This design comes from an exercise in tuning for small area, a short achievable clock period and few clock cycles on the open sky130 flow, not from production work. RTL that was checked went through simulation tests only; none was proved equivalent to the original. The series may have gaps, and a smaller design here may also do less where the tests do not look. No functional check of the RTL was part of runs 2 and 9. Power and IR drop assume default switching activity.

==> run_1/met1.png <==
Drawn at 1 px/um. Cells faint in the background.
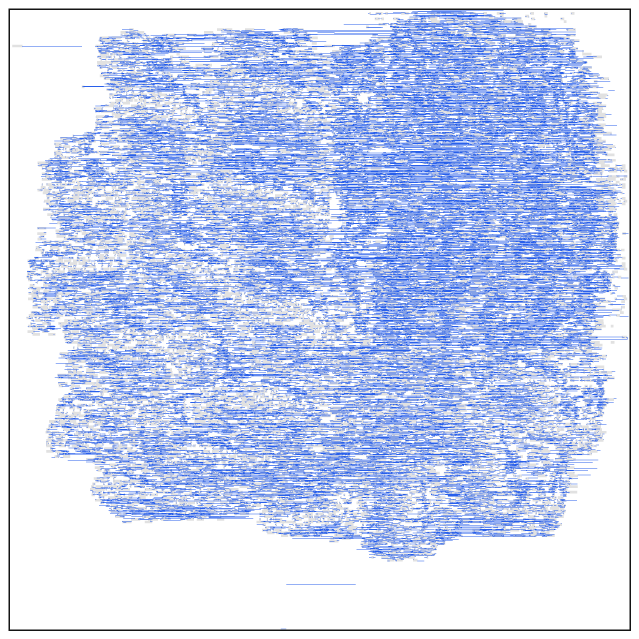
==> run_1/clock_map.png <==
Drawn at 1 px/um.
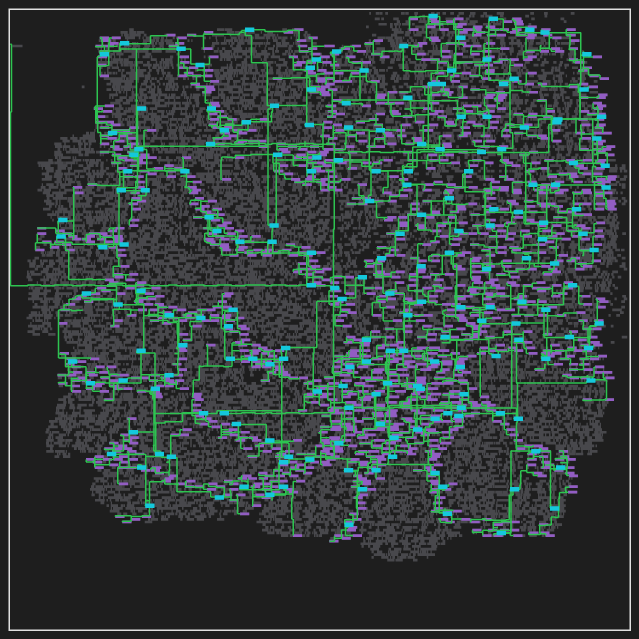
==> run_1/zoom.png <==
Region (295, 419) to (325, 449) um. Cells in gray, sequential cells in the stronger gray; small squares are vias.
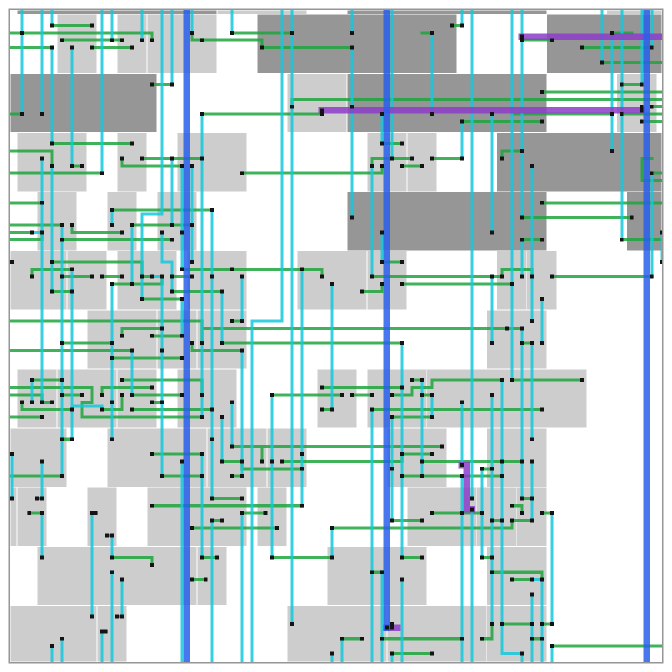
===== flow/config.mk =====
export PLATFORM = sky130hd
export DESIGN_NAME = top
export DESIGN_NICKNAME = top
export VERILOG_FILES = /design/flow/design.v
export SDC_FILE = /design/flow/constraint.sdc
export NUM_CORES = 8
export LEC_CHECK = 0
export CAP_MARGIN = 20
export CORE_MARGIN = 2
export CORE_UTILIZATION = 40
export SLEW_MARGIN = 20

===== flow/constraint.sdc =====
create_clock -name core_clock -period 6.5 [get_ports {clk_i}]
set_input_delay 1.3000 -clock core_clock [delete_from_list [all_inputs] [get_ports {clk_i}]]
set_output_delay 1.3000 -clock core_clock [all_outputs]
set_load 0.01 [all_outputs]

===== flow/design.v =====
module PE #(
    parameter x_w = 9,
    parameter w_w = 9,
    parameter mac_w = 32 
)
(
    input clk_i,
    input rst_i,
    input signed [x_w-1:0] x_i, 
    input x_v_i, 
    input signed [mac_w-1:0] mac_i, 
    input mac_v_i, 
    input signed [w_w-1:0] w_i, 
    input wr_en_i,
    output reg [x_w-1:0] x_o,
    output reg x_v_o,
    output reg signed [mac_w-1:0] mac_o,
    output reg mac_v_o
);
reg signed [w_w-1:0] w_r;
always_ff @(posedge clk_i or negedge rst_i)begin
    if (!rst_i)begin
        w_r <= 0;
    end
    else if (wr_en_i) begin
        w_r <= w_i;
    end
end
always_ff @(posedge clk_i or negedge rst_i)
    if (!rst_i) begin
        x_o <= '0;
    end
    else begin
        if (x_v_i) x_o <= x_i;
    end
always_ff @(posedge clk_i or negedge rst_i) begin
     if (!rst_i) begin
        x_v_o <= 0;
        mac_v_o <= 0;
    end 
    else begin
        x_v_o <= x_v_i;
        mac_v_o <= mac_v_i && x_v_i;
    end
end
always_ff @(posedge clk_i or negedge rst_i) begin
     if (!rst_i) begin
       mac_o <= '0;
    end
    else begin
        if(x_v_i && mac_v_i) mac_o <= x_i*w_r + mac_i;
    end
end
endmodule
module read_buf#(
    parameter x_w = 9,
    parameter depth = 8
)(
    input clk_i,
    input rst_i,
    input start_vi,
    output reg [x_w-1:0] d_o,
    output reg v_vo,
    input [$clog2(depth)-1:0] addr_w_i,
    input [x_w-1:0] data_w_i,
    input w_vi
);
logic [$clog2(depth):0] cnt_n;
reg [$clog2(depth):0] cnt_r;
always_comb begin
    if(cnt_r != depth) begin
        cnt_n = cnt_r + 1; 
    end
    else if(start_vi) begin
        cnt_n = 0; 
    end
    else cnt_n = cnt_r; 
end
always_ff @(posedge clk_i or negedge rst_i) begin
    if (!rst_i) begin
        cnt_r <= depth;
    end
    else cnt_r <= cnt_n;
end
reg [depth-1:0][x_w-1:0] data_r;
always_ff @(posedge clk_i or negedge rst_i)
    if(!rst_i) d_o <= '0;
    else d_o <= data_r[cnt_n[$clog2(depth)-1:0]];
always_ff @(posedge clk_i or negedge rst_i)
    if(!rst_i) v_vo <= '0;
    else v_vo <= cnt_n != depth;
always_ff @(posedge clk_i) 
    if(w_vi) data_r[addr_w_i] <= data_w_i;
endmodule
module o_buf #(
  parameter width = 32,
  parameter depth = 8
)(
  input clk_i,
  input rst_i,
  input [width-1:0] wdata_i,
  input wdata_vi,
  input [$clog2(depth)-1:0] raddr_i,
  output reg [width-1:0] rdata_o, 
  input [width-1:0] cdata_i,  
  input cw_vi  
);
reg [$clog2(depth)-1:0] cnt_r;
always_ff @(posedge clk_i or negedge rst_i) begin
  if(!rst_i) cnt_r <= '0;
  else if(wdata_vi) cnt_r <= cnt_r + 1;
end
reg [depth-1:0][width-1:0] data_r; 
always_ff @(posedge clk_i or negedge rst_i) begin
  if(!rst_i) data_r <= '0;
  else begin
    if(wdata_vi) data_r[cnt_r] <= wdata_i + data_r[cnt_r];
    else if(cw_vi) data_r[raddr_i] <= cdata_i; 
    end
end
always_ff @(posedge clk_i or negedge rst_i) begin
  if(!rst_i) rdata_o <= '0;
  else rdata_o <= data_r[raddr_i]; 
end
endmodule
module pe_array #(
    parameter array_width = 8,
    parameter array_height = 8,
    parameter x_w = 9,
    parameter w_w = 9,
    parameter mac_w = 32,
    parameter rbuf_depth = 8
)
(
    input clk_i,
    input rst_i,
    input [w_w-1:0] w_i,
    input [$clog2(array_width*array_height)-1:0] w_addr_i,
    input w_en_i,
    input [$clog2(array_height) + $clog2(rbuf_depth)-1:0] rbuf_waddr_i,
    input [x_w-1:0] rbuf_wdata_i,
    input rbuf_w_vi,
    input start_vi,
    output [array_width-1:0][mac_w-1:0] mac_o,
    output [array_width-1:0] mac_v_o
);
wire [array_height:0] start_v;
wire [array_height:0][array_width-1:0][mac_w-1:0] pe_mac;
wire [array_height:0][array_width-1:0] pe_mac_v;
for(genvar i = 0; i < array_height; ++i) begin: pe_column
    wire cc_to_pe;
    wire [x_w-1:0] rdata;
    wire [array_width:0][x_w-1:0] pe_x;
    wire [array_width:0] pe_x_v;
    read_buf #(
        .x_w(x_w)
        ,.depth(rbuf_depth)
    ) rbuf (
        .clk_i(clk_i),
        .rst_i(rst_i),
        .start_vi(start_v[i]),
        .d_o(pe_x[0]), 
        .v_vo(pe_x_v[0]), 
        .addr_w_i(rbuf_waddr_i[$clog2(rbuf_depth)-1:0]),
        .data_w_i(rbuf_wdata_i),
        .w_vi(rbuf_waddr_i[$clog2(array_height) + $clog2(rbuf_depth)-1:$clog2(rbuf_depth)] == i && rbuf_w_vi)
    );
    assign start_v[i + 1] = pe_x_v[0]; 
    for(genvar j = 0; j < array_width; ++j) begin: pe_row
        PE #(
            .x_w(x_w)
            ,.w_w(w_w)
            ,.mac_w(mac_w)
        ) pe (
            .clk_i(clk_i)
            ,.rst_i(rst_i)
            ,.x_i(pe_x[j])
            ,.x_v_i(pe_x_v[j])
            ,.mac_i(pe_mac[i][j])
            ,.mac_v_i(pe_mac_v[i][j])
            ,.w_i(w_i)
            ,.wr_en_i(w_addr_i == j+i*array_width && w_en_i)
            ,.x_o(pe_x[j+1])
            ,.x_v_o(pe_x_v[j+1])
            ,.mac_o(pe_mac[i+1][j])
            ,.mac_v_o(pe_mac_v[i+1][j])
        );
    end
end
assign start_v[0] = start_vi;
assign pe_mac[0] = '0;
assign pe_mac_v[0] = '1;
assign mac_o = pe_mac[array_height];
assign mac_v_o = pe_mac_v[array_height];
endmodule
module top #(
    parameter mac_w = 32,
    parameter x_w = 9,
    parameter array_width = 4,
    parameter array_height = 4
)(
    input clk_i,
    input rst_i,
    input [7:0] addr_i,
    input [31:0] data_i,
    input wr_vi,
    output [mac_w-1:0] data_o 
);
localparam ib = $clog2(array_width);
localparam lat = array_height + 2 * array_width;
wire [array_width-1:0][mac_w-1:0] mac;
wire [array_width-1:0] mac_v;
reg [5:0] cnt_24_r;
always_ff @(posedge clk_i or negedge rst_i)begin
    if (!rst_i)begin
         cnt_24_r <= lat;
    end
    else if(cnt_24_r < lat) cnt_24_r <= cnt_24_r + 1;
    else if(addr_i[7:6] == 2'b11 && wr_vi) cnt_24_r <= 0; 
end
pe_array #(
    .array_width(array_width),
    .array_height(array_height),
    .rbuf_depth(array_width)
) i1(
    .clk_i(clk_i),
    .rst_i(rst_i),
    .w_i(data_i[x_w-1:0]),
    .w_addr_i(addr_i[2*ib-1:0]),
    .w_en_i(addr_i[7:6] == 0 && addr_i[5:2*ib] == 0 && wr_vi),
    .rbuf_waddr_i(addr_i[2*ib-1:0]),
    .rbuf_wdata_i(data_i[x_w-1:0]),
    .rbuf_w_vi(addr_i[7:6] == 2'b01 && addr_i[5:2*ib] == 0 && wr_vi),
    .start_vi(addr_i[7:6] == 2'b11 && wr_vi), 
    .mac_o(mac),
    .mac_v_o(mac_v)
);
wire [array_width-1:0][mac_w-1:0] rdata;
for(genvar i = 0; i < array_width; i++) begin: o_buf_gen
    o_buf #(
        .width(mac_w),
        .depth(array_width)
    ) obuf(
        .clk_i(clk_i),
        .rst_i(rst_i),
        .wdata_i(mac[i]),
        .wdata_vi(mac_v[i]),
        .raddr_i(addr_i[ib-1:0]),
        .rdata_o(rdata[i]), 
        .cdata_i(data_i[mac_w-1:0]),
        .cw_vi(addr_i[7:6] == 2'b10 && addr_i[5:2*ib] == 0 && addr_i[2*ib-1:ib] == i && wr_vi)
    );
end
reg [1:0] addr_76_r;
reg [ib-1:0] addr_53_r;
always_ff @(posedge clk_i)begin
    addr_76_r <= addr_i[7:6];
    addr_53_r <= addr_i[2*ib-1:ib];
end
assign data_o = addr_76_r == 2'b10 ? rdata[addr_53_r] : {31'b0, cnt_24_r == lat};
endmodule

===== flow/run.sh =====
#!/bin/bash
# synth_recipe.tcl (not shown) runs the flow's synth.tcl, then flattens the netlist and writes it again
# the make line also repeats each setting of config.mk as NAME=value (left out here)
make -C /OpenROAD-flow-scripts/flow DESIGN_CONFIG=/design/flow/config.mk WORK_HOME=/design/flow/orfs CLKGATE_MAP_FILE= SYNTH_SCRIPT=/design/flow/synth_recipe.tcl finish

==> results.ini, run 1 <==
[power]
power_mw = 80.8
peakVddDrop_v = 0.000353

[timing]
post-route-period-util = 0.952
hold_viol = 0
fin_crit_ns = 6.19
timing.slew.headroom = 0.0997
setup_ws_ns = 0.310
fin_tns_setup_ns = 0

[worst_setup_path]
crit_fanout = 10
path_common_cell = fa_1
reg2reg_slack_ns = 0.31
cp_top_family = adder cells

[clock_network]
hold_buffers = 0
cts_root_buf = clkbuf_16

[place]
place.port_buffers = 74
place_area_um2 = 159000
gp_congestion = 0.995
hpwlAfterDp_mm = 369

[cells_and_area]
clock_area_frac = 0.0398
seq_share = 0.245
final_nets = 18300
area_growth_pct = 9.11

[floorplan]
initial_core_util = 0.401
die_width_um = 619

[global_route]
grt_pass1_vias = 118000
antenna_found_initial = 77

[yosys]
synth_fa_ha_area_frac = 0.301
yosys_warnings = 4
synth_cell_types = 97
synth.yosys.seq_area_share = 0.267
async_flop_share = 0.907
synth-xor-area-share = 0.0276

[routing]
drt-total-wl_mm = 500
highest_layer = met5
drc = 0
vias = 118000

[run_status]
status = complete, no violations

Testbench counts for the RTL of run 1, summed over its fixed seeds: cycles 14,136.
Notes on met1.png above:
The layer holds 40% of the routed length. The longest straight run is 105 um. The layer carries 202 mm of wire. 17,246 nets have wire on it.

Notes on clock_map.png above:
Key: green = clock wires [length 25.6 mm]; purple = flip-flops [count 1,587]; cyan = cells driving clock nets [count 191]
Position of the flops: spread over the die. There are 192 routed clock nets.
clock share of power: 0.144
Post-Route Skew: 0.132 ns
Clk Latency, worst-skew pair: 0.97 ns

Notes on zoom.png above:
Key: cyan = met2; purple = met3; blue = met4; green = met1
60 logic cells have their middle in the window. Netlist names of flops here include `i1.pe_column.pe_row.pe.mac_o` (5), `o_buf_gen.obuf.data_r` (1). Sequential cells in the window: 6.

==> run_1/cell_classes.png <==
Drawn at 1 px/um. Fill, decap, tap and diode cells in gray.
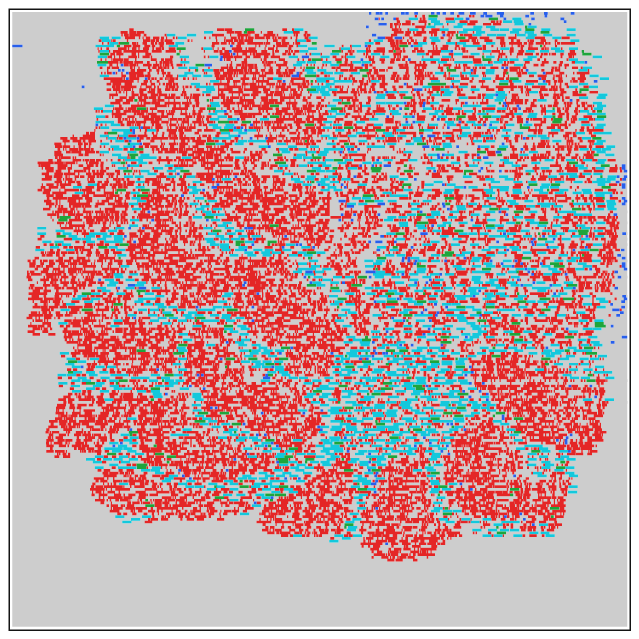

--- run 2 (diff from run 1) ---
==> flow/design.v (replaced) <==
module top (
    input         clk_i,
    input         rst_i,
    input  [7:0]  addr_i,
    input  [31:0] data_i,
    input         wr_vi,
    output [31:0] data_o
);
reg        s0_wx;       
reg        s0_c;        
reg        s0_isx;      
reg        s0_rd;       
reg [3:0]  s0_idx;      
reg [31:0] s0_d;
always_ff @(posedge clk_i or negedge rst_i)
    if (!rst_i) begin
        s0_wx <= 1'b0;
        s0_c  <= 1'b0;
    end else begin
        s0_wx <= wr_vi & ~addr_i[7];
        s0_c  <= wr_vi & addr_i[7] & ~addr_i[6];
    end
always_ff @(posedge clk_i) begin
    s0_isx <= addr_i[6];
    s0_rd  <= addr_i[7] & ~addr_i[6];
    s0_idx <= addr_i[3:0];
    s0_d   <= data_i;
end
reg st0, st1, st2;
always_ff @(posedge clk_i or negedge rst_i)
    if (!rst_i) begin
        st0 <= 1'b0;
        st1 <= 1'b0;
        st2 <= 1'b0;
    end else begin
        st0 <= wr_vi & addr_i[7] & addr_i[6];
        st1 <= st0;
        st2 <= st1;
    end
wire idle = ~(st0 | st1);
reg [8:0] W [16];
reg [8:0] X [16];
always_ff @(posedge clk_i or negedge rst_i)
    if (!rst_i) begin
        for (int a = 0; a < 16; a++) begin
            W[a] <= '0;
            X[a] <= '0;
        end
    end else if (s0_wx) begin
        if (s0_isx) X[s0_idx] <= s0_d[8:0];
        else        W[s0_idx] <= s0_d[8:0];
    end
wire [1:0] row = s0_idx[3:2];
wire [8:0] oldv = s0_isx ? X[s0_idx] : W[s0_idx];
wire [9:0] delta = {s0_d[8], s0_d[8:0]} - {oldv[8], oldv};
reg        sa_v;
reg        sa_isx;
reg [1:0]  sa_sel;
reg [9:0]  sa_delta;
reg [8:0]  sa_b [4];
always_ff @(posedge clk_i or negedge rst_i)
    if (!rst_i) sa_v <= 1'b0;
    else        sa_v <= s0_wx;
always_ff @(posedge clk_i) begin
    sa_isx   <= s0_isx;
    sa_sel   <= s0_idx[1:0];
    sa_delta <= delta;
    for (int m = 0; m < 4; m++)
        sa_b[m] <= s0_isx ? W[{row, m[1:0]}] : X[{row, m[1:0]}];
end
reg        sb_v;
reg        sb_isx;
reg [1:0]  sb_sel;
reg [17:0] sb_p [4];
always_ff @(posedge clk_i or negedge rst_i)
    if (!rst_i) sb_v <= 1'b0;
    else        sb_v <= sa_v;
always_ff @(posedge clk_i) begin
    sb_isx <= sa_isx;
    sb_sel <= sa_sel;
    for (int m = 0; m < 4; m++)
        sb_p[m] <= 18'($signed(sa_delta) * $signed(sa_b[m]));
end
reg [19:0] P [16];
always_ff @(posedge clk_i or negedge rst_i)
    if (!rst_i) begin
        for (int a = 0; a < 16; a++) P[a] <= '0;
    end else begin
        for (int j = 0; j < 4; j++)
            for (int k = 0; k < 4; k++) begin
                logic [17:0] add;
                add = (sb_v &  sb_isx & (sb_sel == k[1:0])) ? sb_p[j] :
                      (sb_v & ~sb_isx & (sb_sel == j[1:0])) ? sb_p[k] : 18'd0;
                P[4*j+k] <= P[4*j+k] + {{2{add[17]}}, add};
            end
    end
reg [31:0] C [16];
always_ff @(posedge clk_i or negedge rst_i)
    if (!rst_i) begin
        for (int a = 0; a < 16; a++) C[a] <= '0;
    end else begin
        for (int a = 0; a < 16; a++) begin
            logic [31:0] base;
            logic [19:0] inc;
            base = (s0_c && s0_idx == a[3:0]) ? s0_d : C[a];
            inc  = st2 ? P[a] : 20'd0;
            C[a] <= base + {{12{inc[19]}}, inc};
        end
    end
assign data_o = s0_rd ? C[s0_idx] : {31'd0, idle};
endmodule
==> run_2/cell_classes.png <==
Drawn at 1.5 px/um. Fill, decap, tap and diode cells in gray.
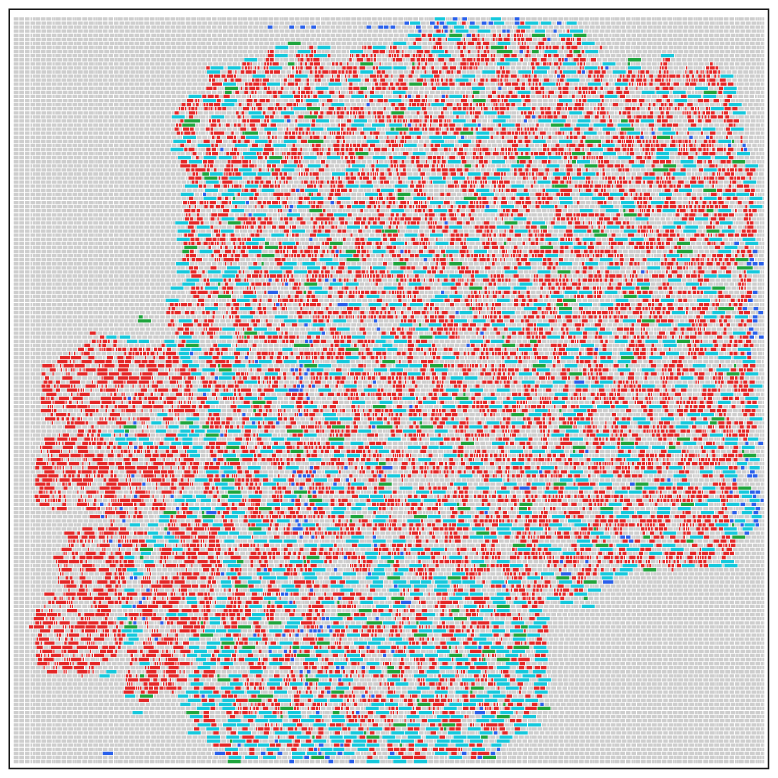
Key: cyan = flip-flops [cells 1,289]; green = clock drivers and dummy loads [cells 280]; red = all other logic [cells 8,495]; blue = other buffers and delay cells [cells 291]

==> run_2/final_routing.png <==
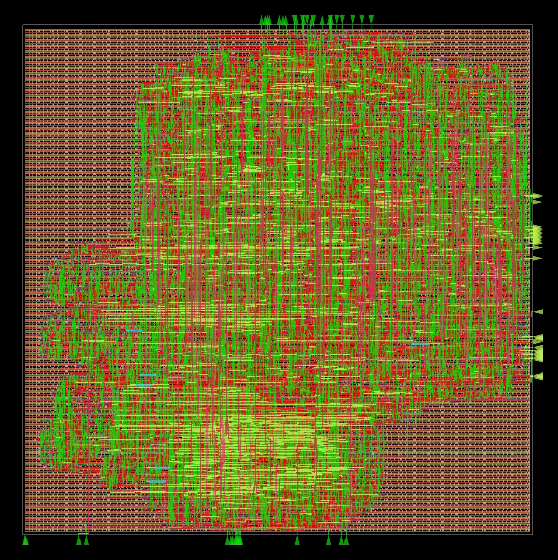
Met1 Wirelength: 153 mm
Met3 Wirelength: 27.6 mm

==> run 2 against run 1 <==
Still clean. Flip-flop and latch count is 298 lower. Non-clock buffer count fell by 142. First-iteration DRC count decreased by 42%. Final area down 33%. Wire length fell by 28%. Die area fell by 34%. Critical path depth fell by 11. Utilization is 0.86 points higher. Combinational power shrank 59%. Count of clock-buffer cells in the layout shrank 30. Maximum frequency shrank 3.3%. Critical path type is now reg -> out.
==> results.ini, run 2 <==
[yosys]
synth.yosys.seq_area_share = 0.313  ; was 0.267
synth_fa_ha_area_frac = 0.185  ; was 0.301
yosys_warnings = 7  ; was 4
synth-xor-area-share = 0.0706  ; was 0.0276
yosysTopAreaCell = dfrtp_1  ; unchanged
async_flop_share = 0.874  ; was 0.907
synth_cell_types = 90  ; was 97

[timing]
post-route-period-util = 0.985  ; was 0.952
timing.slew.headroom = 0.187  ; was 0.0997
hold_viol = 0  ; unchanged
fin_tns_setup_ns = 0  ; unchanged
fmax_mhz = 156  ; was 162 MHz
setup_ws_ns = 0.0986  ; was 0.310 ns
fin_crit_ns = 6.40  ; was 6.19 ns

[worst_setup_path]
r2r-start = s0_idx[2]  ; was i1.pe_column[2].pe_row[2].pe.x_o[5]
arrival_ns = 5.10  ; was 6.93 ns
reg2reg_slack_ns = 0.41  ; was 0.31 ns
path_cells = inv_2 > nand2_1 > nor3_2 > buf_4 > buf_4 > a21oi_1 > and3_1 > a31oi_1 > clkdlybuf4s50_1  ; was and2_1 > fa_1 > inv_1 > fa_1 > inv_1 > fa_1 > fa_1 > inv_1 > fa_1 > inv_1 > ha_1 > a21o_1 > a21oi_1 > o21ai_0 > or3_1 > o221a_2 > and4_1 > a2111oi_0 > nor3_1 > o31ai_1
crit_fanout = 24  ; was 10
path_common_cell = buf_4  ; was fa_1
cp_top_family = buffers and inverters  ; was adder cells
cp-start-kind = flip-flop  ; unchanged
worst-path-stages = 9  ; was 20

[power]
switching_share = 0.426  ; was 0.506
power_frac_clock = 0.207  ; was 0.144
power_per_cell_area_nw_per_um2 = 402  ; was 489 nW/um^2
power_mw = 44.7  ; was 80.8 mW
peakVddDrop_v = 0.000354  ; was 0.000353 V

[clock_network]
cts.sinks = 1289  ; was 1,587
cts_root_buf = clkbuf_16  ; unchanged
hold_buffers = 0  ; unchanged
clk_latency_ns = 0.87  ; was 0.97 ns

[routing]
drt-total-wl_mm = 360  ; was 500 mm
drc = 0  ; unchanged
vias = 81000  ; was 118,000
highest_layer = met5  ; unchanged

[floorplan]
initial_core_util = 0.403  ; was 0.401
die_width_um = 505  ; was 619 um

[cells_and_area]
largest_reg_flops = 512  ; unchanged
clock_area_frac = 0.0475  ; was 0.0398
seq_share = 0.283  ; was 0.245
largestRegisters = C (512), P (320)  ; was o_buf_gen.obuf.data_r (512), i1.pe_column.pe_row.pe.mac_o (456)
nNonClkInverters = 527  ; was 2,643
final_nets = 11600  ; was 18,300
drive_gt1_frac = 0.134  ; was 0.0940
area_growth_pct = 10.6  ; was 9.11%

[global_route]
grt-ovfl-total = 0  ; unchanged
grt_use_met1 = 0.369  ; was 0.345
antenna_found_initial = 22  ; was 77
grt_pass1_vias = 79400  ; was 118,000

[flow_run]
maxCapViolations = 0  ; unchanged

[run_status]
status = complete, no violations  ; unchanged

[place]
gp_congestion = 0.974  ; was 0.995
place_area_um2 = 106000  ; was 159,000 um^2
hpwlAfterDp_mm = 273  ; was 369 mm
place.port_buffers = 72  ; was 74

==> run_2/zoom.png <==
Region (238, 339) to (268, 369) um. Cells in gray, sequential cells in the stronger gray; small squares are vias.
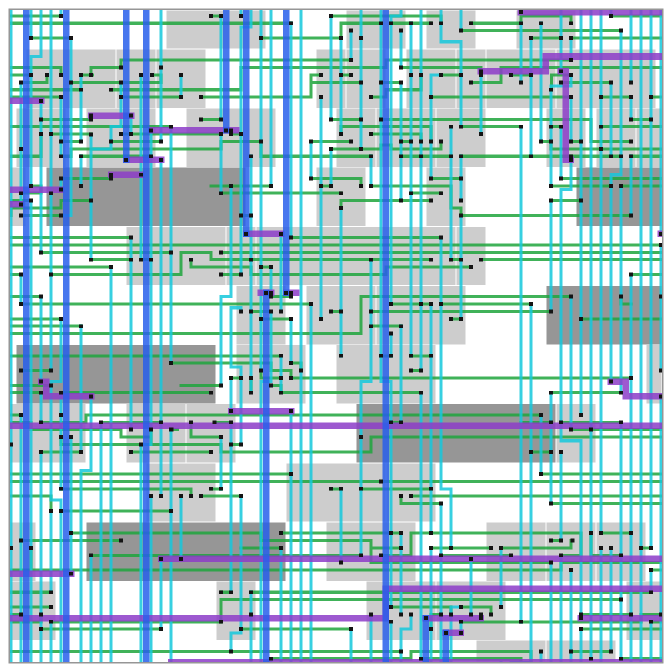
Key: green = met1; purple = met3; blue = met4; cyan = met2
Sequential cells in the window: 5. 54 logic cells have their middle in the window. Most frequent: dfrtp_1 (5), a21oi_1 (5). Netlist names of flops here include `C` (4), `P` (1).

==> run_2/met1.png <==
Drawn at 1 px/um. Cells faint in the background.
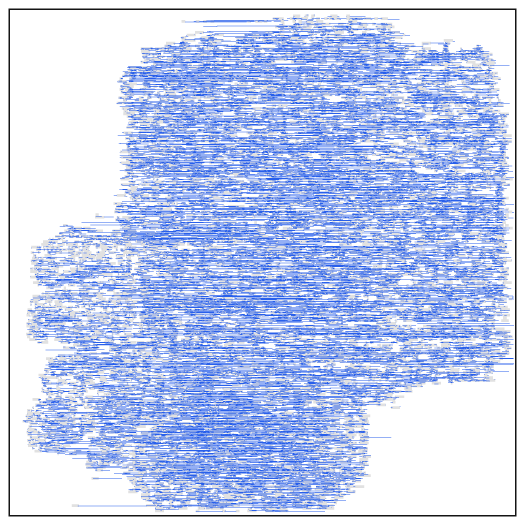

## Run 3: files that changed since run 2, shown whole
==> flow/design.v <==
module top (
    input         clk_i,
    input         rst_i,
    input  [7:0]  addr_i,
    input  [31:0] data_i,
    input         wr_vi,
    output [31:0] data_o
);
wire       op_wx = wr_vi & ~addr_i[7];              
wire       op_c  = wr_vi &  addr_i[7] & ~addr_i[6];  
wire       op_st = wr_vi &  addr_i[7] &  addr_i[6];  
wire       op_rd = addr_i[7] & ~addr_i[6];           
wire       isx   = addr_i[6];
wire [3:0] a     = addr_i[3:0];
wire [1:0] sel   = a[1:0];                           
wire [1:0] row   = a[3:2];                           
wire [8:0] dnew  = data_i[8:0];
reg       b0;
reg [3:0] g;
always_ff @(posedge clk_i or negedge rst_i)
    if (!rst_i) begin
        b0 <= 1'b0;
        g  <= '0;
    end else begin
        b0 <= op_st;
        g  <= {g[2:0], b0};
    end
wire commit = |g;
wire idle_next = ~(op_st | b0 | g[0] | g[1] | g[2]);
reg [8:0] W [16];
reg [8:0] X [16];
always_ff @(posedge clk_i or negedge rst_i)
    if (!rst_i) begin
        for (int q = 0; q < 16; q++) begin
            W[q] <= '0;
            X[q] <= '0;
        end
    end else if (op_wx) begin
        if (isx) X[a] <= dnew;
        else     W[a] <= dnew;
    end
wire [8:0] oldv  = isx ? X[a] : W[a];
wire [9:0] delta = {dnew[8], dnew} - {oldv[8], oldv};
reg       sa_v;
reg [9:0] sa_d;
reg [8:0] sa_b  [4];
reg [3:0] sa_oh [4];      
always_ff @(posedge clk_i or negedge rst_i)
    if (!rst_i) sa_v <= 1'b0;
    else        sa_v <= op_wx;
always_ff @(posedge clk_i) begin
    sa_d <= delta;
    for (int m = 0; m < 4; m++) begin
        logic [1:0] r;
        r = 2'(m) - sel;
        sa_b[m]  <= isx ? W[{row, r}] : X[{row, r}];
        sa_oh[m] <= 4'b1 << (isx ? sel : r);
    end
end
function automatic logic [41:0] mul_cs(input logic [9:0] d, input logic [8:0] b);
    logic [10:0] bx;
    logic [20:0] rows [5];
    logic [20:0] nk;
    logic [20:0] s1, c1, s2, c2, s3, c3, s4, c4;
    bx = {b[8], b, 1'b0};                  
    nk = 21'h0AAC00 | 21'h100000;          
    for (int t = 0; t < 5; t++) begin
        logic neg, one, two;
        logic [10:0] xm, rw;
        neg = bx[2*t+2];
        one = bx[2*t+1] ^ bx[2*t];
        two = (bx[2*t+2] & ~bx[2*t+1] & ~bx[2*t]) | (~bx[2*t+2] & bx[2*t+1] & bx[2*t]);
        xm  = one ? {d[9], d} : two ? {d, 1'b0} : 11'd0;
        rw  = xm ^ {11{neg}};
        rw[10] = ~rw[10];
        rows[t] = 21'(rw) << (2*t);
        nk[2*t] = neg;
    end
    s1 = rows[0] ^ rows[1] ^ rows[2];
    c1 = ((rows[0] & rows[1]) | (rows[0] & rows[2]) | (rows[1] & rows[2])) << 1;
    s2 = rows[3] ^ rows[4] ^ nk;
    c2 = ((rows[3] & rows[4]) | (rows[3] & nk) | (rows[4] & nk)) << 1;
    s3 = s1 ^ c1 ^ s2;
    c3 = ((s1 & c1) | (s1 & s2) | (c1 & s2)) << 1;
    s4 = s3 ^ c3 ^ c2;
    c4 = ((s3 & c3) | (s3 & c2) | (c3 & c2)) << 1;
    mul_cs = {s4, c4};
endfunction
reg        sb_v;
reg [20:0] sb_s  [4];
reg [20:0] sb_c  [4];
reg [3:0]  sb_oh [4];
always_ff @(posedge clk_i or negedge rst_i)
    if (!rst_i) sb_v <= 1'b0;
    else        sb_v <= sa_v;
always_ff @(posedge clk_i)
    for (int m = 0; m < 4; m++) begin
        logic [41:0] sc;
        sc = mul_cs(sa_d, sa_b[m]);
        sb_s[m]  <= sc[41:21];
        sb_c[m]  <= sc[20:0];
        sb_oh[m] <= sa_oh[m];
    end
function automatic logic [3:0] lane_addr(input int m, input int e);
    lane_addr = 4'(4 * ((m - e) & 3) + e);
endfunction
reg [19:0] P [16];      
reg [31:0] C [16];
logic [19:0] lsum [4];   
logic [11:0] lhi  [4];   
logic [3:0]  lsel [4];   
always_comb
    for (int m = 0; m < 4; m++) begin
        logic [19:0] pv, cl;
        logic [11:0] ch;
        logic [20:0] x1, x2, x3, s, cc;
        logic [20:0] tot;
        lsel[m] = commit ? g : sb_oh[m];
        pv = '0; cl = '0; ch = '0;
        for (int e = 0; e < 4; e++)
            if (lsel[m][e]) begin
                pv = pv | P[lane_addr(m, e)];
                cl = cl | C[lane_addr(m, e)][19:0];
                ch = ch | C[lane_addr(m, e)][31:20];
            end
        x1 = {1'b0, pv};
        x2 = commit ? {1'b0, cl} : sb_s[m];
        x3 = commit ? 21'd0 : sb_c[m];
        s  = x1 ^ x2 ^ x3;
        cc = ((x1 & x2) | (x1 & x3) | (x2 & x3)) << 1;
        tot = s + cc;
        lsum[m] = tot[19:0];
        if (tot[20] & ~pv[19])      lhi[m] = ch + 12'd1;
        else if (~tot[20] & pv[19]) lhi[m] = ch - 12'd1;
        else                        lhi[m] = ch;
    end
always_ff @(posedge clk_i or negedge rst_i)
    if (!rst_i) begin
        for (int q = 0; q < 16; q++) P[q] <= '0;
    end else if (sb_v & ~commit) begin
        for (int m = 0; m < 4; m++)
            for (int e = 0; e < 4; e++)
                if (lsel[m][e]) P[lane_addr(m, e)] <= lsum[m];
    end
always_ff @(posedge clk_i or negedge rst_i)
    if (!rst_i) begin
        for (int q = 0; q < 16; q++) C[q] <= '0;
    end else begin
        for (int m = 0; m < 4; m++)
            for (int e = 0; e < 4; e++) begin
                if (commit & g[e])
                    C[lane_addr(m, e)] <= {lhi[m], lsum[m]};
                else if (op_c && a == lane_addr(m, e))
                    C[lane_addr(m, e)] <= data_i;
            end
    end
reg [31:0] dout;
always_ff @(posedge clk_i)
    dout <= op_rd ? C[a] : {31'd0, idle_next};
assign data_o = dout;
endmodule
==> flow/config.mk <==
export PLATFORM = sky130hd
export DESIGN_NAME = top
export DESIGN_NICKNAME = top
export VERILOG_FILES = /design/flow/design.v
export SDC_FILE = /design/flow/constraint.sdc
export NUM_CORES = 8
export LEC_CHECK = 0
export CAP_MARGIN = 20
export CORE_MARGIN = 2
export CORE_UTILIZATION = 40
export SETUP_SLACK_MARGIN = 3.5
export SLEW_MARGIN = 20
==> run_3/met1.png <==
Drawn at 1 px/um. Cells faint in the background.
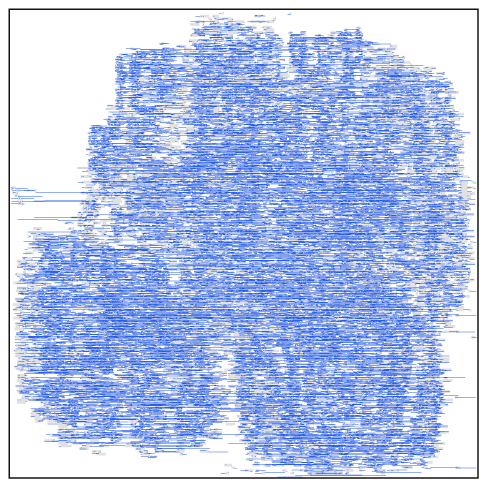
9,685 nets have wire on it. The layer holds 36% of the routed length. The longest straight run is 117 um.
total number of vias: 88,400
Post-Route WL: 429 mm
grt met1 use: 0.471

==> run_3/clock_map.png <==
Drawn at 1 px/um.
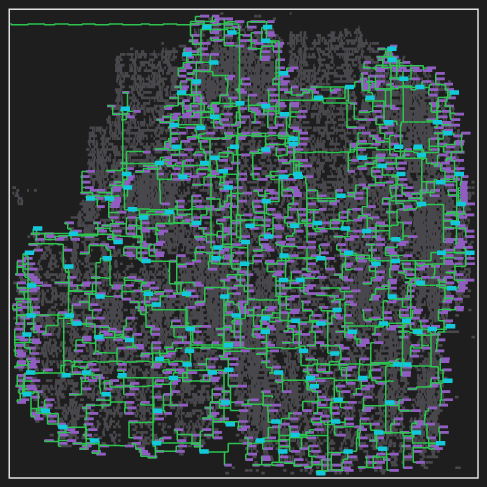
Key: green = clock wires [length 20.1 mm]; purple = flip-flops [count 1,373]; cyan = cells driving clock nets [count 160]
Position of the flops: spread over the die. There are 161 routed clock nets.
clock share of power: 0.147
Clk Latency, worst-skew pair: 0.87 ns
clock network power: 9.39 mW
Post-Route Skew: 0.0787 ns

==> run 3 against run 2 <==
Combinational power is 96% higher. Still clean on timing, DRC and antenna. First-iteration DRC count is 90% higher. Area after synthesis down 15%. Critical endpoint is now C[3][30]. Utilization up 9.0 points.
==> results.ini, run 3 <==
[cells_and_area]
drive_gt1_frac = 0.314  ; was 0.134
largest_reg_flops = 512  ; unchanged
nNonClkInverters = 226  ; was 527
final_nets = 10300  ; was 11,600
clock_area_frac = 0.0466  ; was 0.0475
largestRegisters = C (512), P (320)  ; unchanged

[place]
place_area_um2 = 92100  ; was 106,000 um^2
place.port_buffers = 72  ; unchanged
hpwlAfterDp_mm = 261  ; was 273 mm

[worst_setup_path]
path_cells = nor4b_4 > or2_4 > buf_12 > buf_4 > a22oi_1 > a31oi_2 > ha_1 > ha_4 > o21ai_1 > o21ai_2 > nand4_1 > and3_1 > buf_6 > a211oi_4 > buf_6 > buf_12 > mux2_4 > buf_6 > o22ai_2 > nor3_2  ; was inv_2 > nand2_1 > nor3_2 > buf_4 > buf_4 > a21oi_1 > and3_1 > a31oi_1 > clkdlybuf4s50_1
r2r-start = sb_oh[3][1]  ; was s0_idx[2]
cp_top_family = compound AO/OA/AOI/OAI gates  ; was buffers and inverters
arrival_ns = 6.03  ; was 5.10 ns
reg2reg_slack_ns = 1.19  ; was 0.41 ns
crit_slowest_cell = dfxtp_1  ; was buf_4
crit_fanout = 8  ; was 24
cp-start-kind = flip-flop  ; unchanged

[global_route]
grt_pass1_vias = 82900  ; was 79,400
antenna_found_initial = 41  ; was 22
grt-ovfl-total = 0  ; unchanged

[yosys]
synth_fa_ha_area_frac = 0.0744  ; was 0.185
yosys_warnings = 17  ; was 7
async_flop_share = 0.821  ; was 0.874
synth-xor-area-share = 0.0196  ; was 0.0706
synth.yosys.seq_area_share = 0.386  ; was 0.313

[timing]
fmax_mhz = 189  ; was 156 MHz
timing.slew.headroom = 0.0997  ; was 0.187
whs_ns = 0.325  ; was 0.330 ns
post-route-period-util = 0.816  ; was 0.985
fin_crit_ns = 5.31  ; was 6.40 ns
fin_tns_setup_ns = 0  ; unchanged
setup_ws_ns = 1.19  ; was 0.0986 ns

[routing]
drc = 0  ; unchanged
routed-wl-met3_mm = 60.9  ; was 27.6 mm
highest_layer = met5  ; unchanged

[power]
power_mw = 64.0  ; was 44.7 mW
power_per_cell_area_nw_per_um2 = 558  ; was 402 nW/um^2
peakVddDrop_v = 0.000526  ; was 0.000354 V
switching_share = 0.458  ; was 0.426

[clock_network]
hold_buffers = 0  ; unchanged
cts_root_buf = clkbuf_16  ; unchanged
cts.sinks = 1373  ; was 1,289

[floorplan]
initial_core_util = 0.401  ; was 0.403

[flow_run]
maxCapViolations = 0  ; unchanged

[run_status]
status = complete, no violations  ; unchanged

Testbench counts for the RTL of run 3, summed over its fixed seeds: cycles 12,624.
==> run_3/cell_classes.png <==
Drawn at 1.5 px/um. Fill, decap, tap and diode cells in gray.
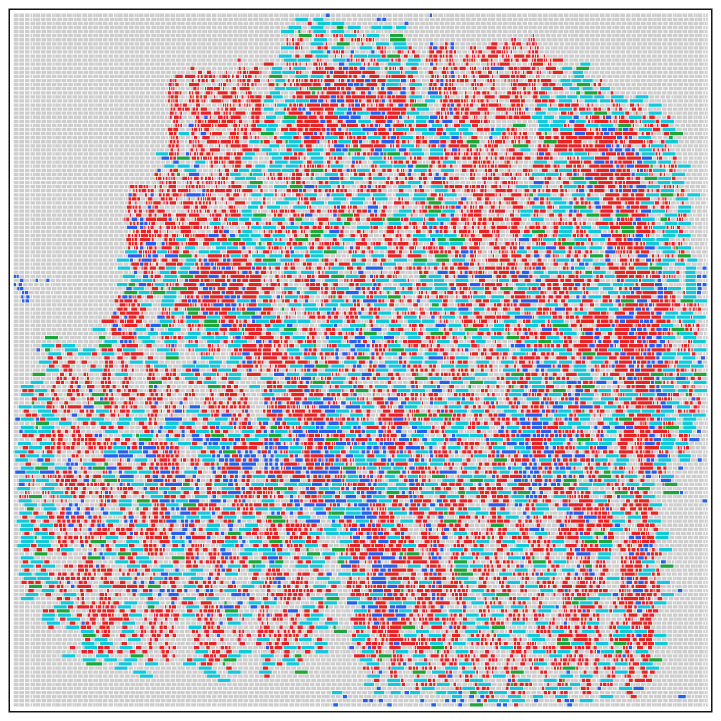
Key: green = clock drivers and dummy loads [cells 298]; cyan = flip-flops [cells 1,373]; blue = other buffers and delay cells [cells 1,202]; red = all other logic [cells 7,106]
post-route cell area: 115,000 um^2
fraction of area in registers: 0.289

==> run_3/final_routing.png <==
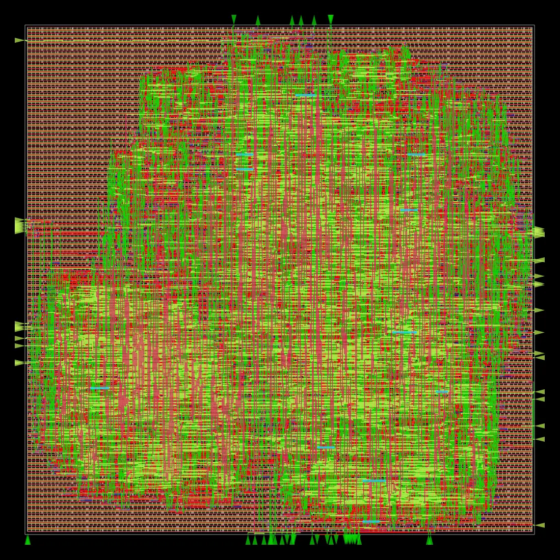

==> run 4: a larger rewrite; changed files in full <==
==> flow/design.v <==
module top (
    input         clk_i,
    input         rst_i,
    input  [7:0]  addr_i,
    input  [31:0] data_i,
    input         wr_vi,
    output [31:0] data_o
);
wire       op_wx = wr_vi & ~addr_i[7];               
wire       op_c  = wr_vi &  addr_i[7] & ~addr_i[6];  
wire       op_st = wr_vi &  addr_i[7] &  addr_i[6];  
wire       op_rd = addr_i[7] & ~addr_i[6];           
wire [3:0] a     = addr_i[3:0];
wire       clr   = ~rst_i;                           
reg [7:1] q;
always_ff @(posedge clk_i or negedge rst_i)
    if (!rst_i) q <= '0;
    else        q <= {q[6:1], op_st};
wire [3:0] crd = q[6:3];    
wire [3:0] cwr = q[7:4];    
wire       crd_any = |crd;
wire       cwr_any = |cwr;
wire idle_next = ~(op_st | q[1] | q[2] | q[3] | q[4] | q[5] | q[6]);
reg        s0_v;
reg        s0_isx;
reg [3:0]  s0_a;
reg [15:0] s0_oh;
reg [8:0]  s0_new;
always_ff @(posedge clk_i or negedge rst_i)
    if (!rst_i) s0_v <= 1'b0;
    else        s0_v <= op_wx;
always_ff @(posedge clk_i) begin
    s0_isx <= addr_i[6];
    s0_a   <= a;
    s0_oh  <= 16'b1 << a;
    s0_new <= data_i[8:0];
end
wire [1:0] sel = s0_a[1:0];     
wire [1:0] row = s0_a[3:2];     
reg [8:0] W [16];
reg [8:0] X [16];
always_ff @(posedge clk_i)
    for (int n = 0; n < 16; n++) begin
        if (clr | (s0_v & ~s0_isx & s0_oh[n])) W[n] <= s0_new & {9{rst_i}};
        if (clr | (s0_v &  s0_isx & s0_oh[n])) X[n] <= s0_new & {9{rst_i}};
    end
logic [8:0] oldw, oldx;
always_comb begin
    oldw = '0;
    oldx = '0;
    for (int n = 0; n < 16; n++) begin
        oldw = oldw | (W[n] & {9{s0_oh[n]}});
        oldx = oldx | (X[n] & {9{s0_oh[n]}});
    end
end
wire [8:0] oldv  = s0_isx ? oldx : oldw;
wire [9:0] delta = {s0_new[8], s0_new} - {oldv[8], oldv};
function automatic logic [14:0] booth_enc(input logic [8:0] b);
    logic [10:0] bx;
    logic [14:0] r;
    bx = {b[8], b, 1'b0};
    for (int t = 0; t < 5; t++) begin
        r[3*t+2] = bx[2*t+2];
        r[3*t+1] = bx[2*t+1] ^ bx[2*t];
        r[3*t]   = (bx[2*t+2] & ~bx[2*t+1] & ~bx[2*t]) | (~bx[2*t+2] & bx[2*t+1] & bx[2*t]);
    end
    booth_enc = r;
endfunction
reg        sa_v;
reg [9:0]  sa_d;
reg [14:0] sa_bd [4];      
reg [3:0]  sa_oh [4];      
always_ff @(posedge clk_i or negedge rst_i)
    if (!rst_i) sa_v <= 1'b0;
    else        sa_v <= s0_v;
always_ff @(posedge clk_i) begin
    sa_d <= delta;
    for (int m = 0; m < 4; m++) begin
        logic [1:0] r;
        r = 2'(m) - sel;
        sa_bd[m] <= booth_enc(s0_isx ? W[{row, r}] : X[{row, r}]) & {15{s0_v}};
        sa_oh[m] <= 4'b1 << (s0_isx ? sel : r);
    end
end
function automatic logic [39:0] mul_cs(input logic [9:0] d, input logic [14:0] bd);
    logic [19:0] rows [5];
    logic [19:0] nk;
    logic [19:0] s1, c1, s2, c2, s3, c3, s4, c4;
    nk = 20'hAAC00;                        
    for (int t = 0; t < 5; t++) begin
        logic [10:0] xm, rw;
        xm = bd[3*t+1] ? {d[9], d} : bd[3*t] ? {d, 1'b0} : 11'd0;
        rw = xm ^ {11{bd[3*t+2]}};
        rw[10] = ~rw[10];
        rows[t] = 20'(rw) << (2*t);
        nk[2*t] = bd[3*t+2];
    end
    s1 = rows[0] ^ rows[1] ^ rows[2];
    c1 = ((rows[0] & rows[1]) | (rows[0] & rows[2]) | (rows[1] & rows[2])) << 1;
    s2 = rows[3] ^ rows[4] ^ nk;
    c2 = ((rows[3] & rows[4]) | (rows[3] & nk) | (rows[4] & nk)) << 1;
    s3 = s1 ^ c1 ^ s2;
    c3 = ((s1 & c1) | (s1 & s2) | (c1 & s2)) << 1;
    s4 = s3 ^ c3 ^ c2;
    c4 = ((s3 & c3) | (s3 & c2) | (c3 & c2)) << 1;
    mul_cs = {s4, c4};
endfunction
function automatic logic [3:0] lane_addr(input int m, input int e);
    lane_addr = 4'(4 * ((m - e) & 3) + e);
endfunction
reg [19:0] P [16];
reg [31:0] C [16];
reg        sb_v, sc_v;
reg [19:0] sb_s  [4];
reg [19:0] sb_c  [4];
reg [3:0]  sb_oh [4];
reg [31:0] sc_p  [4];     
reg [3:0]  sc_oh [4];
reg [19:0] pr    [4];     
logic [31:0] lsum [4];    
always_ff @(posedge clk_i or negedge rst_i)
    if (!rst_i) begin
        sb_v <= 1'b0;
        sc_v <= 1'b0;
    end else begin
        sb_v <= sa_v;
        sc_v <= sb_v;
    end
always_ff @(posedge clk_i)
    for (int m = 0; m < 4; m++) begin
        logic [39:0] sc;
        logic [3:0]  ri;
        logic [19:0] pv;
        logic [31:0] cv;
        sc = mul_cs(sa_d, sa_bd[m]);
        sb_s[m]  <= sc[39:20];
        sb_c[m]  <= sc[19:0];
        sb_oh[m] <= sa_oh[m];
        ri = crd_any ? crd : sb_oh[m];
        pv = '0;
        cv = '0;
        for (int e = 0; e < 4; e++) begin
            pv = pv | (P[lane_addr(m, e)] & {20{ri[e]}});
            cv = cv | (C[lane_addr(m, e)] & {32{crd[e]}});
        end
        sc_p[m]  <= crd_any ? cv : {12'd0, sb_s[m] + sb_c[m]};
        sc_oh[m] <= sb_oh[m];
        pr[m]    <= (sc_v && ri == sc_oh[m]) ? lsum[m][19:0] : pv;
    end
always_comb
    for (int m = 0; m < 4; m++)
        lsum[m] = {{12{pr[m][19]}}, pr[m]} + sc_p[m];
always_ff @(posedge clk_i or negedge rst_i)
    if (!rst_i) begin
        for (int n = 0; n < 16; n++) P[n] <= '0;
    end else if (sc_v) begin
        for (int m = 0; m < 4; m++)
            for (int e = 0; e < 4; e++)
                if (sc_oh[m][e]) P[lane_addr(m, e)] <= lsum[m][19:0];
    end
always_ff @(posedge clk_i)
    for (int m = 0; m < 4; m++) begin
        logic [31:0] din;
        din = cwr_any ? lsum[m] : data_i & {32{rst_i}};
        for (int e = 0; e < 4; e++)
            if (clr | cwr[e] | (op_c && a == lane_addr(m, e)))
                C[lane_addr(m, e)] <= din;
    end
reg [31:0] dout;
always_ff @(posedge clk_i)
    dout <= op_rd ? C[a] : {31'd0, idle_next};
assign data_o = dout;
endmodule
==> flow/config.mk <==
export PLATFORM = sky130hd
export DESIGN_NAME = top
export DESIGN_NICKNAME = top
export VERILOG_FILES = /design/flow/design.v
export SDC_FILE = /design/flow/constraint.sdc
export NUM_CORES = 8
export LEC_CHECK = 0
export CAP_MARGIN = 20
export CORE_MARGIN = 2
export CORE_UTILIZATION = 40
export SETUP_SLACK_MARGIN = 3.3
export SLEW_MARGIN = 20
==> run_4/final_routing.png <==
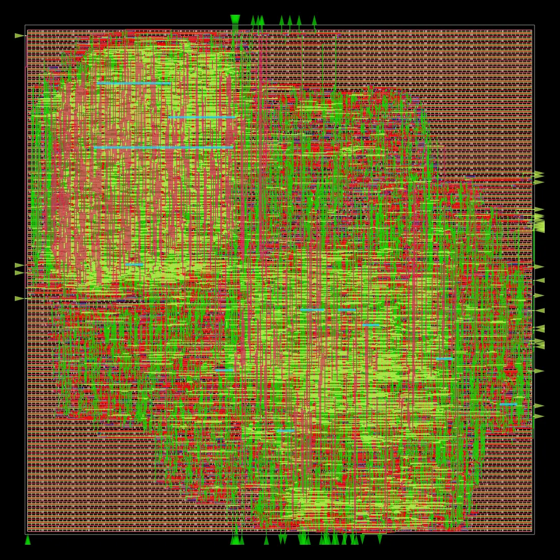
Met3 Wirelength: 53.5 mm
Met1 Wirelength: 134 mm
Avg WL per Cell: 33.5 um
GRT Resource Usage Total: 0.331

==> run_4/met1.png <==
Drawn at 1 px/um. Cells faint in the background.
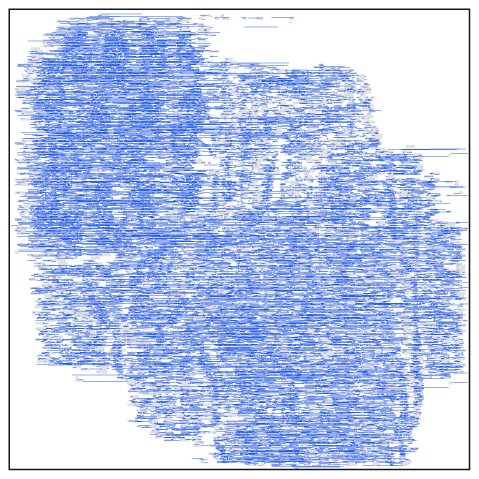
The layer carries 134 mm of wire. The layer holds 37% of the routed length. The longest straight run is 132 um.

==> run 4 against run 3 <==
Now fails the layout checks on antenna violations. Wire length down 15%. Combinational power decreased by 54%. Area after synthesis decreased by 3.6%. Largest cell class is now sequential cells. First-iteration DRC count down 15%. Global-route usage down 4.2 points. Critical endpoint is now sa_bd[0][6]. Setup slack better by 1.7 ns. Final area decreased by 12%. Clock skew is 0.025 ns higher. Count of clock-buffer cells in the layout down 5.
==> results.ini, run 4 <==
[run_status]
status = finished with violations  ; was complete, no violations
so_faults = antenna violations

[place]
place.port_buffers = 72  ; unchanged
place_area_um2 = 87000  ; was 92,100 um^2
gp_congestion = 1.02  ; was 0.985
hpwlAfterDp_mm = 230  ; was 261 mm

[worst_setup_path]
reg2reg_slack_ns = 2.92  ; was 1.19 ns
r2r-start = s0_a[1]  ; was sb_oh[3][1]
arrival_ns = 4.33  ; was 6.03 ns
path_common_cell = buf_12  ; was buf_6
crit_fanout = 6  ; was 8
cp_top_family = compound AO/OA/AOI/OAI gates  ; unchanged
cp-start-kind = flip-flop  ; unchanged
crit_slowest_cell = a211o_1  ; was dfxtp_1

[cells_and_area]
largestRegisters = C (512), P (320)  ; unchanged
seq_share = 0.424  ; was 0.289
drive_gt1_frac = 0.196  ; was 0.314
nNonClkInverters = 216  ; was 226
clock_area_frac = 0.0640  ; was 0.0466
area_growth_pct = 22.3  ; was 33.7%

[global_route]
antenna_found_initial = 41  ; unchanged
grt-ovfl-total = 0  ; unchanged
grt_use_met1 = 0.422  ; was 0.471

[timing]
fmax_mhz = 279  ; was 189 MHz
hold_viol = 0  ; unchanged
timing.slew.headroom = 0.180  ; was 0.0997
fin_crit_ns = 3.58  ; was 5.31 ns
fin_tns_setup_ns = 0  ; unchanged
whs_ns = 0.316  ; was 0.325 ns

[yosys]
async_flop_share = 0.200  ; was 0.821
yosysTopAreaCell = edfxtp_1  ; was dfrtp_1
synth_cell_types = 92  ; was 88
synth_fa_ha_area_frac = 0.0709  ; was 0.0744
yosys_warnings = 18  ; was 17
synth-xor-area-share = 0.0438  ; was 0.0196

[power]
power_frac_clock = 0.238  ; was 0.147
pg_clk_mw = 11.0  ; was 9.39 mW
switching_share = 0.404  ; was 0.458

[clock_network]
clk_latency_ns = 0.89  ; was 0.87 ns
cts_root_buf = clkbuf_16  ; unchanged
cts.sinks = 1651  ; was 1,373

[floorplan]
die_width_um = 459  ; was 467 um
initial_core_util = 0.404  ; was 0.401

[routing]
highest_layer = met5  ; unchanged
drtAntennaViolNets = 1  ; was 0
drc = 0  ; unchanged
vias = 72800  ; was 88,400

[flow_run]
maxCapViolations = 0  ; unchanged

Testbench counts for the RTL of run 4, summed over its fixed seeds: cycles 13,056.
==> run_4/cell_classes.png <==
Drawn at 1.5 px/um. Fill, decap, tap and diode cells in gray.
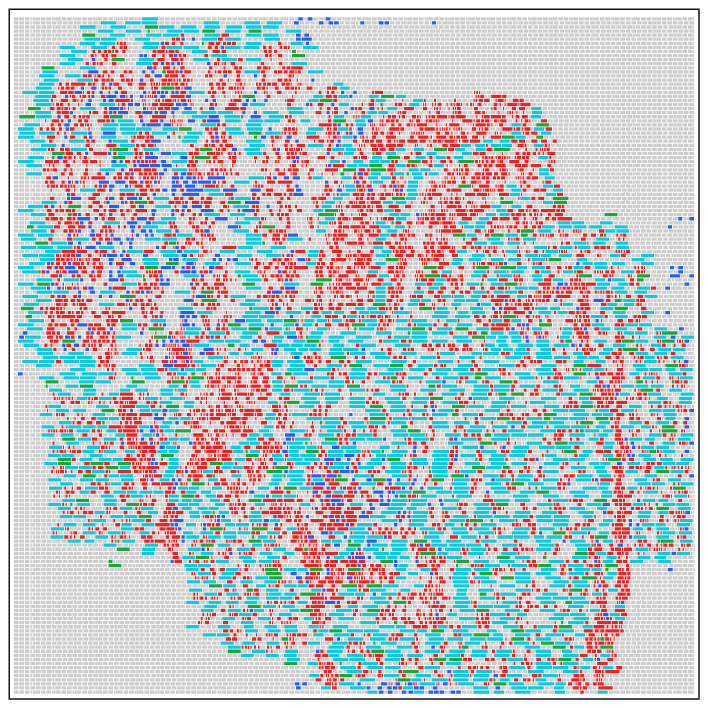
Key: cyan = flip-flops [cells 1,651]; blue = other buffers and delay cells [cells 686]; green = clock drivers and dummy loads [cells 336]; red = all other logic [cells 5,502]
CORE AREA: 205,000 um^2
Final Util: 0.493
post-route cell area: 101,000 um^2
std cell rows: 166

==> run_4/clock_map.png <==
Drawn at 1 px/um.
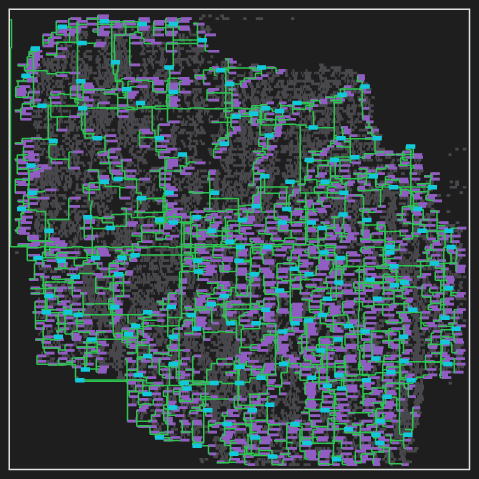

--- run 5 (diff from run 4) ---
--- a/flow/design.v
+++ b/flow/design.v
@@ -24,6 +24,7 @@
 reg        s0_v;
 reg        s0_isx;
-reg [3:0]  s0_a;
-reg [15:0] s0_oh;
+reg [15:0] s0_oh;       
+reg [3:0]  s0_row;      
+reg [3:0]  s0_sel;      
 reg [8:0]  s0_new;
 always_ff @(posedge clk_i or negedge rst_i)
@@ -32,10 +33,9 @@
 always_ff @(posedge clk_i) begin
     s0_isx <= addr_i[6];
-    s0_a   <= a;
     s0_oh  <= 16'b1 << a;
+    s0_row <= 4'b1 << a[3:2];
+    s0_sel <= 4'b1 << a[1:0];
     s0_new <= data_i[8:0];
 end
-wire [1:0] sel = s0_a[1:0];     
-wire [1:0] row = s0_a[3:2];     
 reg [8:0] W [16];
 reg [8:0] X [16];
@@ -45,14 +45,22 @@
         if (clr | (s0_v &  s0_isx & s0_oh[n])) X[n] <= s0_new & {9{rst_i}};
     end
-logic [8:0] oldw, oldx;
+logic [8:0] rowv [4];
+logic [8:0] rowo [4];
+logic [8:0] oldv;
 always_comb begin
-    oldw = '0;
-    oldx = '0;
-    for (int n = 0; n < 16; n++) begin
-        oldw = oldw | (W[n] & {9{s0_oh[n]}});
-        oldx = oldx | (X[n] & {9{s0_oh[n]}});
+    oldv = '0;
+    for (int e = 0; e < 4; e++) begin
+        logic [8:0] rw, rx;
+        rw = '0;
+        rx = '0;
+        for (int r = 0; r < 4; r++) begin
+            rw = rw | (W[4*r+e] & {9{s0_row[r]}});
+            rx = rx | (X[4*r+e] & {9{s0_row[r]}});
+        end
+        rowv[e] = s0_isx ? rx : rw;
+        rowo[e] = s0_isx ? rw : rx;
+        oldv = oldv | (rowv[e] & {9{s0_sel[e]}});
     end
 end
-wire [8:0] oldv  = s0_isx ? oldx : oldw;
 wire [9:0] delta = {s0_new[8], s0_new} - {oldv[8], oldv};
 function automatic logic [14:0] booth_enc(input logic [8:0] b);
@@ -77,8 +85,13 @@
     sa_d <= delta;
     for (int m = 0; m < 4; m++) begin
-        logic [1:0] r;
-        r = 2'(m) - sel;
-        sa_bd[m] <= booth_enc(s0_isx ? W[{row, r}] : X[{row, r}]) & {15{s0_v}};
-        sa_oh[m] <= 4'b1 << (s0_isx ? sel : r);
+        logic [3:0] rot;
+        logic [8:0] b;
+        b = '0;
+        for (int e = 0; e < 4; e++) begin
+            rot[e] = s0_sel[(m - e) & 3];
+            b = b | (rowo[e] & {9{rot[e]}});
+        end
+        sa_bd[m] <= booth_enc(b) & {15{s0_v}};
+        sa_oh[m] <= s0_isx ? s0_sel : rot;
     end
 end
@@ -151,12 +164,9 @@
     for (int m = 0; m < 4; m++)
         lsum[m] = {{12{pr[m][19]}}, pr[m]} + sc_p[m];
-always_ff @(posedge clk_i or negedge rst_i)
-    if (!rst_i) begin
-        for (int n = 0; n < 16; n++) P[n] <= '0;
-    end else if (sc_v) begin
-        for (int m = 0; m < 4; m++)
-            for (int e = 0; e < 4; e++)
-                if (sc_oh[m][e]) P[lane_addr(m, e)] <= lsum[m][19:0];
-    end
+always_ff @(posedge clk_i)
+    for (int m = 0; m < 4; m++)
+        for (int e = 0; e < 4; e++)
+            if (clr | (sc_v & sc_oh[m][e]))
+                P[lane_addr(m, e)] <= lsum[m][19:0] & {20{rst_i}};
 always_ff @(posedge clk_i)
     for (int m = 0; m < 4; m++) begin
--- a/flow/config.mk
+++ b/flow/config.mk
@@ -8,5 +8,5 @@
 export CAP_MARGIN = 20
 export CORE_MARGIN = 2
-export CORE_UTILIZATION = 40
-export SETUP_SLACK_MARGIN = 3.3
+export CORE_UTILIZATION = 30
+export SETUP_SLACK_MARGIN = 3.6
 export SLEW_MARGIN = 20
==> run_5/clock_map.png <==
Drawn at 1 px/um.
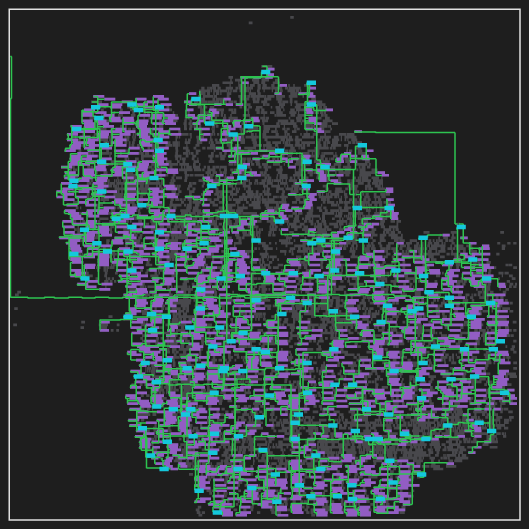
Key: purple = flip-flops [count 1,655]; cyan = cells driving clock nets [count 178]; green = clock wires [length 20.5 mm]
There are 179 routed clock nets. Position of the flops: spread over the die.

==> run_5/zoom.png <==
Region (240, 342) to (270, 372) um. Cells in gray, sequential cells in the stronger gray; small squares are vias.
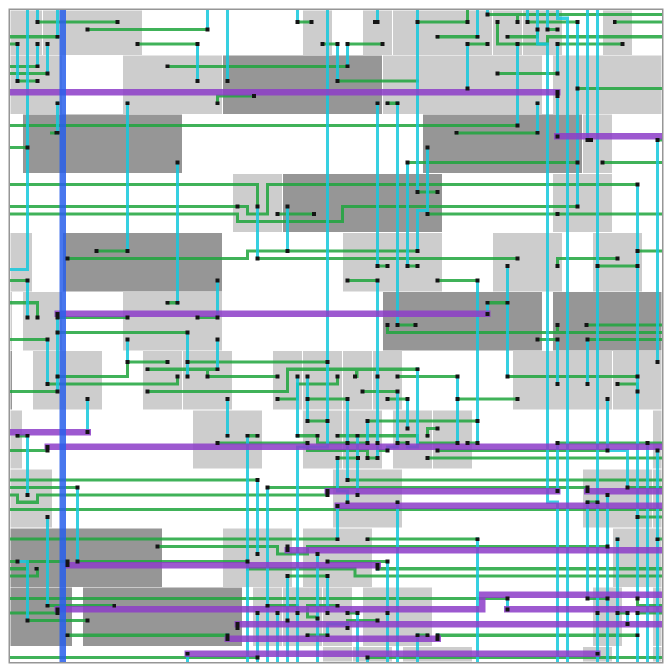
Key: green = met1; cyan = met2; blue = met4; purple = met3
Most frequent: dfxtp_1 (9), ha_1 (7), xor2_1 (6). Netlist names of flops here include `sa_bd` (3), `sb_c` (3), `sb_s` (3). Sequential cells in the window: 9. 52 logic cells have their middle in the window.

==> run 5 against run 4 <==
The run now finishes clean. Critical path depth shrank 5. Largest cell class unchanged. Combinational power grew 6%. Cell count shrank 6.9%. Count of clock-buffer cells in the layout increased by 8. Maximum frequency up 13%. Utilization is 13 points lower. Worst hold slack improved by 0.0062 ns. Critical path type unchanged. Flip-flop and latch count grew 4. Non-clock buffer count down 301. Total power grew 2.9%. Clock power barely moved. Clock skew shrank 0.044 ns.
==> results.ini, run 5 <==
[run_status]
status = complete, no violations  ; was finished with violations

[clock_network]
hold_buffers = 0  ; unchanged
cts.sinks = 1655  ; was 1,651

[floorplan]
die_width_um = 509  ; was 459 um

[yosys]
async_flop_share = 0.00665  ; was 0.200
yosys_warnings = 20  ; was 18

[cells_and_area]
largestRegisters = C (512), P (320)  ; unchanged
final_nets = 7045  ; was 8,470
clock_area_frac = 0.0673  ; was 0.0640
nNonClkInverters = 188  ; was 216

[power]
peakVddDrop_v = 0.000333  ; was 0.000331 V
power_frac_clock = 0.225  ; was 0.238

[timing]
final.setup_skew_ns = 0.0594  ; was 0.104 ns
whs_ns = 0.323  ; was 0.316 ns
setup_ws_ns = 3.32  ; was 2.92 ns

[global_route]
antenna_found_initial = 19  ; was 41
grt_usage = 0.215  ; was 0.331
grt-ovfl-total = 0  ; unchanged

[place]
gp_congestion = 0.993  ; was 1.02

[worst_setup_path]
path_cells = ha_4 > fa_2 > a21o_1 > a21oi_4 > o211ai_1 > and4_4 > o22ai_4 > o21ai_4 > a221oi_2 > xor2_2 > o21ai_2  ; was buf_12 > clkinvlp_4 > buf_12 > buf_6 > ha_4 > buf_16 > and2_4 > buf_12 > a222oi_1 > o2111ai_2 > a211o_1 > a21oi_4 > buf_12 > nand2_1 > or2_0 > a21oi_2
crit_slowest_cell = xor2_2  ; was a211o_1
worst-path-stages = 11  ; was 16

[routing]
drtAntennaViolNets = 0  ; was 1
vias = 57800  ; was 72,800

Testbench counts for the RTL of run 5, summed over its fixed seeds: cycles 13,056.
==> run_5/cell_classes.png <==
Drawn at 1.5 px/um. Fill, decap, tap and diode cells in gray.
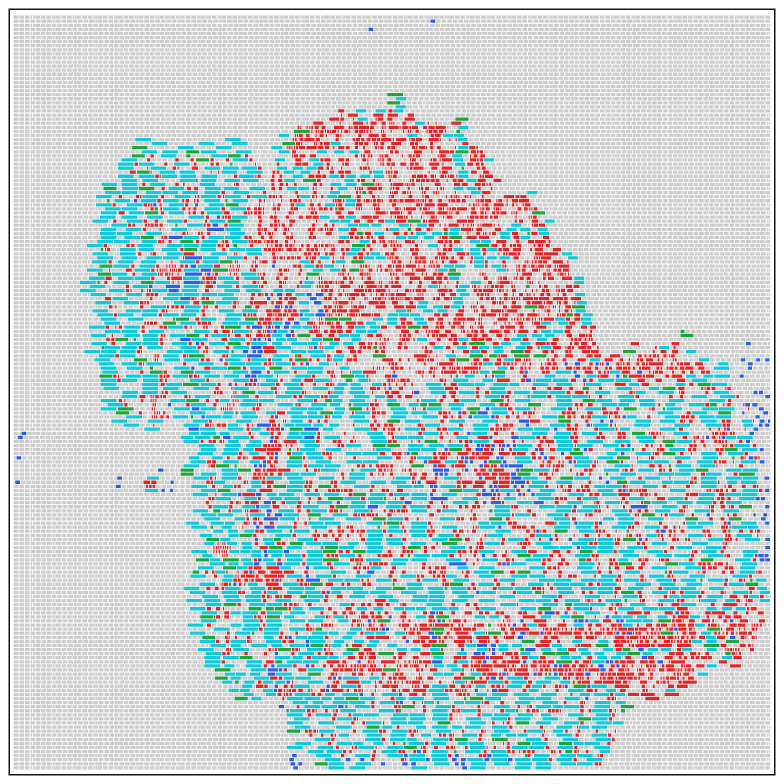
Key: red = all other logic [cells 4,380]; green = clock drivers and dummy loads [cells 337]; cyan = flip-flops [cells 1,655]; blue = other buffers and delay cells [cells 385]

==> run_5/final_routing.png <==
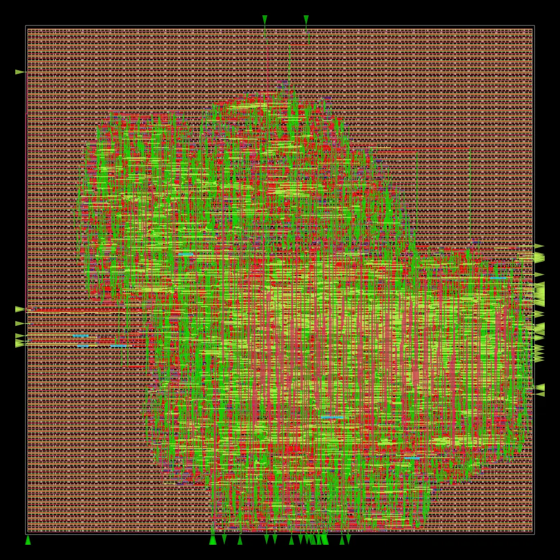

--- run 6 (diff from run 5) ---
--- a/flow/design.v
+++ b/flow/design.v
@@ -24,5 +24,4 @@
 reg        s0_v;
 reg        s0_isx;
-reg [15:0] s0_oh;       
 reg [3:0]  s0_row;      
 reg [3:0]  s0_sel;      
@@ -33,5 +32,4 @@
 always_ff @(posedge clk_i) begin
     s0_isx <= addr_i[6];
-    s0_oh  <= 16'b1 << a;
     s0_row <= 4'b1 << a[3:2];
     s0_sel <= 4'b1 << a[1:0];
@@ -42,6 +40,6 @@
 always_ff @(posedge clk_i)
     for (int n = 0; n < 16; n++) begin
-        if (clr | (s0_v & ~s0_isx & s0_oh[n])) W[n] <= s0_new & {9{rst_i}};
-        if (clr | (s0_v &  s0_isx & s0_oh[n])) X[n] <= s0_new & {9{rst_i}};
+        if (clr | (s0_v & ~s0_isx & s0_row[n/4] & s0_sel[n%4])) W[n] <= s0_new & {9{rst_i}};
+        if (clr | (s0_v &  s0_isx & s0_row[n/4] & s0_sel[n%4])) X[n] <= s0_new & {9{rst_i}};
     end
 logic [8:0] rowv [4];
@@ -78,5 +76,12 @@
 reg [9:0]  sa_d;
 reg [14:0] sa_bd [4];      
-reg [3:0]  sa_oh [4];      
+reg        sa_isx;
+reg [3:0]  sa_sel;
+function automatic logic [3:0] lane_oh(input int m, input logic isx, input logic [3:0] sel);
+    logic [3:0] r;
+    for (int e = 0; e < 4; e++)
+        r[e] = isx ? sel[e] : sel[(m - e) & 3];
+    lane_oh = r;
+endfunction
 always_ff @(posedge clk_i or negedge rst_i)
     if (!rst_i) sa_v <= 1'b0;
@@ -93,6 +98,7 @@
         end
         sa_bd[m] <= booth_enc(b) & {15{s0_v}};
-        sa_oh[m] <= s0_isx ? s0_sel : rot;
     end
+    sa_isx <= s0_isx;
+    sa_sel <= s0_sel;
 end
 function automatic logic [39:0] mul_cs(input logic [9:0] d, input logic [14:0] bd);
@@ -127,7 +133,7 @@
 reg [19:0] sb_s  [4];
 reg [19:0] sb_c  [4];
-reg [3:0]  sb_oh [4];
+reg        sb_isx, sc_isx;
+reg [3:0]  sb_sel, sc_sel;
 reg [31:0] sc_p  [4];     
-reg [3:0]  sc_oh [4];
 reg [19:0] pr    [4];     
 logic [31:0] lsum [4];    
@@ -149,6 +155,5 @@
         sb_s[m]  <= sc[39:20];
         sb_c[m]  <= sc[19:0];
-        sb_oh[m] <= sa_oh[m];
-        ri = crd_any ? crd : sb_oh[m];
+        ri = crd_any ? crd : lane_oh(m, sb_isx, sb_sel);
         pv = '0;
         cv = '0;
@@ -158,15 +163,23 @@
         end
         sc_p[m]  <= crd_any ? cv : {12'd0, sb_s[m] + sb_c[m]};
-        sc_oh[m] <= sb_oh[m];
-        pr[m]    <= (sc_v && ri == sc_oh[m]) ? lsum[m][19:0] : pv;
+        pr[m]    <= (sc_v && ri == lane_oh(m, sc_isx, sc_sel)) ? lsum[m][19:0] : pv;
     end
+always_ff @(posedge clk_i) begin
+    sb_isx <= sa_isx;
+    sb_sel <= sa_sel;
+    sc_isx <= sb_isx;
+    sc_sel <= sb_sel;
+end
 always_comb
     for (int m = 0; m < 4; m++)
         lsum[m] = {{12{pr[m][19]}}, pr[m]} + sc_p[m];
 always_ff @(posedge clk_i)
-    for (int m = 0; m < 4; m++)
+    for (int m = 0; m < 4; m++) begin
+        logic [3:0] wo;
+        wo = lane_oh(m, sc_isx, sc_sel);
         for (int e = 0; e < 4; e++)
-            if (clr | (sc_v & sc_oh[m][e]))
+            if (clr | (sc_v & wo[e]))
                 P[lane_addr(m, e)] <= lsum[m][19:0] & {20{rst_i}};
+    end
 always_ff @(posedge clk_i)
     for (int m = 0; m < 4; m++) begin
==> run_6/final_routing.png <==
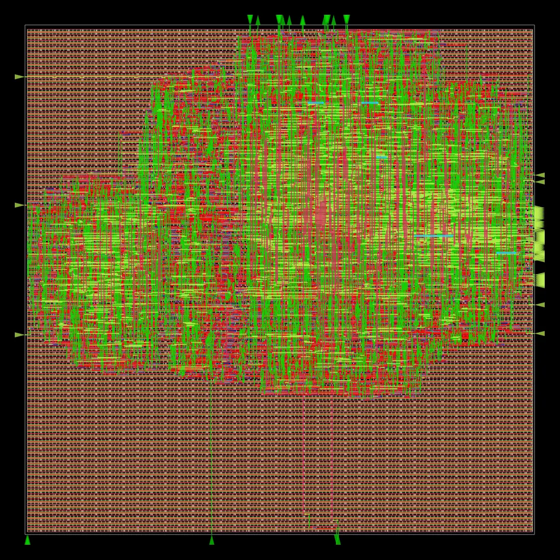
uppermost layer routed: met5
Avg WL per Cell: 27.2 um
total number of vias: 56,400

==> run_6/met1.png <==
Drawn at 1 px/um. Cells faint in the background.
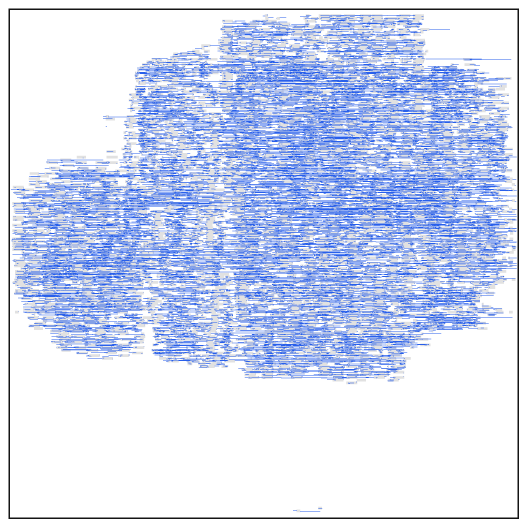
The layer carries 107 mm of wire. The longest straight run is 104 um. 6,790 nets have wire on it. The layer holds 39% of the routed length. The wires run mostly horizontal.

==> run_6/clock_map.png <==
Drawn at 1 px/um.
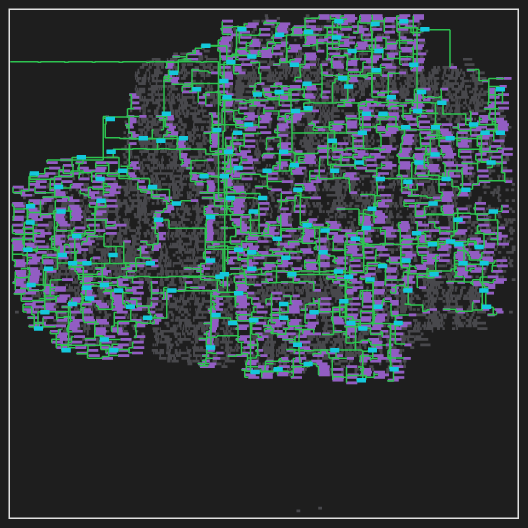
Key: green = clock wires [length 19,500 um]; purple = flip-flops [count 1,606]; cyan = cells driving clock nets [count 161]
There are 162 routed clock nets.
Clk Latency, worst-skew pair: 0.85 ns
clock network power: 9.55 mW
clock share of power: 0.213

==> run 6 against run 5 <==
Still clean on timing, DRC and antenna. Utilization decreased by 0.074 points. Wire length decreased by 5.2%. Sequential power about the same. Area after synthesis decreased by 0.69%. Register-to-register slack got worse by 0.15 ns. Flip-flop and latch count decreased by 49. Clock skew increased by 0.020 ns. Critical path depth unchanged. Synthesized cell count decreased by 0.45%. Worst hold slack improved by 0.022 ns. Non-clock buffer count increased by 54. Total power decreased by 5.9%. Largest power group is now sequential cells.
==> results.ini, run 6 <==
[run_status]
status = complete, no violations  ; unchanged

[cells_and_area]
seq_share = 0.472  ; was 0.478
largestRegisters = C (512), P (320)  ; unchanged
drive_gt1_frac = 0.182  ; was 0.176
fin_util = 0.366  ; was 0.367
clock_area_frac = 0.0587  ; was 0.0673
largest_reg_flops = 512  ; unchanged
final_nets = 7061  ; was 7,045

[timing]
hold_viol = 0  ; unchanged
whs_ns = 0.344  ; was 0.323 ns
fmax_mhz = 300  ; was 315 MHz
final.setup_skew_ns = 0.0792  ; was 0.0594 ns
fin_tns_setup_ns = 0  ; unchanged
post-route-period-util = 0.513  ; was 0.489

[place]
place_area_um2 = 81100  ; was 81,400 um^2

[routing]
wl_met1_mm = 107  ; was 111 mm
routed-wl-met3_mm = 26.3  ; was 33.2 mm
drtAntennaViolNets = 0  ; unchanged

[yosys]
synth_cell_types = 91  ; was 83
synth_fa_ha_area_frac = 0.0761  ; was 0.0756
synth.yosys.seq_area_share = 0.571  ; was 0.580
synth-xor-area-share = 0.0482  ; was 0.0485

[worst_setup_path]
crit_fanout = 4  ; unchanged
r2r-start = sc_p[2][0]  ; was pr[2][0]
path_cells = ha_4 > fa_2 > a211o_1 > a21oi_4 > a22oi_2 > o31a_4 > a2111oi_4 > nor2_2 > a221oi_2 > xor2_1 > o21ai_2  ; was ha_4 > fa_2 > a21o_1 > a21oi_4 > o211ai_1 > and4_4 > o22ai_4 > o21ai_4 > a221oi_2 > xor2_2 > o21ai_2
arrival_ns = 3.87  ; was 3.74 ns
cp-start-kind = flip-flop  ; unchanged

[global_route]
antenna_found_initial = 16  ; was 19
grt_use_met1 = 0.258  ; was 0.282

[clock_network]
hold_buffers = 0  ; unchanged
cts_root_buf = clkbuf_16  ; unchanged

[floorplan]
core-area_um2 = 252000  ; was 254,000 um^2

[power]
power_mw = 44.8  ; was 47.6 mW

Testbench counts for the RTL of run 6, summed over its fixed seeds: cycles 13,056.
==> run_6/zoom.png <==
Region (239, 340) to (269, 370) um. Cells in gray, sequential cells in the stronger gray; small squares are vias.
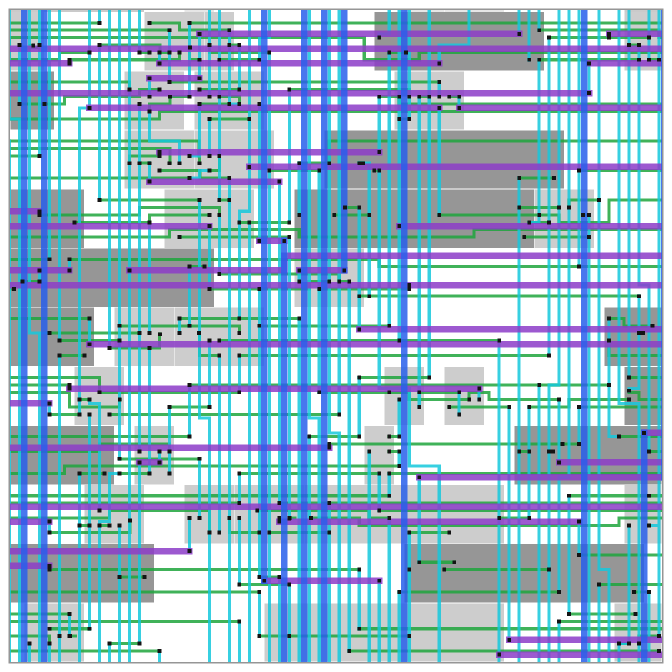

--- run 7 (changed files replaced; the others as in run 6) ---
==> flow/design.v <==
module top (
    input         clk_i,
    input         rst_i,
    input  [7:0]  addr_i,
    input  [31:0] data_i,
    input         wr_vi,
    output [31:0] data_o
);
wire       op_wx = wr_vi & ~addr_i[7];               
wire       op_c  = wr_vi &  addr_i[7] & ~addr_i[6];  
wire       op_st = wr_vi &  addr_i[7] &  addr_i[6];  
wire       op_rd = addr_i[7] & ~addr_i[6];           
wire [3:0] a     = addr_i[3:0];
wire       clr   = ~rst_i;                           
reg [8:1] q;
always_ff @(posedge clk_i or negedge rst_i)
    if (!rst_i) q <= '0;
    else        q <= {q[7:1], op_st};
wire [3:0] cwr = q[7:4];    
wire [3:0] chi = q[8:5];    
wire idle_next = ~(op_st | q[1] | q[2] | q[3] | q[4] | q[5] | q[6] | q[7]);
reg [8:0] W [16];
reg [8:0] X [16];
reg        s0_v;
reg        s0_isx;
reg [3:0]  s0_row;      
reg [3:0]  s0_a;
reg [8:0]  s0_old;      
reg [3:0]  s0_sel;      
reg [8:0]  s0_new;
always_ff @(posedge clk_i or negedge rst_i)
    if (!rst_i) s0_v <= 1'b0;
    else        s0_v <= op_wx;
always_ff @(posedge clk_i) begin
    s0_isx <= addr_i[6];
    s0_row <= 4'b1 << a[3:2];
    s0_a   <= a;
    if (s0_v && s0_isx == addr_i[6] && s0_a == a) s0_old <= s0_new;
    else s0_old <= addr_i[6] ? X[a] : W[a];
    s0_sel <= 4'b1 << a[1:0];
    s0_new <= data_i[8:0];
end
always_ff @(posedge clk_i)
    for (int n = 0; n < 16; n++) begin
        if (clr | (s0_v & ~s0_isx & s0_row[n/4] & s0_sel[n%4])) W[n] <= s0_new & {9{rst_i}};
        if (clr | (s0_v &  s0_isx & s0_row[n/4] & s0_sel[n%4])) X[n] <= s0_new & {9{rst_i}};
    end
logic [8:0] rowo [4];
always_comb begin
    for (int e = 0; e < 4; e++) begin
        logic [8:0] rw, rx;
        rw = '0;
        rx = '0;
        for (int r = 0; r < 4; r++) begin
            rw = rw | (W[4*r+e] & {9{s0_row[r]}});
            rx = rx | (X[4*r+e] & {9{s0_row[r]}});
        end
        rowo[e] = s0_isx ? rw : rx;
    end
end
wire [9:0] delta = {s0_new[8], s0_new} - {s0_old[8], s0_old};
function automatic logic [14:0] booth_enc(input logic [8:0] b);
    logic [10:0] bx;
    logic [14:0] r;
    bx = {b[8], b, 1'b0};
    for (int t = 0; t < 5; t++) begin
        r[3*t+2] = bx[2*t+2];
        r[3*t+1] = bx[2*t+1] ^ bx[2*t];
        r[3*t]   = (bx[2*t+2] & ~bx[2*t+1] & ~bx[2*t]) | (~bx[2*t+2] & bx[2*t+1] & bx[2*t]);
    end
    booth_enc = r;
endfunction
reg        sa_v;
reg [9:0]  sa_d;
reg [14:0] sa_bd [4];      
reg [3:0]  sa_oh [4];      
always_ff @(posedge clk_i or negedge rst_i)
    if (!rst_i) sa_v <= 1'b0;
    else        sa_v <= s0_v;
always_ff @(posedge clk_i) begin
    sa_d <= delta;
    for (int m = 0; m < 4; m++) begin
        logic [3:0] rot;
        logic [8:0] b;
        b = '0;
        for (int e = 0; e < 4; e++) begin
            rot[e] = s0_sel[(m - e) & 3];
            b = b | (rowo[e] & {9{rot[e]}});
        end
        sa_bd[m] <= booth_enc(b) & {15{s0_v}};
        sa_oh[m] <= s0_isx ? s0_sel : rot;
    end
end
function automatic logic [39:0] mul_cs(input logic [9:0] d, input logic [14:0] bd);
    logic [19:0] rows [5];
    logic [19:0] nk;
    logic [19:0] s1, c1, s2, c2, s3, c3, s4, c4;
    nk = 20'hAAC00;                        
    for (int t = 0; t < 5; t++) begin
        logic [10:0] xm, rw;
        xm = bd[3*t+1] ? {d[9], d} : bd[3*t] ? {d, 1'b0} : 11'd0;
        rw = xm ^ {11{bd[3*t+2]}};
        rw[10] = ~rw[10];
        rows[t] = 20'(rw) << (2*t);
        nk[2*t] = bd[3*t+2];
    end
    s1 = rows[0] ^ rows[1] ^ rows[2];
    c1 = ((rows[0] & rows[1]) | (rows[0] & rows[2]) | (rows[1] & rows[2])) << 1;
    s2 = rows[3] ^ rows[4] ^ nk;
    c2 = ((rows[3] & rows[4]) | (rows[3] & nk) | (rows[4] & nk)) << 1;
    s3 = s1 ^ c1 ^ s2;
    c3 = ((s1 & c1) | (s1 & s2) | (c1 & s2)) << 1;
    s4 = s3 ^ c3 ^ c2;
    c4 = ((s3 & c3) | (s3 & c2) | (c3 & c2)) << 1;
    mul_cs = {s4, c4};
endfunction
function automatic logic [3:0] lane_addr(input int m, input int e);
    lane_addr = 4'(4 * ((m - e) & 3) + e);
endfunction
reg [19:0] P [16];
reg [31:0] C [16];
reg        sb_v, sc_v;
reg [19:0] sb_s  [4];
reg [19:0] sb_c  [4];
reg [3:0]  sb_oh [4];
reg [19:0] sc_p  [4];     
reg [3:0]  sc_oh [4];
reg [19:0] pr    [4];     
logic [20:0] lsum [4];    
reg   [1:0]  adj  [4];    
reg [3:0]  rsel  [4];
reg        fwd   [4];
reg        crdl  [4];
reg        cwrl  [4];
reg        chil  [4];
reg [3:0]  chiv  [4];
reg [3:0]  crdv  [4];
always_ff @(posedge clk_i or negedge rst_i)
    if (!rst_i) begin
        sb_v <= 1'b0;
        sc_v <= 1'b0;
    end else begin
        sb_v <= sa_v;
        sc_v <= sb_v;
    end
always_ff @(posedge clk_i)
    for (int m = 0; m < 4; m++) begin
        logic [39:0] sc;
        logic [3:0]  ri;
        logic [19:0] pv;
        logic [19:0] cv;
        sc = mul_cs(sa_d, sa_bd[m]);
        sb_s[m]  <= sc[39:20];
        sb_c[m]  <= sc[19:0];
        sb_oh[m] <= sa_oh[m];
        ri = |q[5:2] ? q[5:2] : sa_oh[m];
        rsel[m] <= ri;
        fwd[m]  <= sb_v && ri == sb_oh[m];
        crdl[m] <= |q[5:2];
        crdv[m] <= q[5:2];
        cwrl[m] <= |q[6:3];
        chil[m] <= |q[7:4];
        chiv[m] <= q[7:4];
        pv = '0;
        cv = '0;
        for (int e = 0; e < 4; e++) begin
            pv = pv | (P[lane_addr(m, e)] & {20{rsel[m][e]}});
            cv = cv | (C[lane_addr(m, e)][19:0] & {20{crdv[m][e]}});
        end
        sc_p[m]  <= crdl[m] ? cv : sb_s[m] + sb_c[m];
        sc_oh[m] <= sb_oh[m];
        pr[m]    <= fwd[m] ? lsum[m][19:0] : pv;
    end
always_comb
    for (int m = 0; m < 4; m++)
        lsum[m] = {1'b0, pr[m]} + {1'b0, sc_p[m]};
always_ff @(posedge clk_i)
    for (int m = 0; m < 4; m++)
        adj[m] <= {~lsum[m][20] & pr[m][19], lsum[m][20] & ~pr[m][19]};
always_ff @(posedge clk_i)
    for (int m = 0; m < 4; m++)
        for (int e = 0; e < 4; e++)
            if (clr | (sc_v & sc_oh[m][e]))
                P[lane_addr(m, e)] <= lsum[m][19:0] & {20{rst_i}};
always_ff @(posedge clk_i)
    for (int m = 0; m < 4; m++) begin
        logic [19:0] dlo;
        logic [11:0] dhi, ch;
        ch = '0;
        for (int e = 0; e < 4; e++)
            ch = ch | (C[lane_addr(m, e)][31:20] & {12{chiv[m][e]}});
        dlo = cwrl[m] ? lsum[m][19:0] : data_i[19:0] & {20{rst_i}};
        dhi = chil[m] ? (adj[m][1] ? ch - 12'd1 : adj[m][0] ? ch + 12'd1 : ch) : data_i[31:20] & {12{rst_i}};
        for (int e = 0; e < 4; e++) begin
            if (clr | cwr[e] | (op_c && a == lane_addr(m, e)))
                C[lane_addr(m, e)][19:0] <= dlo;
            if (clr | chi[e] | (op_c && a == lane_addr(m, e)))
                C[lane_addr(m, e)][31:20] <= dhi;
        end
    end
reg [31:0] dout;
always_ff @(posedge clk_i)
    dout <= op_rd ? C[a] : {31'd0, idle_next};
assign data_o = dout;
endmodule
==> flow/config.mk <==
export PLATFORM = sky130hd
export DESIGN_NAME = top
export DESIGN_NICKNAME = top
export VERILOG_FILES = /design/flow/design.v
export SDC_FILE = /design/flow/constraint.sdc
export NUM_CORES = 8
export LEC_CHECK = 0
export CAP_MARGIN = 20
export CORE_MARGIN = 2
export CORE_UTILIZATION = 30
export CTS_CLUSTER_DIAMETER = 80
export CTS_CLUSTER_SIZE = 30
export SETUP_SLACK_MARGIN = 3.7
export SLEW_MARGIN = 20
==> run_7/zoom.png <==
Region (241, 343) to (271, 373) um. Cells in gray, sequential cells in the stronger gray; small squares are vias.
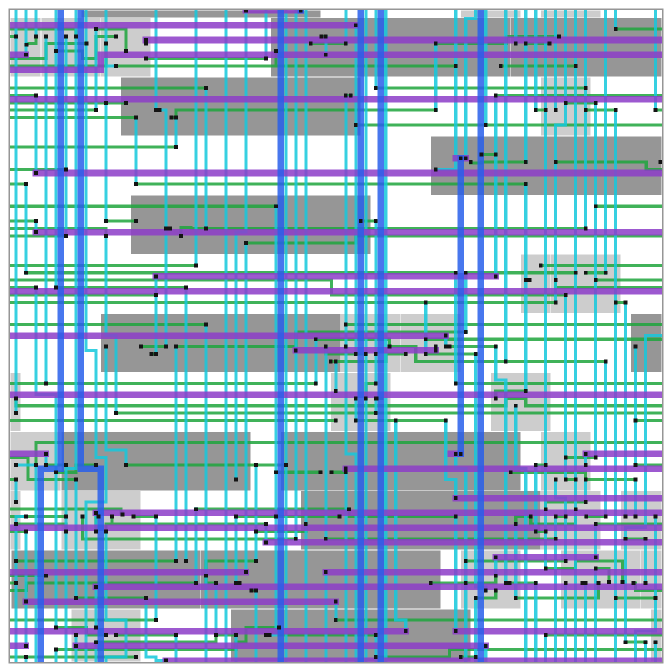
Key: purple = met3; green = met1; cyan = met2; blue = met4
Most frequent: edfxtp_1 (10), a22oi_1 (7), a31oi_1 (3). 30 logic cells have their middle in the window. Netlist names of flops here include `C` (10), `dout` (2). Sequential cells in the window: 12.

==> run_7/clock_map.png <==
Drawn at 1 px/um.
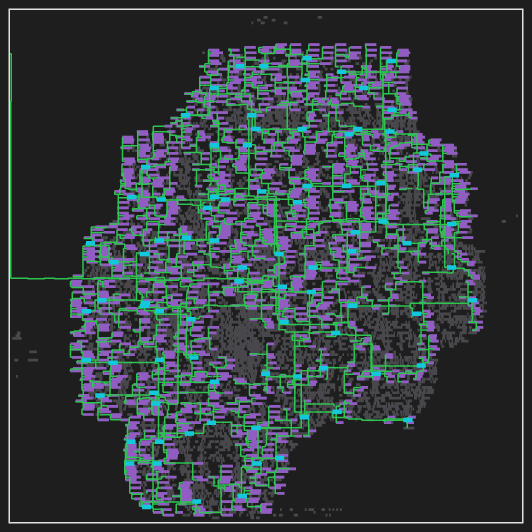
Key: green = clock wires [length 18,100 um]; cyan = cells driving clock nets [count 89]; purple = flip-flops [count 1,642]
There are 90 routed clock nets.
Clk Latency, worst-skew pair: 0.86 ns
clock share of power: 0.173

==> run 7 against run 6 <==
Combinational power decreased by 7%. Utilization decreased by 0.98 points. Total power decreased by 9.9%. Via count increased by 8.3%. Flip-flop and latch count increased by 36. Wire length increased by 16%. Register-to-register slack improved by 0.33 ns. Largest power group unchanged. Clock power decreased by 27%. First-iteration DRC count increased by 30%. Count of clock-buffer cells in the layout decreased by 110. Sequential share of layout area increased by 1.3 points. Synthesized cell count increased by 2.8%.
==> results.ini, run 7 <==
[cells_and_area]
fin_util = 0.356  ; was 0.366
largest_reg_flops = 512  ; unchanged
area_growth_pct = 18.1  ; was 21.2%
clock_area_frac = 0.0361  ; was 0.0587
nNonClkInverters = 171  ; was 201
largestRegisters = C (512), P (320)  ; unchanged
finalInstanceArea_um2 = 91400  ; was 92,200 um^2

[routing]
drtAntennaViolNets = 0  ; unchanged
wl_met1_mm = 114  ; was 107 mm
vias = 61100  ; was 56,400
detail_route.wl_per_cell_um = 31.2  ; was 27.2 um
drc = 0  ; unchanged

[place]
gp_congestion = 0.968  ; about the same
place.port_buffers = 72  ; unchanged
place_area_um2 = 82400  ; was 81,100 um^2
hpwlAfterDp_mm = 207  ; was 178 mm

[clock_network]
cts_tree = done  ; unchanged

[worst_setup_path]
crit_fanout = 4  ; unchanged
r2r-start = sc_p[1][0]  ; was sc_p[2][0]
reg2reg_slack_ns = 3.50  ; was 3.17 ns
worst-path-stages = 11  ; unchanged
arrival_ns = 3.58  ; was 3.87 ns
path_cells = ha_4 > fa_2 > a211oi_2 > o21a_1 > o21ai_2 > a211o_4 > a2111o_1 > a31oi_4 > xor2_2 > buf_6 > o21ai_4  ; was ha_4 > fa_2 > a211o_1 > a21oi_4 > a22oi_2 > o31a_4 > a2111oi_4 > nor2_2 > a221oi_2 > xor2_1 > o21ai_2
crit_slowest_cell = a2111o_1  ; was a2111oi_4

[yosys]
synth_fa_ha_area_frac = 0.0690  ; was 0.0761
synth_cell_types = 93  ; was 91
async_flop_share = 0.00731  ; was 0.00685
synth-xor-area-share = 0.0466  ; was 0.0482
synth.yosys.seq_area_share = 0.570  ; was 0.571
yosysTopAreaCell = edfxtp_1  ; unchanged

[timing]
hold_viol = 0  ; unchanged
fin_crit_ns = 3.00  ; was 3.33 ns
post-route-period-util = 0.462  ; was 0.513
final.setup_skew_ns = 0.0801  ; was 0.0792 ns
whs_ns = 0.358  ; was 0.344 ns
fin_tns_setup_ns = 0  ; unchanged
timing.slew.headroom = 0.177  ; was 0.230
fmax_mhz = 333  ; was 300 MHz
setup_ws_ns = 3.50  ; was 3.17 ns

[power]
peakVddDrop_v = 0.000323  ; was 0.000274 V
power_mw = 40.4  ; was 44.8 mW
power_per_cell_area_nw_per_um2 = 442  ; was 486 nW/um^2
switching_share = 0.408  ; was 0.385

[global_route]
grt_use_met1 = 0.282  ; was 0.258
grt_usage = 0.230  ; was 0.203
antenna_found_initial = 52  ; was 16

[flow_run]
maxCapViolations = 0  ; unchanged

[floorplan]
initial_core_util = 0.302  ; about the same
die_width_um = 512  ; was 508 um

[run_status]
status = complete, no violations  ; unchanged

Testbench counts for the RTL of run 7, summed over its fixed seeds: cycles 13,272.
==> run_7/cell_classes.png <==
Drawn at 1 px/um. Fill, decap, tap and diode cells in gray.
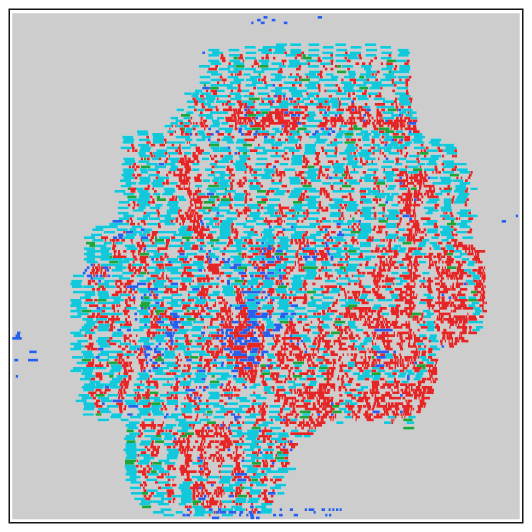
Key: blue = other buffers and delay cells [cells 430]; cyan = flip-flops [cells 1,642]; green = clock drivers and dummy loads [cells 168]; red = all other logic [cells 4,536]

==> run_7/met1.png <==
Drawn at 1 px/um. Cells faint in the background.
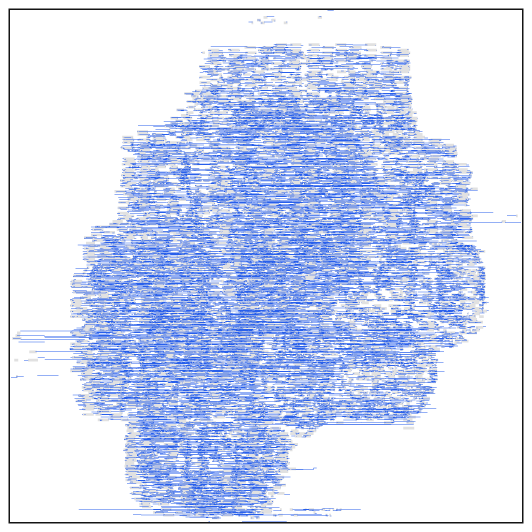

--- run 8 (diff from run 7) ---
--- a/flow/config.mk
+++ b/flow/config.mk
@@ -10,5 +10,6 @@
 export CORE_UTILIZATION = 30
 export CTS_CLUSTER_DIAMETER = 80
-export CTS_CLUSTER_SIZE = 30
+export CTS_CLUSTER_SIZE = 25
+export PLACE_DENSITY = 0.7
 export SETUP_SLACK_MARGIN = 3.7
 export SLEW_MARGIN = 20
==> run_8/met1.png <==
Drawn at 1 px/um. Cells faint in the background.
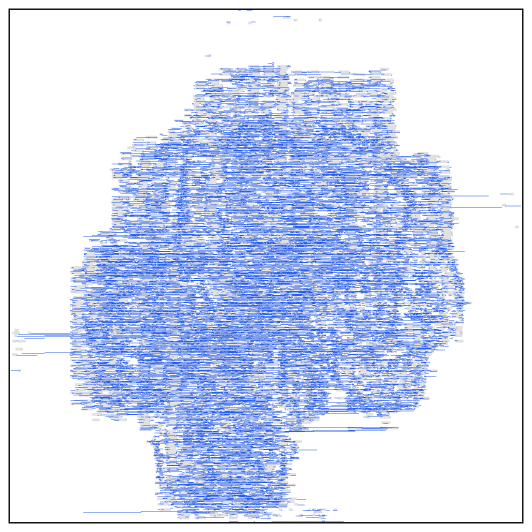
6,811 nets have wire on it. The longest straight run is 122 um. The layer carries 106 mm of wire. The layer holds 34% of the routed length.
total number of vias: 62,300
grt met1 use: 0.268

==> run_8/clock_map.png <==
Drawn at 1 px/um.
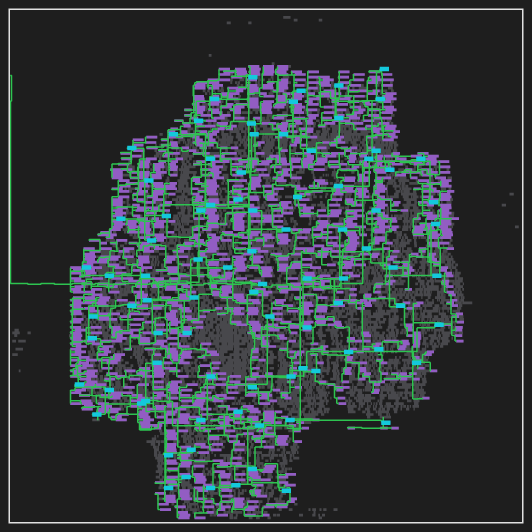
Key: purple = flip-flops [count 1,642]; green = clock wires [length 17,800 um]; cyan = cells driving clock nets [count 88]
There are 89 routed clock nets.
clock share of power: 0.163
Clk Latency, worst-skew pair: 0.80 ns
clock network power: 6.54 mW
Post-Route Skew: 0.0553 ns

==> run 8 against run 7 <==
Global-route usage shrank 0.72 points. Synthesized cell count is the same. Critical path depth shrank 2. Sequential power is essentially flat. Total power shrank 0.58%. Clock power shrank 6.4%. Non-clock buffer count shrank 14. Clock skew shrank 0.025 ns. Setup slack lost 0.029 ns. Utilization shrank 0.33 points. Worst hold slack lost 0.028 ns. Still clean. Largest power group unchanged.
==> results.ini, run 8 <==
[run_status]
status = complete, no violations  ; unchanged

[floorplan]
rows = 186  ; unchanged
initial_core_util = 0.302  ; unchanged
die_width_um = 512  ; unchanged

[place]
gp_congestion = 1.03  ; was 0.968
hpwlAfterDp_mm = 202  ; was 207 mm
place.port_buffers = 72  ; unchanged
place_area_um2 = 82400  ; about the same

[global_route]
grt_pass1_vias = 57800  ; was 57,500
antenna_found_initial = 47  ; was 52
top_usage_layer = met2  ; unchanged
grt-ovfl-total = 0  ; unchanged

[timing]
whs_ns = 0.331  ; was 0.358 ns
hold_viol = 0  ; unchanged
setup_ws_ns = 3.47  ; was 3.50 ns
timing.slew.headroom = 0.217  ; was 0.177
fmax_mhz = 330  ; was 333 MHz
fin_crit_ns = 3.03  ; was 3.00 ns
post-route-period-util = 0.466  ; was 0.462

[flow_run]
maxCapViolations = 0  ; unchanged

[worst_setup_path]
arrival_ns = 3.74  ; was 3.58 ns
crit_slowest_cell = and2_0  ; was a2111o_1
cp-start-kind = input pin  ; was flip-flop
path_common_cell = buf_6
worst-path-stages = 9  ; was 11
crit_fanout = 23  ; was 4
reg2reg_slack_ns = 3.53  ; was 3.50 ns
path_cells = buf_6 > buf_6 > and2_0 > buf_4 > a22oi_1 > o22a_1 > nand4_1 > o221ai_1 > o311ai_0  ; was ha_4 > fa_2 > a211oi_2 > o21a_1 > o21ai_2 > a211o_4 > a2111o_1 > a31oi_4 > xor2_2 > buf_6 > o21ai_4

[routing]
routed-wl-met3_mm = 46.5  ; was 42.4 mm
highest_layer = met5  ; unchanged
drt-total-wl_mm = 310  ; was 318 mm
drc = 0  ; unchanged
drtAntennaViolNets = 0  ; unchanged

[cells_and_area]
nNonClkInverters = 171  ; unchanged
drive_gt1_frac = 0.152  ; was 0.167
area_growth_pct = 17.0  ; was 18.1%
clock_area_frac = 0.0321  ; was 0.0361
largest_reg_flops = 512  ; unchanged
fin_util = 0.353  ; was 0.356
seq_share = 0.489  ; was 0.485

[yosys]
async_flop_share = 0.00731  ; unchanged
synth_fa_ha_area_frac = 0.0690  ; unchanged
synth_cell_types = 93  ; unchanged
synth.yosys.seq_area_share = 0.570  ; unchanged
yosys_warnings = 27  ; unchanged

[clock_network]
cts_root_buf = clkbuf_16  ; unchanged
cts.sinks = 1642  ; unchanged
cts_tree = done  ; unchanged
hold_buffers = 0  ; unchanged

[power]
peakVddDrop_v = 0.000404  ; was 0.000323 V
power_per_cell_area_nw_per_um2 = 443  ; was 442 nW/um^2

==> run_8/final_routing.png <==
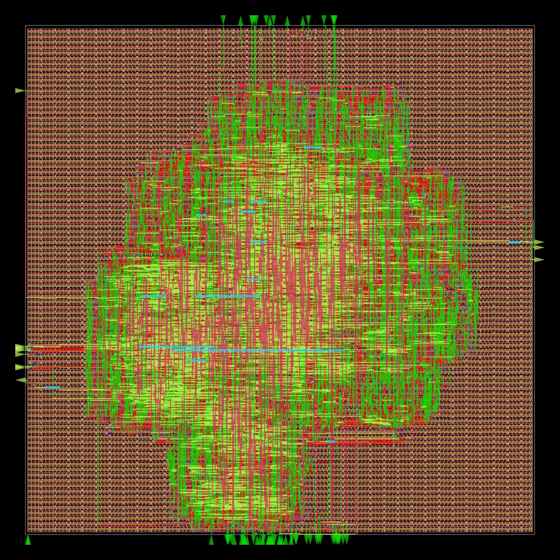
GRT Resource Usage Total: 0.223
Avg WL per Cell: 30.5 um

==> run_8/cell_classes.png <==
Drawn at 1 px/um. Fill, decap, tap and diode cells in gray.
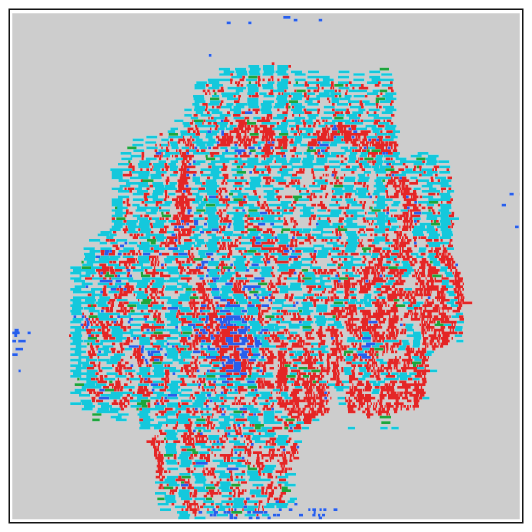

==> run 9: a larger rewrite; changed files in full <==
==> flow/design.v <==
module top (
    input         clk_i,
    input         rst_i,
    input  [7:0]  addr_i,
    input  [31:0] data_i,
    input         wr_vi,
    output [31:0] data_o
);
wire       op_w  = wr_vi & ~addr_i[7] & ~addr_i[6];  
wire       op_x  = wr_vi & ~addr_i[7] &  addr_i[6];  
wire       op_c  = wr_vi &  addr_i[7] & ~addr_i[6];  
wire       op_st = wr_vi &  addr_i[7] &  addr_i[6];  
wire       op_rd = addr_i[7] & ~addr_i[6];           
wire [3:0] a     = addr_i[3:0];
wire       clr   = ~rst_i;                           
reg [8:0] W [16];
reg [8:0] X [16];
reg [15:0] xv;
reg        pok;
wire       fast = pok & (&xv);
reg        rc;
reg [4:0]  rn;
reg        rc_op;           
wire       rc_clr = rc & (rn == 5'd2);
wire       vst    = rc & (rn == 5'd19);
reg [7:1] q;
always_ff @(posedge clk_i or negedge rst_i)
    if (!rst_i) begin
        q   <= '0;
        rc  <= 1'b0;
        rn  <= '0;
        xv  <= '0;
        pok <= 1'b1;
    end else begin
        q <= {q[6:1], (op_st & fast) | vst};
        if (op_st & ~fast) begin
            rc <= 1'b1;
            rn <= '0;
        end else if (rc) begin
            rn <= rn + 5'd1;
            if (vst) rc <= 1'b0;
        end
        if (q[1]) begin
            xv  <= '0;
            pok <= 1'b1;
        end else if (op_x) begin
            xv[a] <= 1'b1;
            if (xv[a]) pok <= 1'b0;
        end else if (op_w) begin
            if (|(xv & (16'hF << {a[3:2], 2'b00}))) pok <= 1'b0;
        end
    end
wire idle_next = ~(op_st | rc | q[1] | q[2] | q[3] | q[4] | q[5]);
wire qin = (op_st & fast) | vst;
always_ff @(posedge clk_i)
    for (int n = 0; n < 16; n++) begin
        if (clr | (op_w & a == n)) W[n] <= data_i[8:0] & {9{rst_i}};
        if (clr | (op_x & a == n)) X[n] <= data_i[8:0] & {9{rst_i}};
    end
reg [3:0] ri_oh, rk_oh;         
always_ff @(posedge clk_i or negedge rst_i)
    if (!rst_i) begin
        rc_op <= 1'b0;
        ri_oh <= '0;
        rk_oh <= '0;
    end else begin
        logic [3:0] n;
        logic       nx;
        n  = 4'(rn - 5'd2);         
        nx = rc & (rn >= 5'd2) & (rn <= 5'd17);
        rc_op <= nx;
        ri_oh <= nx ? 4'b1 << n[3:2] : 4'd0;
        rk_oh <= nx ? 4'b1 << n[1:0] : 4'd0;
    end
function automatic logic [14:0] booth_enc(input logic [8:0] b);
    logic [10:0] bx;
    logic [14:0] r;
    bx = {b[8], b, 1'b0};
    for (int t = 0; t < 5; t++) begin
        r[3*t+2] = bx[2*t+2];
        r[3*t+1] = bx[2*t+1] ^ bx[2*t];
        r[3*t]   = (bx[2*t+2] & ~bx[2*t+1] & ~bx[2*t]) | (~bx[2*t+2] & bx[2*t+1] & bx[2*t]);
    end
    booth_enc = r;
endfunction
wire [3:0] oh_i = (op_x ? 4'b1 << a[3:2] : 4'd0) | ri_oh;
wire [3:0] oh_k = (op_x ? 4'b1 << a[1:0] : 4'd0) | rk_oh;
logic [8:0] roww [4];
logic [8:0] xval;
always_comb begin
    xval = '0;
    for (int e = 0; e < 4; e++) begin
        logic [8:0] rx;
        roww[e] = '0;
        rx = '0;
        for (int r = 0; r < 4; r++) begin
            roww[e] = roww[e] | (W[4*r+e] & {9{oh_i[r]}});
            rx = rx | (X[4*r+e] & {9{ri_oh[r]}});
        end
        xval = xval | (rx & {9{rk_oh[e]}});
    end
end
reg        sa_v;
reg [8:0]  sa_d;
reg [14:0] sa_bd [4];      
reg [3:0]  sa_k;           
always_ff @(posedge clk_i or negedge rst_i)
    if (!rst_i) sa_v <= 1'b0;
    else        sa_v <= op_x | rc_op;
always_ff @(posedge clk_i) begin
    logic [8:0] d;
    d = rc_op ? xval : data_i[8:0];
    sa_d <= d;
    sa_k <= oh_k;
    for (int m = 0; m < 4; m++) begin
        logic [8:0] b;
        b = '0;
        for (int e = 0; e < 4; e++)
            b = b | (roww[e] & {9{oh_k[(m - e) & 3]}});
        sa_bd[m] <= booth_enc(b) & {15{op_x | rc_op}};
    end
end
function automatic logic [3:0] lane_addr(input int m, input int e);
    lane_addr = 4'(4 * ((m - e) & 3) + e);
endfunction
reg [19:0] P [16];
reg [31:0] C [16];
reg        sb_v;
reg [19:0] sb_s  [4];     
reg [19:0] sb_c  [4];
reg [3:0]  sb_k;
reg [19:0] pr    [4];     
logic [20:0] lsum [4];    
reg   [1:0]  adj  [4];    
logic [11:0] chsel [4];   
reg [3:0]  rsel;
reg        fwd;
reg        cwrl, chil, pzl;
reg [3:0]  crdv, cwrv, chiv;
always_ff @(posedge clk_i or negedge rst_i)
    if (!rst_i) sb_v <= 1'b0;
    else        sb_v <= sa_v;
always_ff @(posedge clk_i) begin
    logic [3:0] ri, nq;
    nq = {q[3:1], qin};       
    ri = |nq ? nq : oh_k;
    rsel <= ri;
    fwd  <= sa_v && ri == sa_k;
    crdv <= nq;
    cwrl <= |q[4:1];
    cwrv <= q[4:1];
    chil <= |q[5:2];
    chiv <= q[5:2];
    pzl  <= |q[4:1] | rc_clr;
    sb_k <= sa_k;
end
wire [39:0] msc [4];
wire [20:0] lsw [4];
wire [11:0] hiw [4];
logic [19:0] cin [4];     
for (genvar g = 0; g < 4; g++) begin : g_lane
    mul_cs_m u_mul (.d(sa_d), .bd(sa_bd[g]), .v(sa_v), .e(cin[g]), .sc(msc[g]));
    add3_m   u_l   (.a(pr[g]), .b(sb_s[g]), .c(sb_c[g]), .s(lsw[g]));
    hiadj_m  u_h   (.ch(chsel[g]), .adj(adj[g]), .s(hiw[g]));
end
always_comb
    for (int m = 0; m < 4; m++) begin
        cin[m] = '0;
        for (int e = 0; e < 4; e++)
            cin[m] = cin[m] | (C[lane_addr(m, e)][19:0] & {20{crdv[e]}});
    end
always_ff @(posedge clk_i)
    for (int m = 0; m < 4; m++) begin
        logic [19:0] pv;
        sb_s[m] <= msc[m][39:20];
        sb_c[m] <= msc[m][19:0];
        pv = '0;
        for (int e = 0; e < 4; e++)
            pv = pv | (P[lane_addr(m, e)] & {20{rsel[e]}});
        pr[m]   <= fwd ? lsum[m][19:0] : pv;
    end
always_comb
    for (int m = 0; m < 4; m++)
        lsum[m] = lsw[m];
always_ff @(posedge clk_i)
    for (int m = 0; m < 4; m++)
        adj[m] <= {~lsum[m][20] & pr[m][19], lsum[m][20] & ~pr[m][19]};
always_ff @(posedge clk_i)
    for (int m = 0; m < 4; m++)
        for (int e = 0; e < 4; e++)
            if (clr | pzl & (cwrv[e] | ~cwrl) | (sb_v & sb_k[e]))
                P[lane_addr(m, e)] <= lsum[m][19:0] & {20{rst_i & ~pzl}};
always_ff @(posedge clk_i)
    for (int m = 0; m < 4; m++) begin
        logic [19:0] dlo;
        logic [11:0] dhi;
        dlo = cwrl ? lsum[m][19:0] : data_i[19:0] & {20{rst_i}};
        dhi = chil ? hiw[m] : data_i[31:20] & {12{rst_i}};
        for (int e = 0; e < 4; e++) begin
            if (clr | cwrv[e] | (op_c && a == lane_addr(m, e)))
                C[lane_addr(m, e)][19:0] <= dlo;
            if (clr | chiv[e] | (op_c && a == lane_addr(m, e)))
                C[lane_addr(m, e)][31:20] <= dhi;
        end
    end
always_comb
    for (int m = 0; m < 4; m++) begin
        chsel[m] = '0;
        for (int e = 0; e < 4; e++)
            chsel[m] = chsel[m] | (C[lane_addr(m, e)][31:20] & {12{chiv[e]}});
    end
reg [31:0] dout;
always_ff @(posedge clk_i)
    dout <= op_rd ? C[a] : {31'd0, idle_next};
assign data_o = dout;
endmodule
module mul_cs_m (input [8:0] d, input [14:0] bd, input v, input [19:0] e, output [39:0] sc);
    logic [19:0] rows [5];
    logic [19:0] nk;
    logic [19:0] s1, c1, s2, c2, s3, c3, s4, c4;
    always_comb begin
        nk = 20'hD5600 & {20{v}};          
        for (int t = 0; t < 5; t++) begin
            logic [9:0] xm, rw;
            xm = bd[3*t+1] ? {d[8], d} : bd[3*t] ? {d, 1'b0} : 10'd0;
            rw = xm ^ {10{bd[3*t+2]}};
            rw[9] = rw[9] ^ v;
            rows[t] = 20'(rw) << (2*t);
            nk[2*t] = bd[3*t+2];
        end
        s1 = rows[0] ^ rows[1] ^ rows[2];
        c1 = ((rows[0] & rows[1]) | (rows[0] & rows[2]) | (rows[1] & rows[2])) << 1;
        s2 = rows[3] ^ rows[4] ^ nk;
        c2 = ((rows[3] & rows[4]) | (rows[3] & nk) | (rows[4] & nk)) << 1;
        s3 = s1 ^ c1 ^ s2;
        c3 = ((s1 & c1) | (s1 & s2) | (c1 & s2)) << 1;
        c2 = v ? c2 : e;
        s4 = s3 ^ c3 ^ c2;
        c4 = ((s3 & c3) | (s3 & c2) | (c3 & c2)) << 1;
    end
    assign sc = {s4, c4};
endmodule
module add3_m (input [19:0] a, input [19:0] b, input [19:0] c, output [20:0] s);
    assign s = {1'b0, a} + {1'b0, b} + {1'b0, c};
endmodule
module hiadj_m (input [11:0] ch, input [1:0] adj, output [11:0] s);
    assign s = adj[1] ? ch - 12'd1 : adj[0] ? ch + 12'd1 : ch;
endmodule
==> flow/config.mk <==
export PLATFORM = sky130hd
export DESIGN_NAME = top
export DESIGN_NICKNAME = top
export VERILOG_FILES = /design/flow/design.v
export SDC_FILE = /design/flow/constraint.sdc
export NUM_CORES = 8
export LEC_CHECK = 0
export CAP_MARGIN = 20
export CORE_MARGIN = 2
export CORE_UTILIZATION = 30
export CTS_CLUSTER_DIAMETER = 80
export CTS_CLUSTER_SIZE = 25
export PLACE_DENSITY = 0.7
export SETUP_SLACK_MARGIN = 3.7
export SLEW_MARGIN = 20
export SYNTH_HIERARCHICAL = 1
export SYNTH_MINIMUM_KEEP_SIZE = 0
==> run_9/cell_classes.png <==
Drawn at 1.5 px/um. Fill, decap, tap and diode cells in gray.
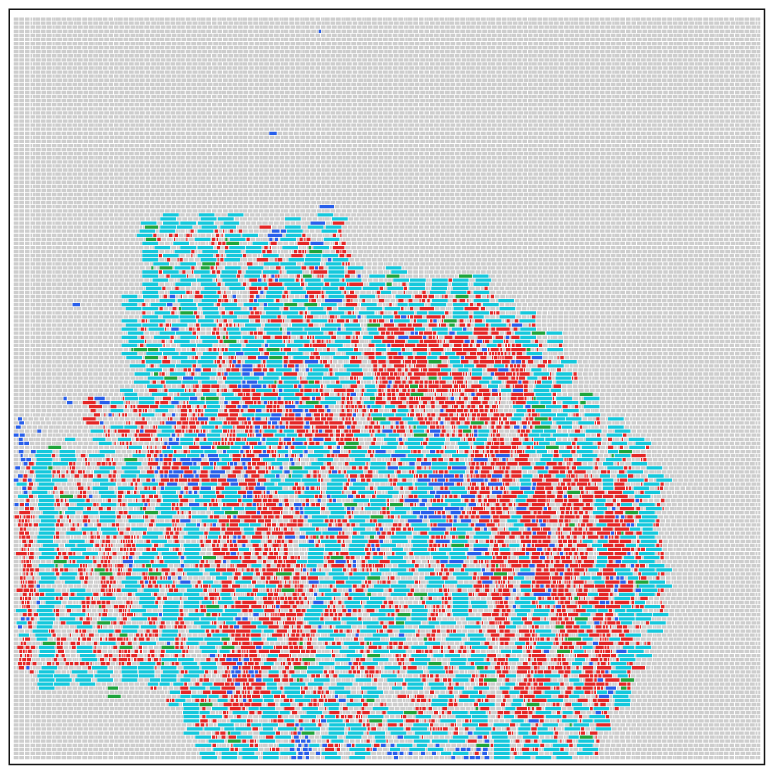
Key: blue = other buffers and delay cells [cells 509]; red = all other logic [cells 4,064]; cyan = flip-flops [cells 1,526]; green = clock drivers and dummy loads [cells 149]

==> run_9/final_routing.png <==
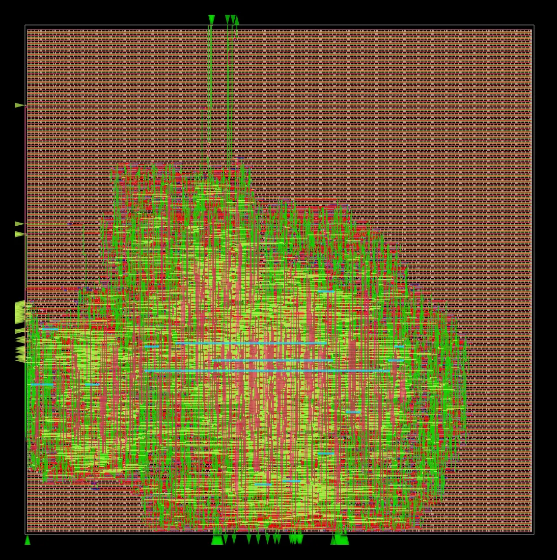
Avg WL per Cell: 30.2 um
Post-Route WL: 290 mm
total number of vias: 57,300

==> run_9/met1.png <==
Drawn at 1 px/um. Cells faint in the background.
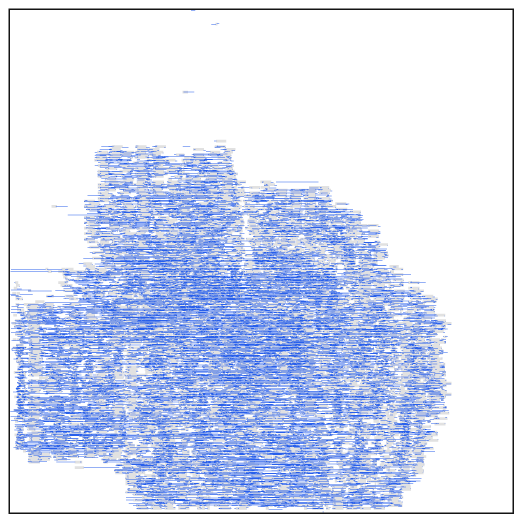
The wires run mostly horizontal. The layer holds 33% of the routed length. 6,267 nets have wire on it.

==> run 9 against run 8 <==
Still clean. Maximum frequency shrank 7.1%. Global-route usage shrank 0.73 points. Critical path depth grew 2. Register-to-register slack lost 0.30 ns. Clock skew grew 0.016 ns. Worst hold slack gained 0.028 ns.
==> results.ini, run 9 <==
[timing]
fin_tns_setup_ns = 0  ; unchanged
final.setup_skew_ns = 0.0709  ; was 0.0553 ns
post-route-period-util = 0.502  ; was 0.466
setup_ws_ns = 3.23  ; was 3.47 ns
hold_viol = 0  ; unchanged
whs_ns = 0.359  ; was 0.331 ns
fmax_mhz = 306  ; was 330 MHz

[power]
peakVddDrop_v = 0.000477  ; was 0.000404 V
power_frac_clock = 0.105  ; was 0.163
power_per_cell_area_nw_per_um2 = 635  ; was 443 nW/um^2
pg_clk_mw = 6.05  ; was 6.54 mW
switching_share = 0.450  ; was 0.407

[place]
place_area_um2 = 79700  ; was 82,400 um^2
place.port_buffers = 72  ; unchanged

[yosys]
yosys_warnings = 35  ; was 27
synth-xor-area-share = 0.0418  ; was 0.0466
async_flop_share = 0.0256  ; was 0.00731
synth.yosys.seq_area_share = 0.563  ; was 0.570
synth_cell_types = 92  ; was 93
synth_fa_ha_area_frac = 0.0842  ; was 0.0690
yosysTopAreaCell = edfxtp_1  ; unchanged

[floorplan]
core-area_um2 = 246000  ; was 257,000 um^2
initial_core_util = 0.302  ; about the same
die_width_um = 502  ; was 512 um

[global_route]
top_usage_layer = met2  ; unchanged
antenna_found_initial = 34  ; was 47
grt_pass1_vias = 54300  ; was 57,800
grt-ovfl-total = 0  ; unchanged
grt_usage = 0.216  ; was 0.223

[worst_setup_path]
crit_fanout = 4  ; was 23
cp_top_family = adder cells  ; was buffers and inverters
path_common_cell = fa_2  ; was buf_6
worst-path-stages = 11  ; was 9
cp-start-kind = flip-flop  ; was input pin
r2r-start = pr[3][1]  ; was pr[1][0]
crit_slowest_cell = fa_2  ; was and2_0

[cells_and_area]
clock_area_frac = 0.0294  ; was 0.0321
seq_share = 0.463  ; was 0.489
largestRegisters = C (512), P (320)  ; unchanged
largest_reg_flops = 512  ; unchanged
drive_gt1_frac = 0.257  ; was 0.152
final_nets = 6601  ; was 7,092
area_growth_pct = 22.2  ; was 17.0%

[clock_network]
cts.sinks = 1526  ; was 1,642
hold_buffers = 0  ; unchanged
cts_tree = done  ; unchanged

[routing]
highest_layer = met5  ; unchanged
routed-wl-met3_mm = 44.7  ; was 46.5 mm

[run_status]
status = complete, no violations  ; unchanged

==> run_9/clock_map.png <==
Drawn at 1 px/um.
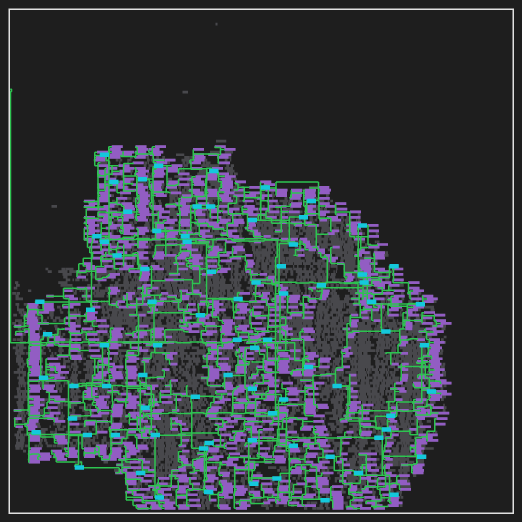

--- run 10 (diff from run 9) ---
--- a/flow/design.v
+++ b/flow/design.v
@@ -51,6 +51,5 @@
         end
     end
-wire idle_next = ~(op_st | rc | q[1] | q[2] | q[3] | q[4] | q[5]);
-wire qin = (op_st & fast) | vst;
+wire idle_next = ~(op_st | rc | q[1] | q[2] | q[3] | q[4] | q[5] | q[6]);
 always_ff @(posedge clk_i)
     for (int n = 0; n < 16; n++) begin
@@ -102,5 +101,5 @@
 end
 reg        sa_v;
-reg [8:0]  sa_d;
+reg [9:0]  sa_d;
 reg [14:0] sa_bd [4];      
 reg [3:0]  sa_k;           
@@ -111,5 +110,5 @@
     logic [8:0] d;
     d = rc_op ? xval : data_i[8:0];
-    sa_d <= d;
+    sa_d <= {d[8], d};
     sa_k <= oh_k;
     for (int m = 0; m < 4; m++) begin
@@ -118,7 +117,30 @@
         for (int e = 0; e < 4; e++)
             b = b | (roww[e] & {9{oh_k[(m - e) & 3]}});
-        sa_bd[m] <= booth_enc(b) & {15{op_x | rc_op}};
-    end
-end
+        sa_bd[m] <= booth_enc(b);
+    end
+end
+function automatic logic [39:0] mul_cs(input logic [9:0] d, input logic [14:0] bd);
+    logic [19:0] rows [5];
+    logic [19:0] nk;
+    logic [19:0] s1, c1, s2, c2, s3, c3, s4, c4;
+    nk = 20'hAAC00;                        
+    for (int t = 0; t < 5; t++) begin
+        logic [10:0] xm, rw;
+        xm = bd[3*t+1] ? {d[9], d} : bd[3*t] ? {d, 1'b0} : 11'd0;
+        rw = xm ^ {11{bd[3*t+2]}};
+        rw[10] = ~rw[10];
+        rows[t] = 20'(rw) << (2*t);
+        nk[2*t] = bd[3*t+2];
+    end
+    s1 = rows[0] ^ rows[1] ^ rows[2];
+    c1 = ((rows[0] & rows[1]) | (rows[0] & rows[2]) | (rows[1] & rows[2])) << 1;
+    s2 = rows[3] ^ rows[4] ^ nk;
+    c2 = ((rows[3] & rows[4]) | (rows[3] & nk) | (rows[4] & nk)) << 1;
+    s3 = s1 ^ c1 ^ s2;
+    c3 = ((s1 & c1) | (s1 & s2) | (c1 & s2)) << 1;
+    s4 = s3 ^ c3 ^ c2;
+    c4 = ((s3 & c3) | (s3 & c2) | (c3 & c2)) << 1;
+    mul_cs = {s4, c4};
+endfunction
 function automatic logic [3:0] lane_addr(input int m, input int e);
     lane_addr = 4'(4 * ((m - e) & 3) + e);
@@ -126,8 +148,10 @@
 reg [19:0] P [16];
 reg [31:0] C [16];
-reg        sb_v;
-reg [19:0] sb_s  [4];     
+reg        sb_v, sc_v;
+reg [19:0] sb_s  [4];
 reg [19:0] sb_c  [4];
 reg [3:0]  sb_k;
+reg [19:0] sc_p  [4];     
+reg [3:0]  sc_k;
 reg [19:0] pr    [4];     
 logic [20:0] lsum [4];    
@@ -136,46 +160,53 @@
 reg [3:0]  rsel;
 reg        fwd;
-reg        cwrl, chil, pzl;
+reg        crdl, cwrl, chil, pzl;
 reg [3:0]  crdv, cwrv, chiv;
 always_ff @(posedge clk_i or negedge rst_i)
-    if (!rst_i) sb_v <= 1'b0;
-    else        sb_v <= sa_v;
+    if (!rst_i) begin
+        sb_v <= 1'b0;
+        sc_v <= 1'b0;
+    end else begin
+        sb_v <= sa_v;
+        sc_v <= sb_v;
+    end
 always_ff @(posedge clk_i) begin
-    logic [3:0] ri, nq;
-    nq = {q[3:1], qin};       
-    ri = |nq ? nq : oh_k;
+    logic [3:0] ri;
+    ri = |q[4:1] ? q[4:1] : sa_k;
     rsel <= ri;
-    fwd  <= sa_v && ri == sa_k;
-    crdv <= nq;
-    cwrl <= |q[4:1];
-    cwrv <= q[4:1];
-    chil <= |q[5:2];
-    chiv <= q[5:2];
-    pzl  <= |q[4:1] | rc_clr;
+    fwd  <= sb_v && ri == sb_k;
+    crdl <= |q[4:1];
+    crdv <= q[4:1];
+    cwrl <= |q[5:2];
+    cwrv <= q[5:2];
+    chil <= |q[6:3];
+    chiv <= q[6:3];
+    pzl  <= |q[5:2] | rc_clr;
     sb_k <= sa_k;
+    sc_k <= sb_k;
 end
 wire [39:0] msc [4];
+wire [19:0] bsum [4];
 wire [20:0] lsw [4];
 wire [11:0] hiw [4];
-logic [19:0] cin [4];     
 for (genvar g = 0; g < 4; g++) begin : g_lane
-    mul_cs_m u_mul (.d(sa_d), .bd(sa_bd[g]), .v(sa_v), .e(cin[g]), .sc(msc[g]));
-    add3_m   u_l   (.a(pr[g]), .b(sb_s[g]), .c(sb_c[g]), .s(lsw[g]));
+    mul_cs_m u_mul (.d(sa_d), .bd(sa_bd[g]), .sc(msc[g]));
+    add20_m  u_b2  (.a(sb_s[g]), .b(sb_c[g]), .s(bsum[g]));
+    add21_m  u_l   (.a(pr[g]), .b(sc_p[g]), .s(lsw[g]));
     hiadj_m  u_h   (.ch(chsel[g]), .adj(adj[g]), .s(hiw[g]));
 end
-always_comb
-    for (int m = 0; m < 4; m++) begin
-        cin[m] = '0;
-        for (int e = 0; e < 4; e++)
-            cin[m] = cin[m] | (C[lane_addr(m, e)][19:0] & {20{crdv[e]}});
-    end
-always_ff @(posedge clk_i)
-    for (int m = 0; m < 4; m++) begin
-        logic [19:0] pv;
-        sb_s[m] <= msc[m][39:20];
-        sb_c[m] <= msc[m][19:0];
+always_ff @(posedge clk_i)
+    for (int m = 0; m < 4; m++) begin
+        logic [39:0] sc;
+        logic [19:0] pv, cv;
+        sc = msc[m];
+        sb_s[m] <= sc[39:20];
+        sb_c[m] <= sc[19:0];
         pv = '0;
-        for (int e = 0; e < 4; e++)
+        cv = '0;
+        for (int e = 0; e < 4; e++) begin
             pv = pv | (P[lane_addr(m, e)] & {20{rsel[e]}});
+            cv = cv | (C[lane_addr(m, e)][19:0] & {20{crdv[e]}});
+        end
+        sc_p[m] <= crdl ? cv : bsum[m];
         pr[m]   <= fwd ? lsum[m][19:0] : pv;
     end
@@ -189,5 +220,5 @@
     for (int m = 0; m < 4; m++)
         for (int e = 0; e < 4; e++)
-            if (clr | pzl & (cwrv[e] | ~cwrl) | (sb_v & sb_k[e]))
+            if (clr | pzl & (cwrv[e] | ~cwrl) | (sc_v & sc_k[e]))
                 P[lane_addr(m, e)] <= lsum[m][19:0] & {20{rst_i & ~pzl}};
 always_ff @(posedge clk_i)
@@ -215,15 +246,15 @@
 assign data_o = dout;
 endmodule
-module mul_cs_m (input [8:0] d, input [14:0] bd, input v, input [19:0] e, output [39:0] sc);
+module mul_cs_m (input [9:0] d, input [14:0] bd, output [39:0] sc);
     logic [19:0] rows [5];
     logic [19:0] nk;
     logic [19:0] s1, c1, s2, c2, s3, c3, s4, c4;
     always_comb begin
-        nk = 20'hD5600 & {20{v}};          
+        nk = 20'hAAC00;                    
         for (int t = 0; t < 5; t++) begin
-            logic [9:0] xm, rw;
-            xm = bd[3*t+1] ? {d[8], d} : bd[3*t] ? {d, 1'b0} : 10'd0;
-            rw = xm ^ {10{bd[3*t+2]}};
-            rw[9] = rw[9] ^ v;
+            logic [10:0] xm, rw;
+            xm = bd[3*t+1] ? {d[9], d} : bd[3*t] ? {d, 1'b0} : 11'd0;
+            rw = xm ^ {11{bd[3*t+2]}};
+            rw[10] = ~rw[10];
             rows[t] = 20'(rw) << (2*t);
             nk[2*t] = bd[3*t+2];
@@ -235,5 +266,4 @@
         s3 = s1 ^ c1 ^ s2;
         c3 = ((s1 & c1) | (s1 & s2) | (c1 & s2)) << 1;
-        c2 = v ? c2 : e;
         s4 = s3 ^ c3 ^ c2;
         c4 = ((s3 & c3) | (s3 & c2) | (c3 & c2)) << 1;
@@ -241,6 +271,9 @@
     assign sc = {s4, c4};
 endmodule
-module add3_m (input [19:0] a, input [19:0] b, input [19:0] c, output [20:0] s);
-    assign s = {1'b0, a} + {1'b0, b} + {1'b0, c};
+module add20_m (input [19:0] a, input [19:0] b, output [19:0] s);
+    assign s = a + b;
+endmodule
+module add21_m (input [19:0] a, input [19:0] b, output [20:0] s);
+    assign s = {1'b0, a} + {1'b0, b};
 endmodule
 module hiadj_m (input [11:0] ch, input [1:0] adj, output [11:0] s);
--- a/flow/config.mk
+++ b/flow/config.mk
@@ -8,5 +8,5 @@
 export CAP_MARGIN = 20
 export CORE_MARGIN = 2
-export CORE_UTILIZATION = 30
+export CORE_UTILIZATION = 45
 export CTS_CLUSTER_DIAMETER = 80
 export CTS_CLUSTER_SIZE = 25
==> run_10/clock_map.png <==
Drawn at 1 px/um.
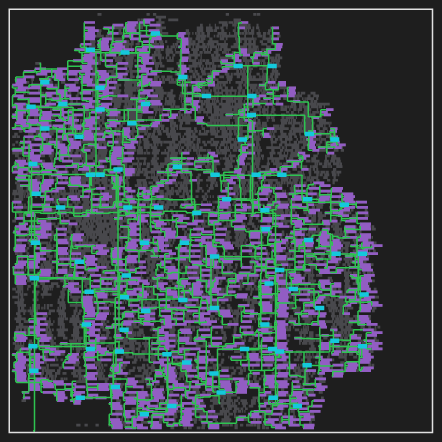
Key: cyan = cells driving clock nets [count 82]; purple = flip-flops [count 1,613]; green = clock wires [length 16,600 um]
Position of the flops: spread over the die.

==> run_10/cell_classes.png <==
Drawn at 1.5 px/um. Fill, decap, tap and diode cells in gray.
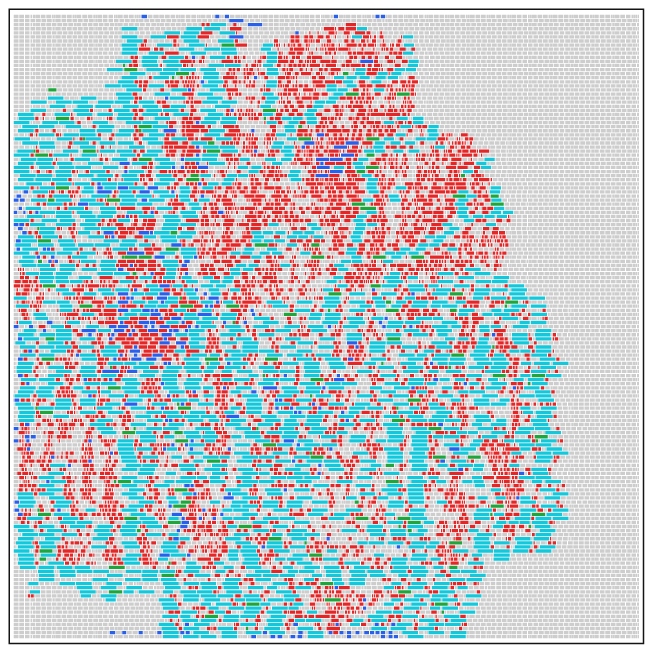
Key: blue = other buffers and delay cells [cells 304]; red = all other logic [cells 4,564]; green = clock drivers and dummy loads [cells 150]; cyan = flip-flops [cells 1,613]
std cell rows: 153
Final Util: 0.510
fraction of area in registers: 0.495

==> run_10/final_routing.png <==
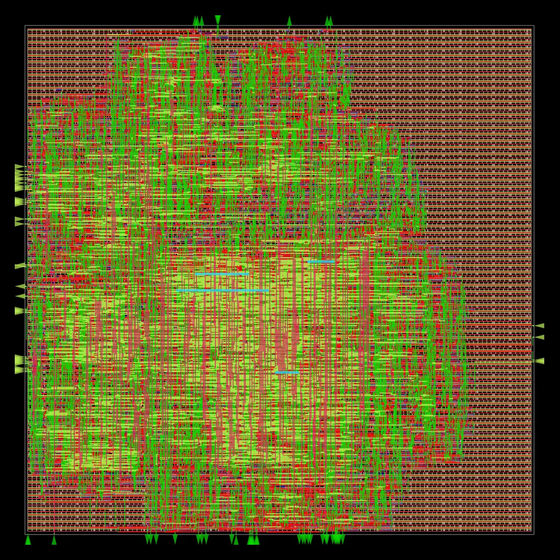
Met3 Wirelength: 37.4 mm
total number of vias: 59,100
Met1 Wirelength: 98.4 mm

==> run 10 against run 9 <==
Still clean on timing, DRC and antenna. Final area is 2.8% lower. Area after synthesis is 5.4% higher. Worst hold slack better by 0.010 ns. Cell count is 6.5% lower. Count of clock-buffer cells in the layout is 9 higher. Clock skew is 0.013 ns lower. Wire length is 5.2% lower. First-iteration DRC count is 4.2% lower. Die area is 30% lower. Largest cell class unchanged. Largest power group unchanged.
==> results.ini, run 10 <==
[worst_setup_path]
cp_top_family = compound AO/OA/AOI/OAI gates  ; was adder cells
crit_fanout = 43  ; was 4
worst-path-stages = 5  ; was 11
crit_slowest_cell = o21ai_4  ; was fa_2
cp-start-kind = input pin  ; was flip-flop

[global_route]
top_usage_layer = met2  ; unchanged
grt_use_met1 = 0.369  ; was 0.247
antenna_found_initial = 10  ; was 34

[routing]
detail_route.wl_per_cell_um = 30.6  ; was 30.2 um
highest_layer = met5  ; unchanged
drtAntennaViolNets = 0  ; unchanged

[place]
place.port_buffers = 72  ; unchanged
place_area_um2 = 82200  ; was 79,700 um^2
hpwlAfterDp_mm = 172  ; was 167 mm

[power]
power_frac_clock = 0.125  ; was 0.105

[clock_network]
cts.sinks = 1613  ; was 1,526
clk_latency_ns = 0.75  ; was 0.80 ns

[yosys]
synth_fa_ha_area_frac = 0.0719  ; was 0.0842
async_flop_share = 0.0254  ; was 0.0256
yosys_warnings = 35  ; unchanged
synth.yosys.seq_area_share = 0.556  ; was 0.563

[floorplan]
die_width_um = 422  ; was 502 um

[timing]
post-route-period-util = 0.450  ; was 0.502
fmax_mhz = 342  ; was 306 MHz
setup_ws_ns = 3.57  ; was 3.23 ns
fin_tns_setup_ns = 0  ; unchanged
fin_crit_ns = 2.93  ; was 3.27 ns

[run_status]
status = complete, no violations  ; unchanged

[flow_run]
maxCapViolations = 0  ; unchanged

[cells_and_area]
clock_area_frac = 0.0304  ; was 0.0294

Testbench counts for the RTL of run 10, summed over its fixed seeds: cycles 13,056.

-- re-timing with driven ports --
The results above use ideal ports. As a check the final layouts listed here were re-extracted and re-timed, cells and wires unchanged.
Step 1 (the two cells are an assumption about what drives the block):
set clk [get_ports {clk_i}]
set_driving_cell -lib_cell sky130_fd_sc_hd__clkbuf_16 $clk
set_driving_cell -lib_cell sky130_fd_sc_hd__buf_2 [delete_from_list [all_inputs] $clk]
Step 2, shift: input delay + t, output delay - t, t = (earliest + latest rising clock arrival at the registers) / 2. This alone moves slack from input paths to output paths.
Slacks: ideal ports / drivers / drivers and shift; pairs: ideal ports / drivers.
| run | t, ns | slack for setup (ns) | worst setup path at the end | worst data-port slew with drivers (ns) |
|---|---|---|---|---|
| run 1 | 1.006 | 0.310 / 0.310 / 0.310 | register to register | 0.24 |
| run 2 | 0.944 | 0.099 / -0.007 / 0.408 | register to register | 0.11 |
| run 3 | 0.922 | 1.195 / 1.195 / 1.195 | register to register | 0.22 |
| run 4 | 0.940 | 2.920 / 2.920 / 2.313 | input to register | 0.09 |
| run 5 | 0.915 | 3.322 / 3.322 / 2.655 | input to register | 0.08 |
| run 6 | 0.889 | 3.167 / 3.167 / 2.636 | input to register | 0.14 |
| run 7 | 0.906 | 3.497 / 3.497 / 2.767 | input to register | 0.29 |
| run 8 | 0.867 | 3.468 / 3.517 / 2.651 | input to register | 0.35 |
| run 9 | 0.867 | 3.235 / 3.235 / 2.643 | input to register | 0.25 |
| run 10 | 0.816 | 3.572 / 3.384 / 2.569 | input to register | 0.42 |
For run 10, which loses most, drivers alone change the setup slack by -0.188 ns; drivers and shift together by -1.003 ns.
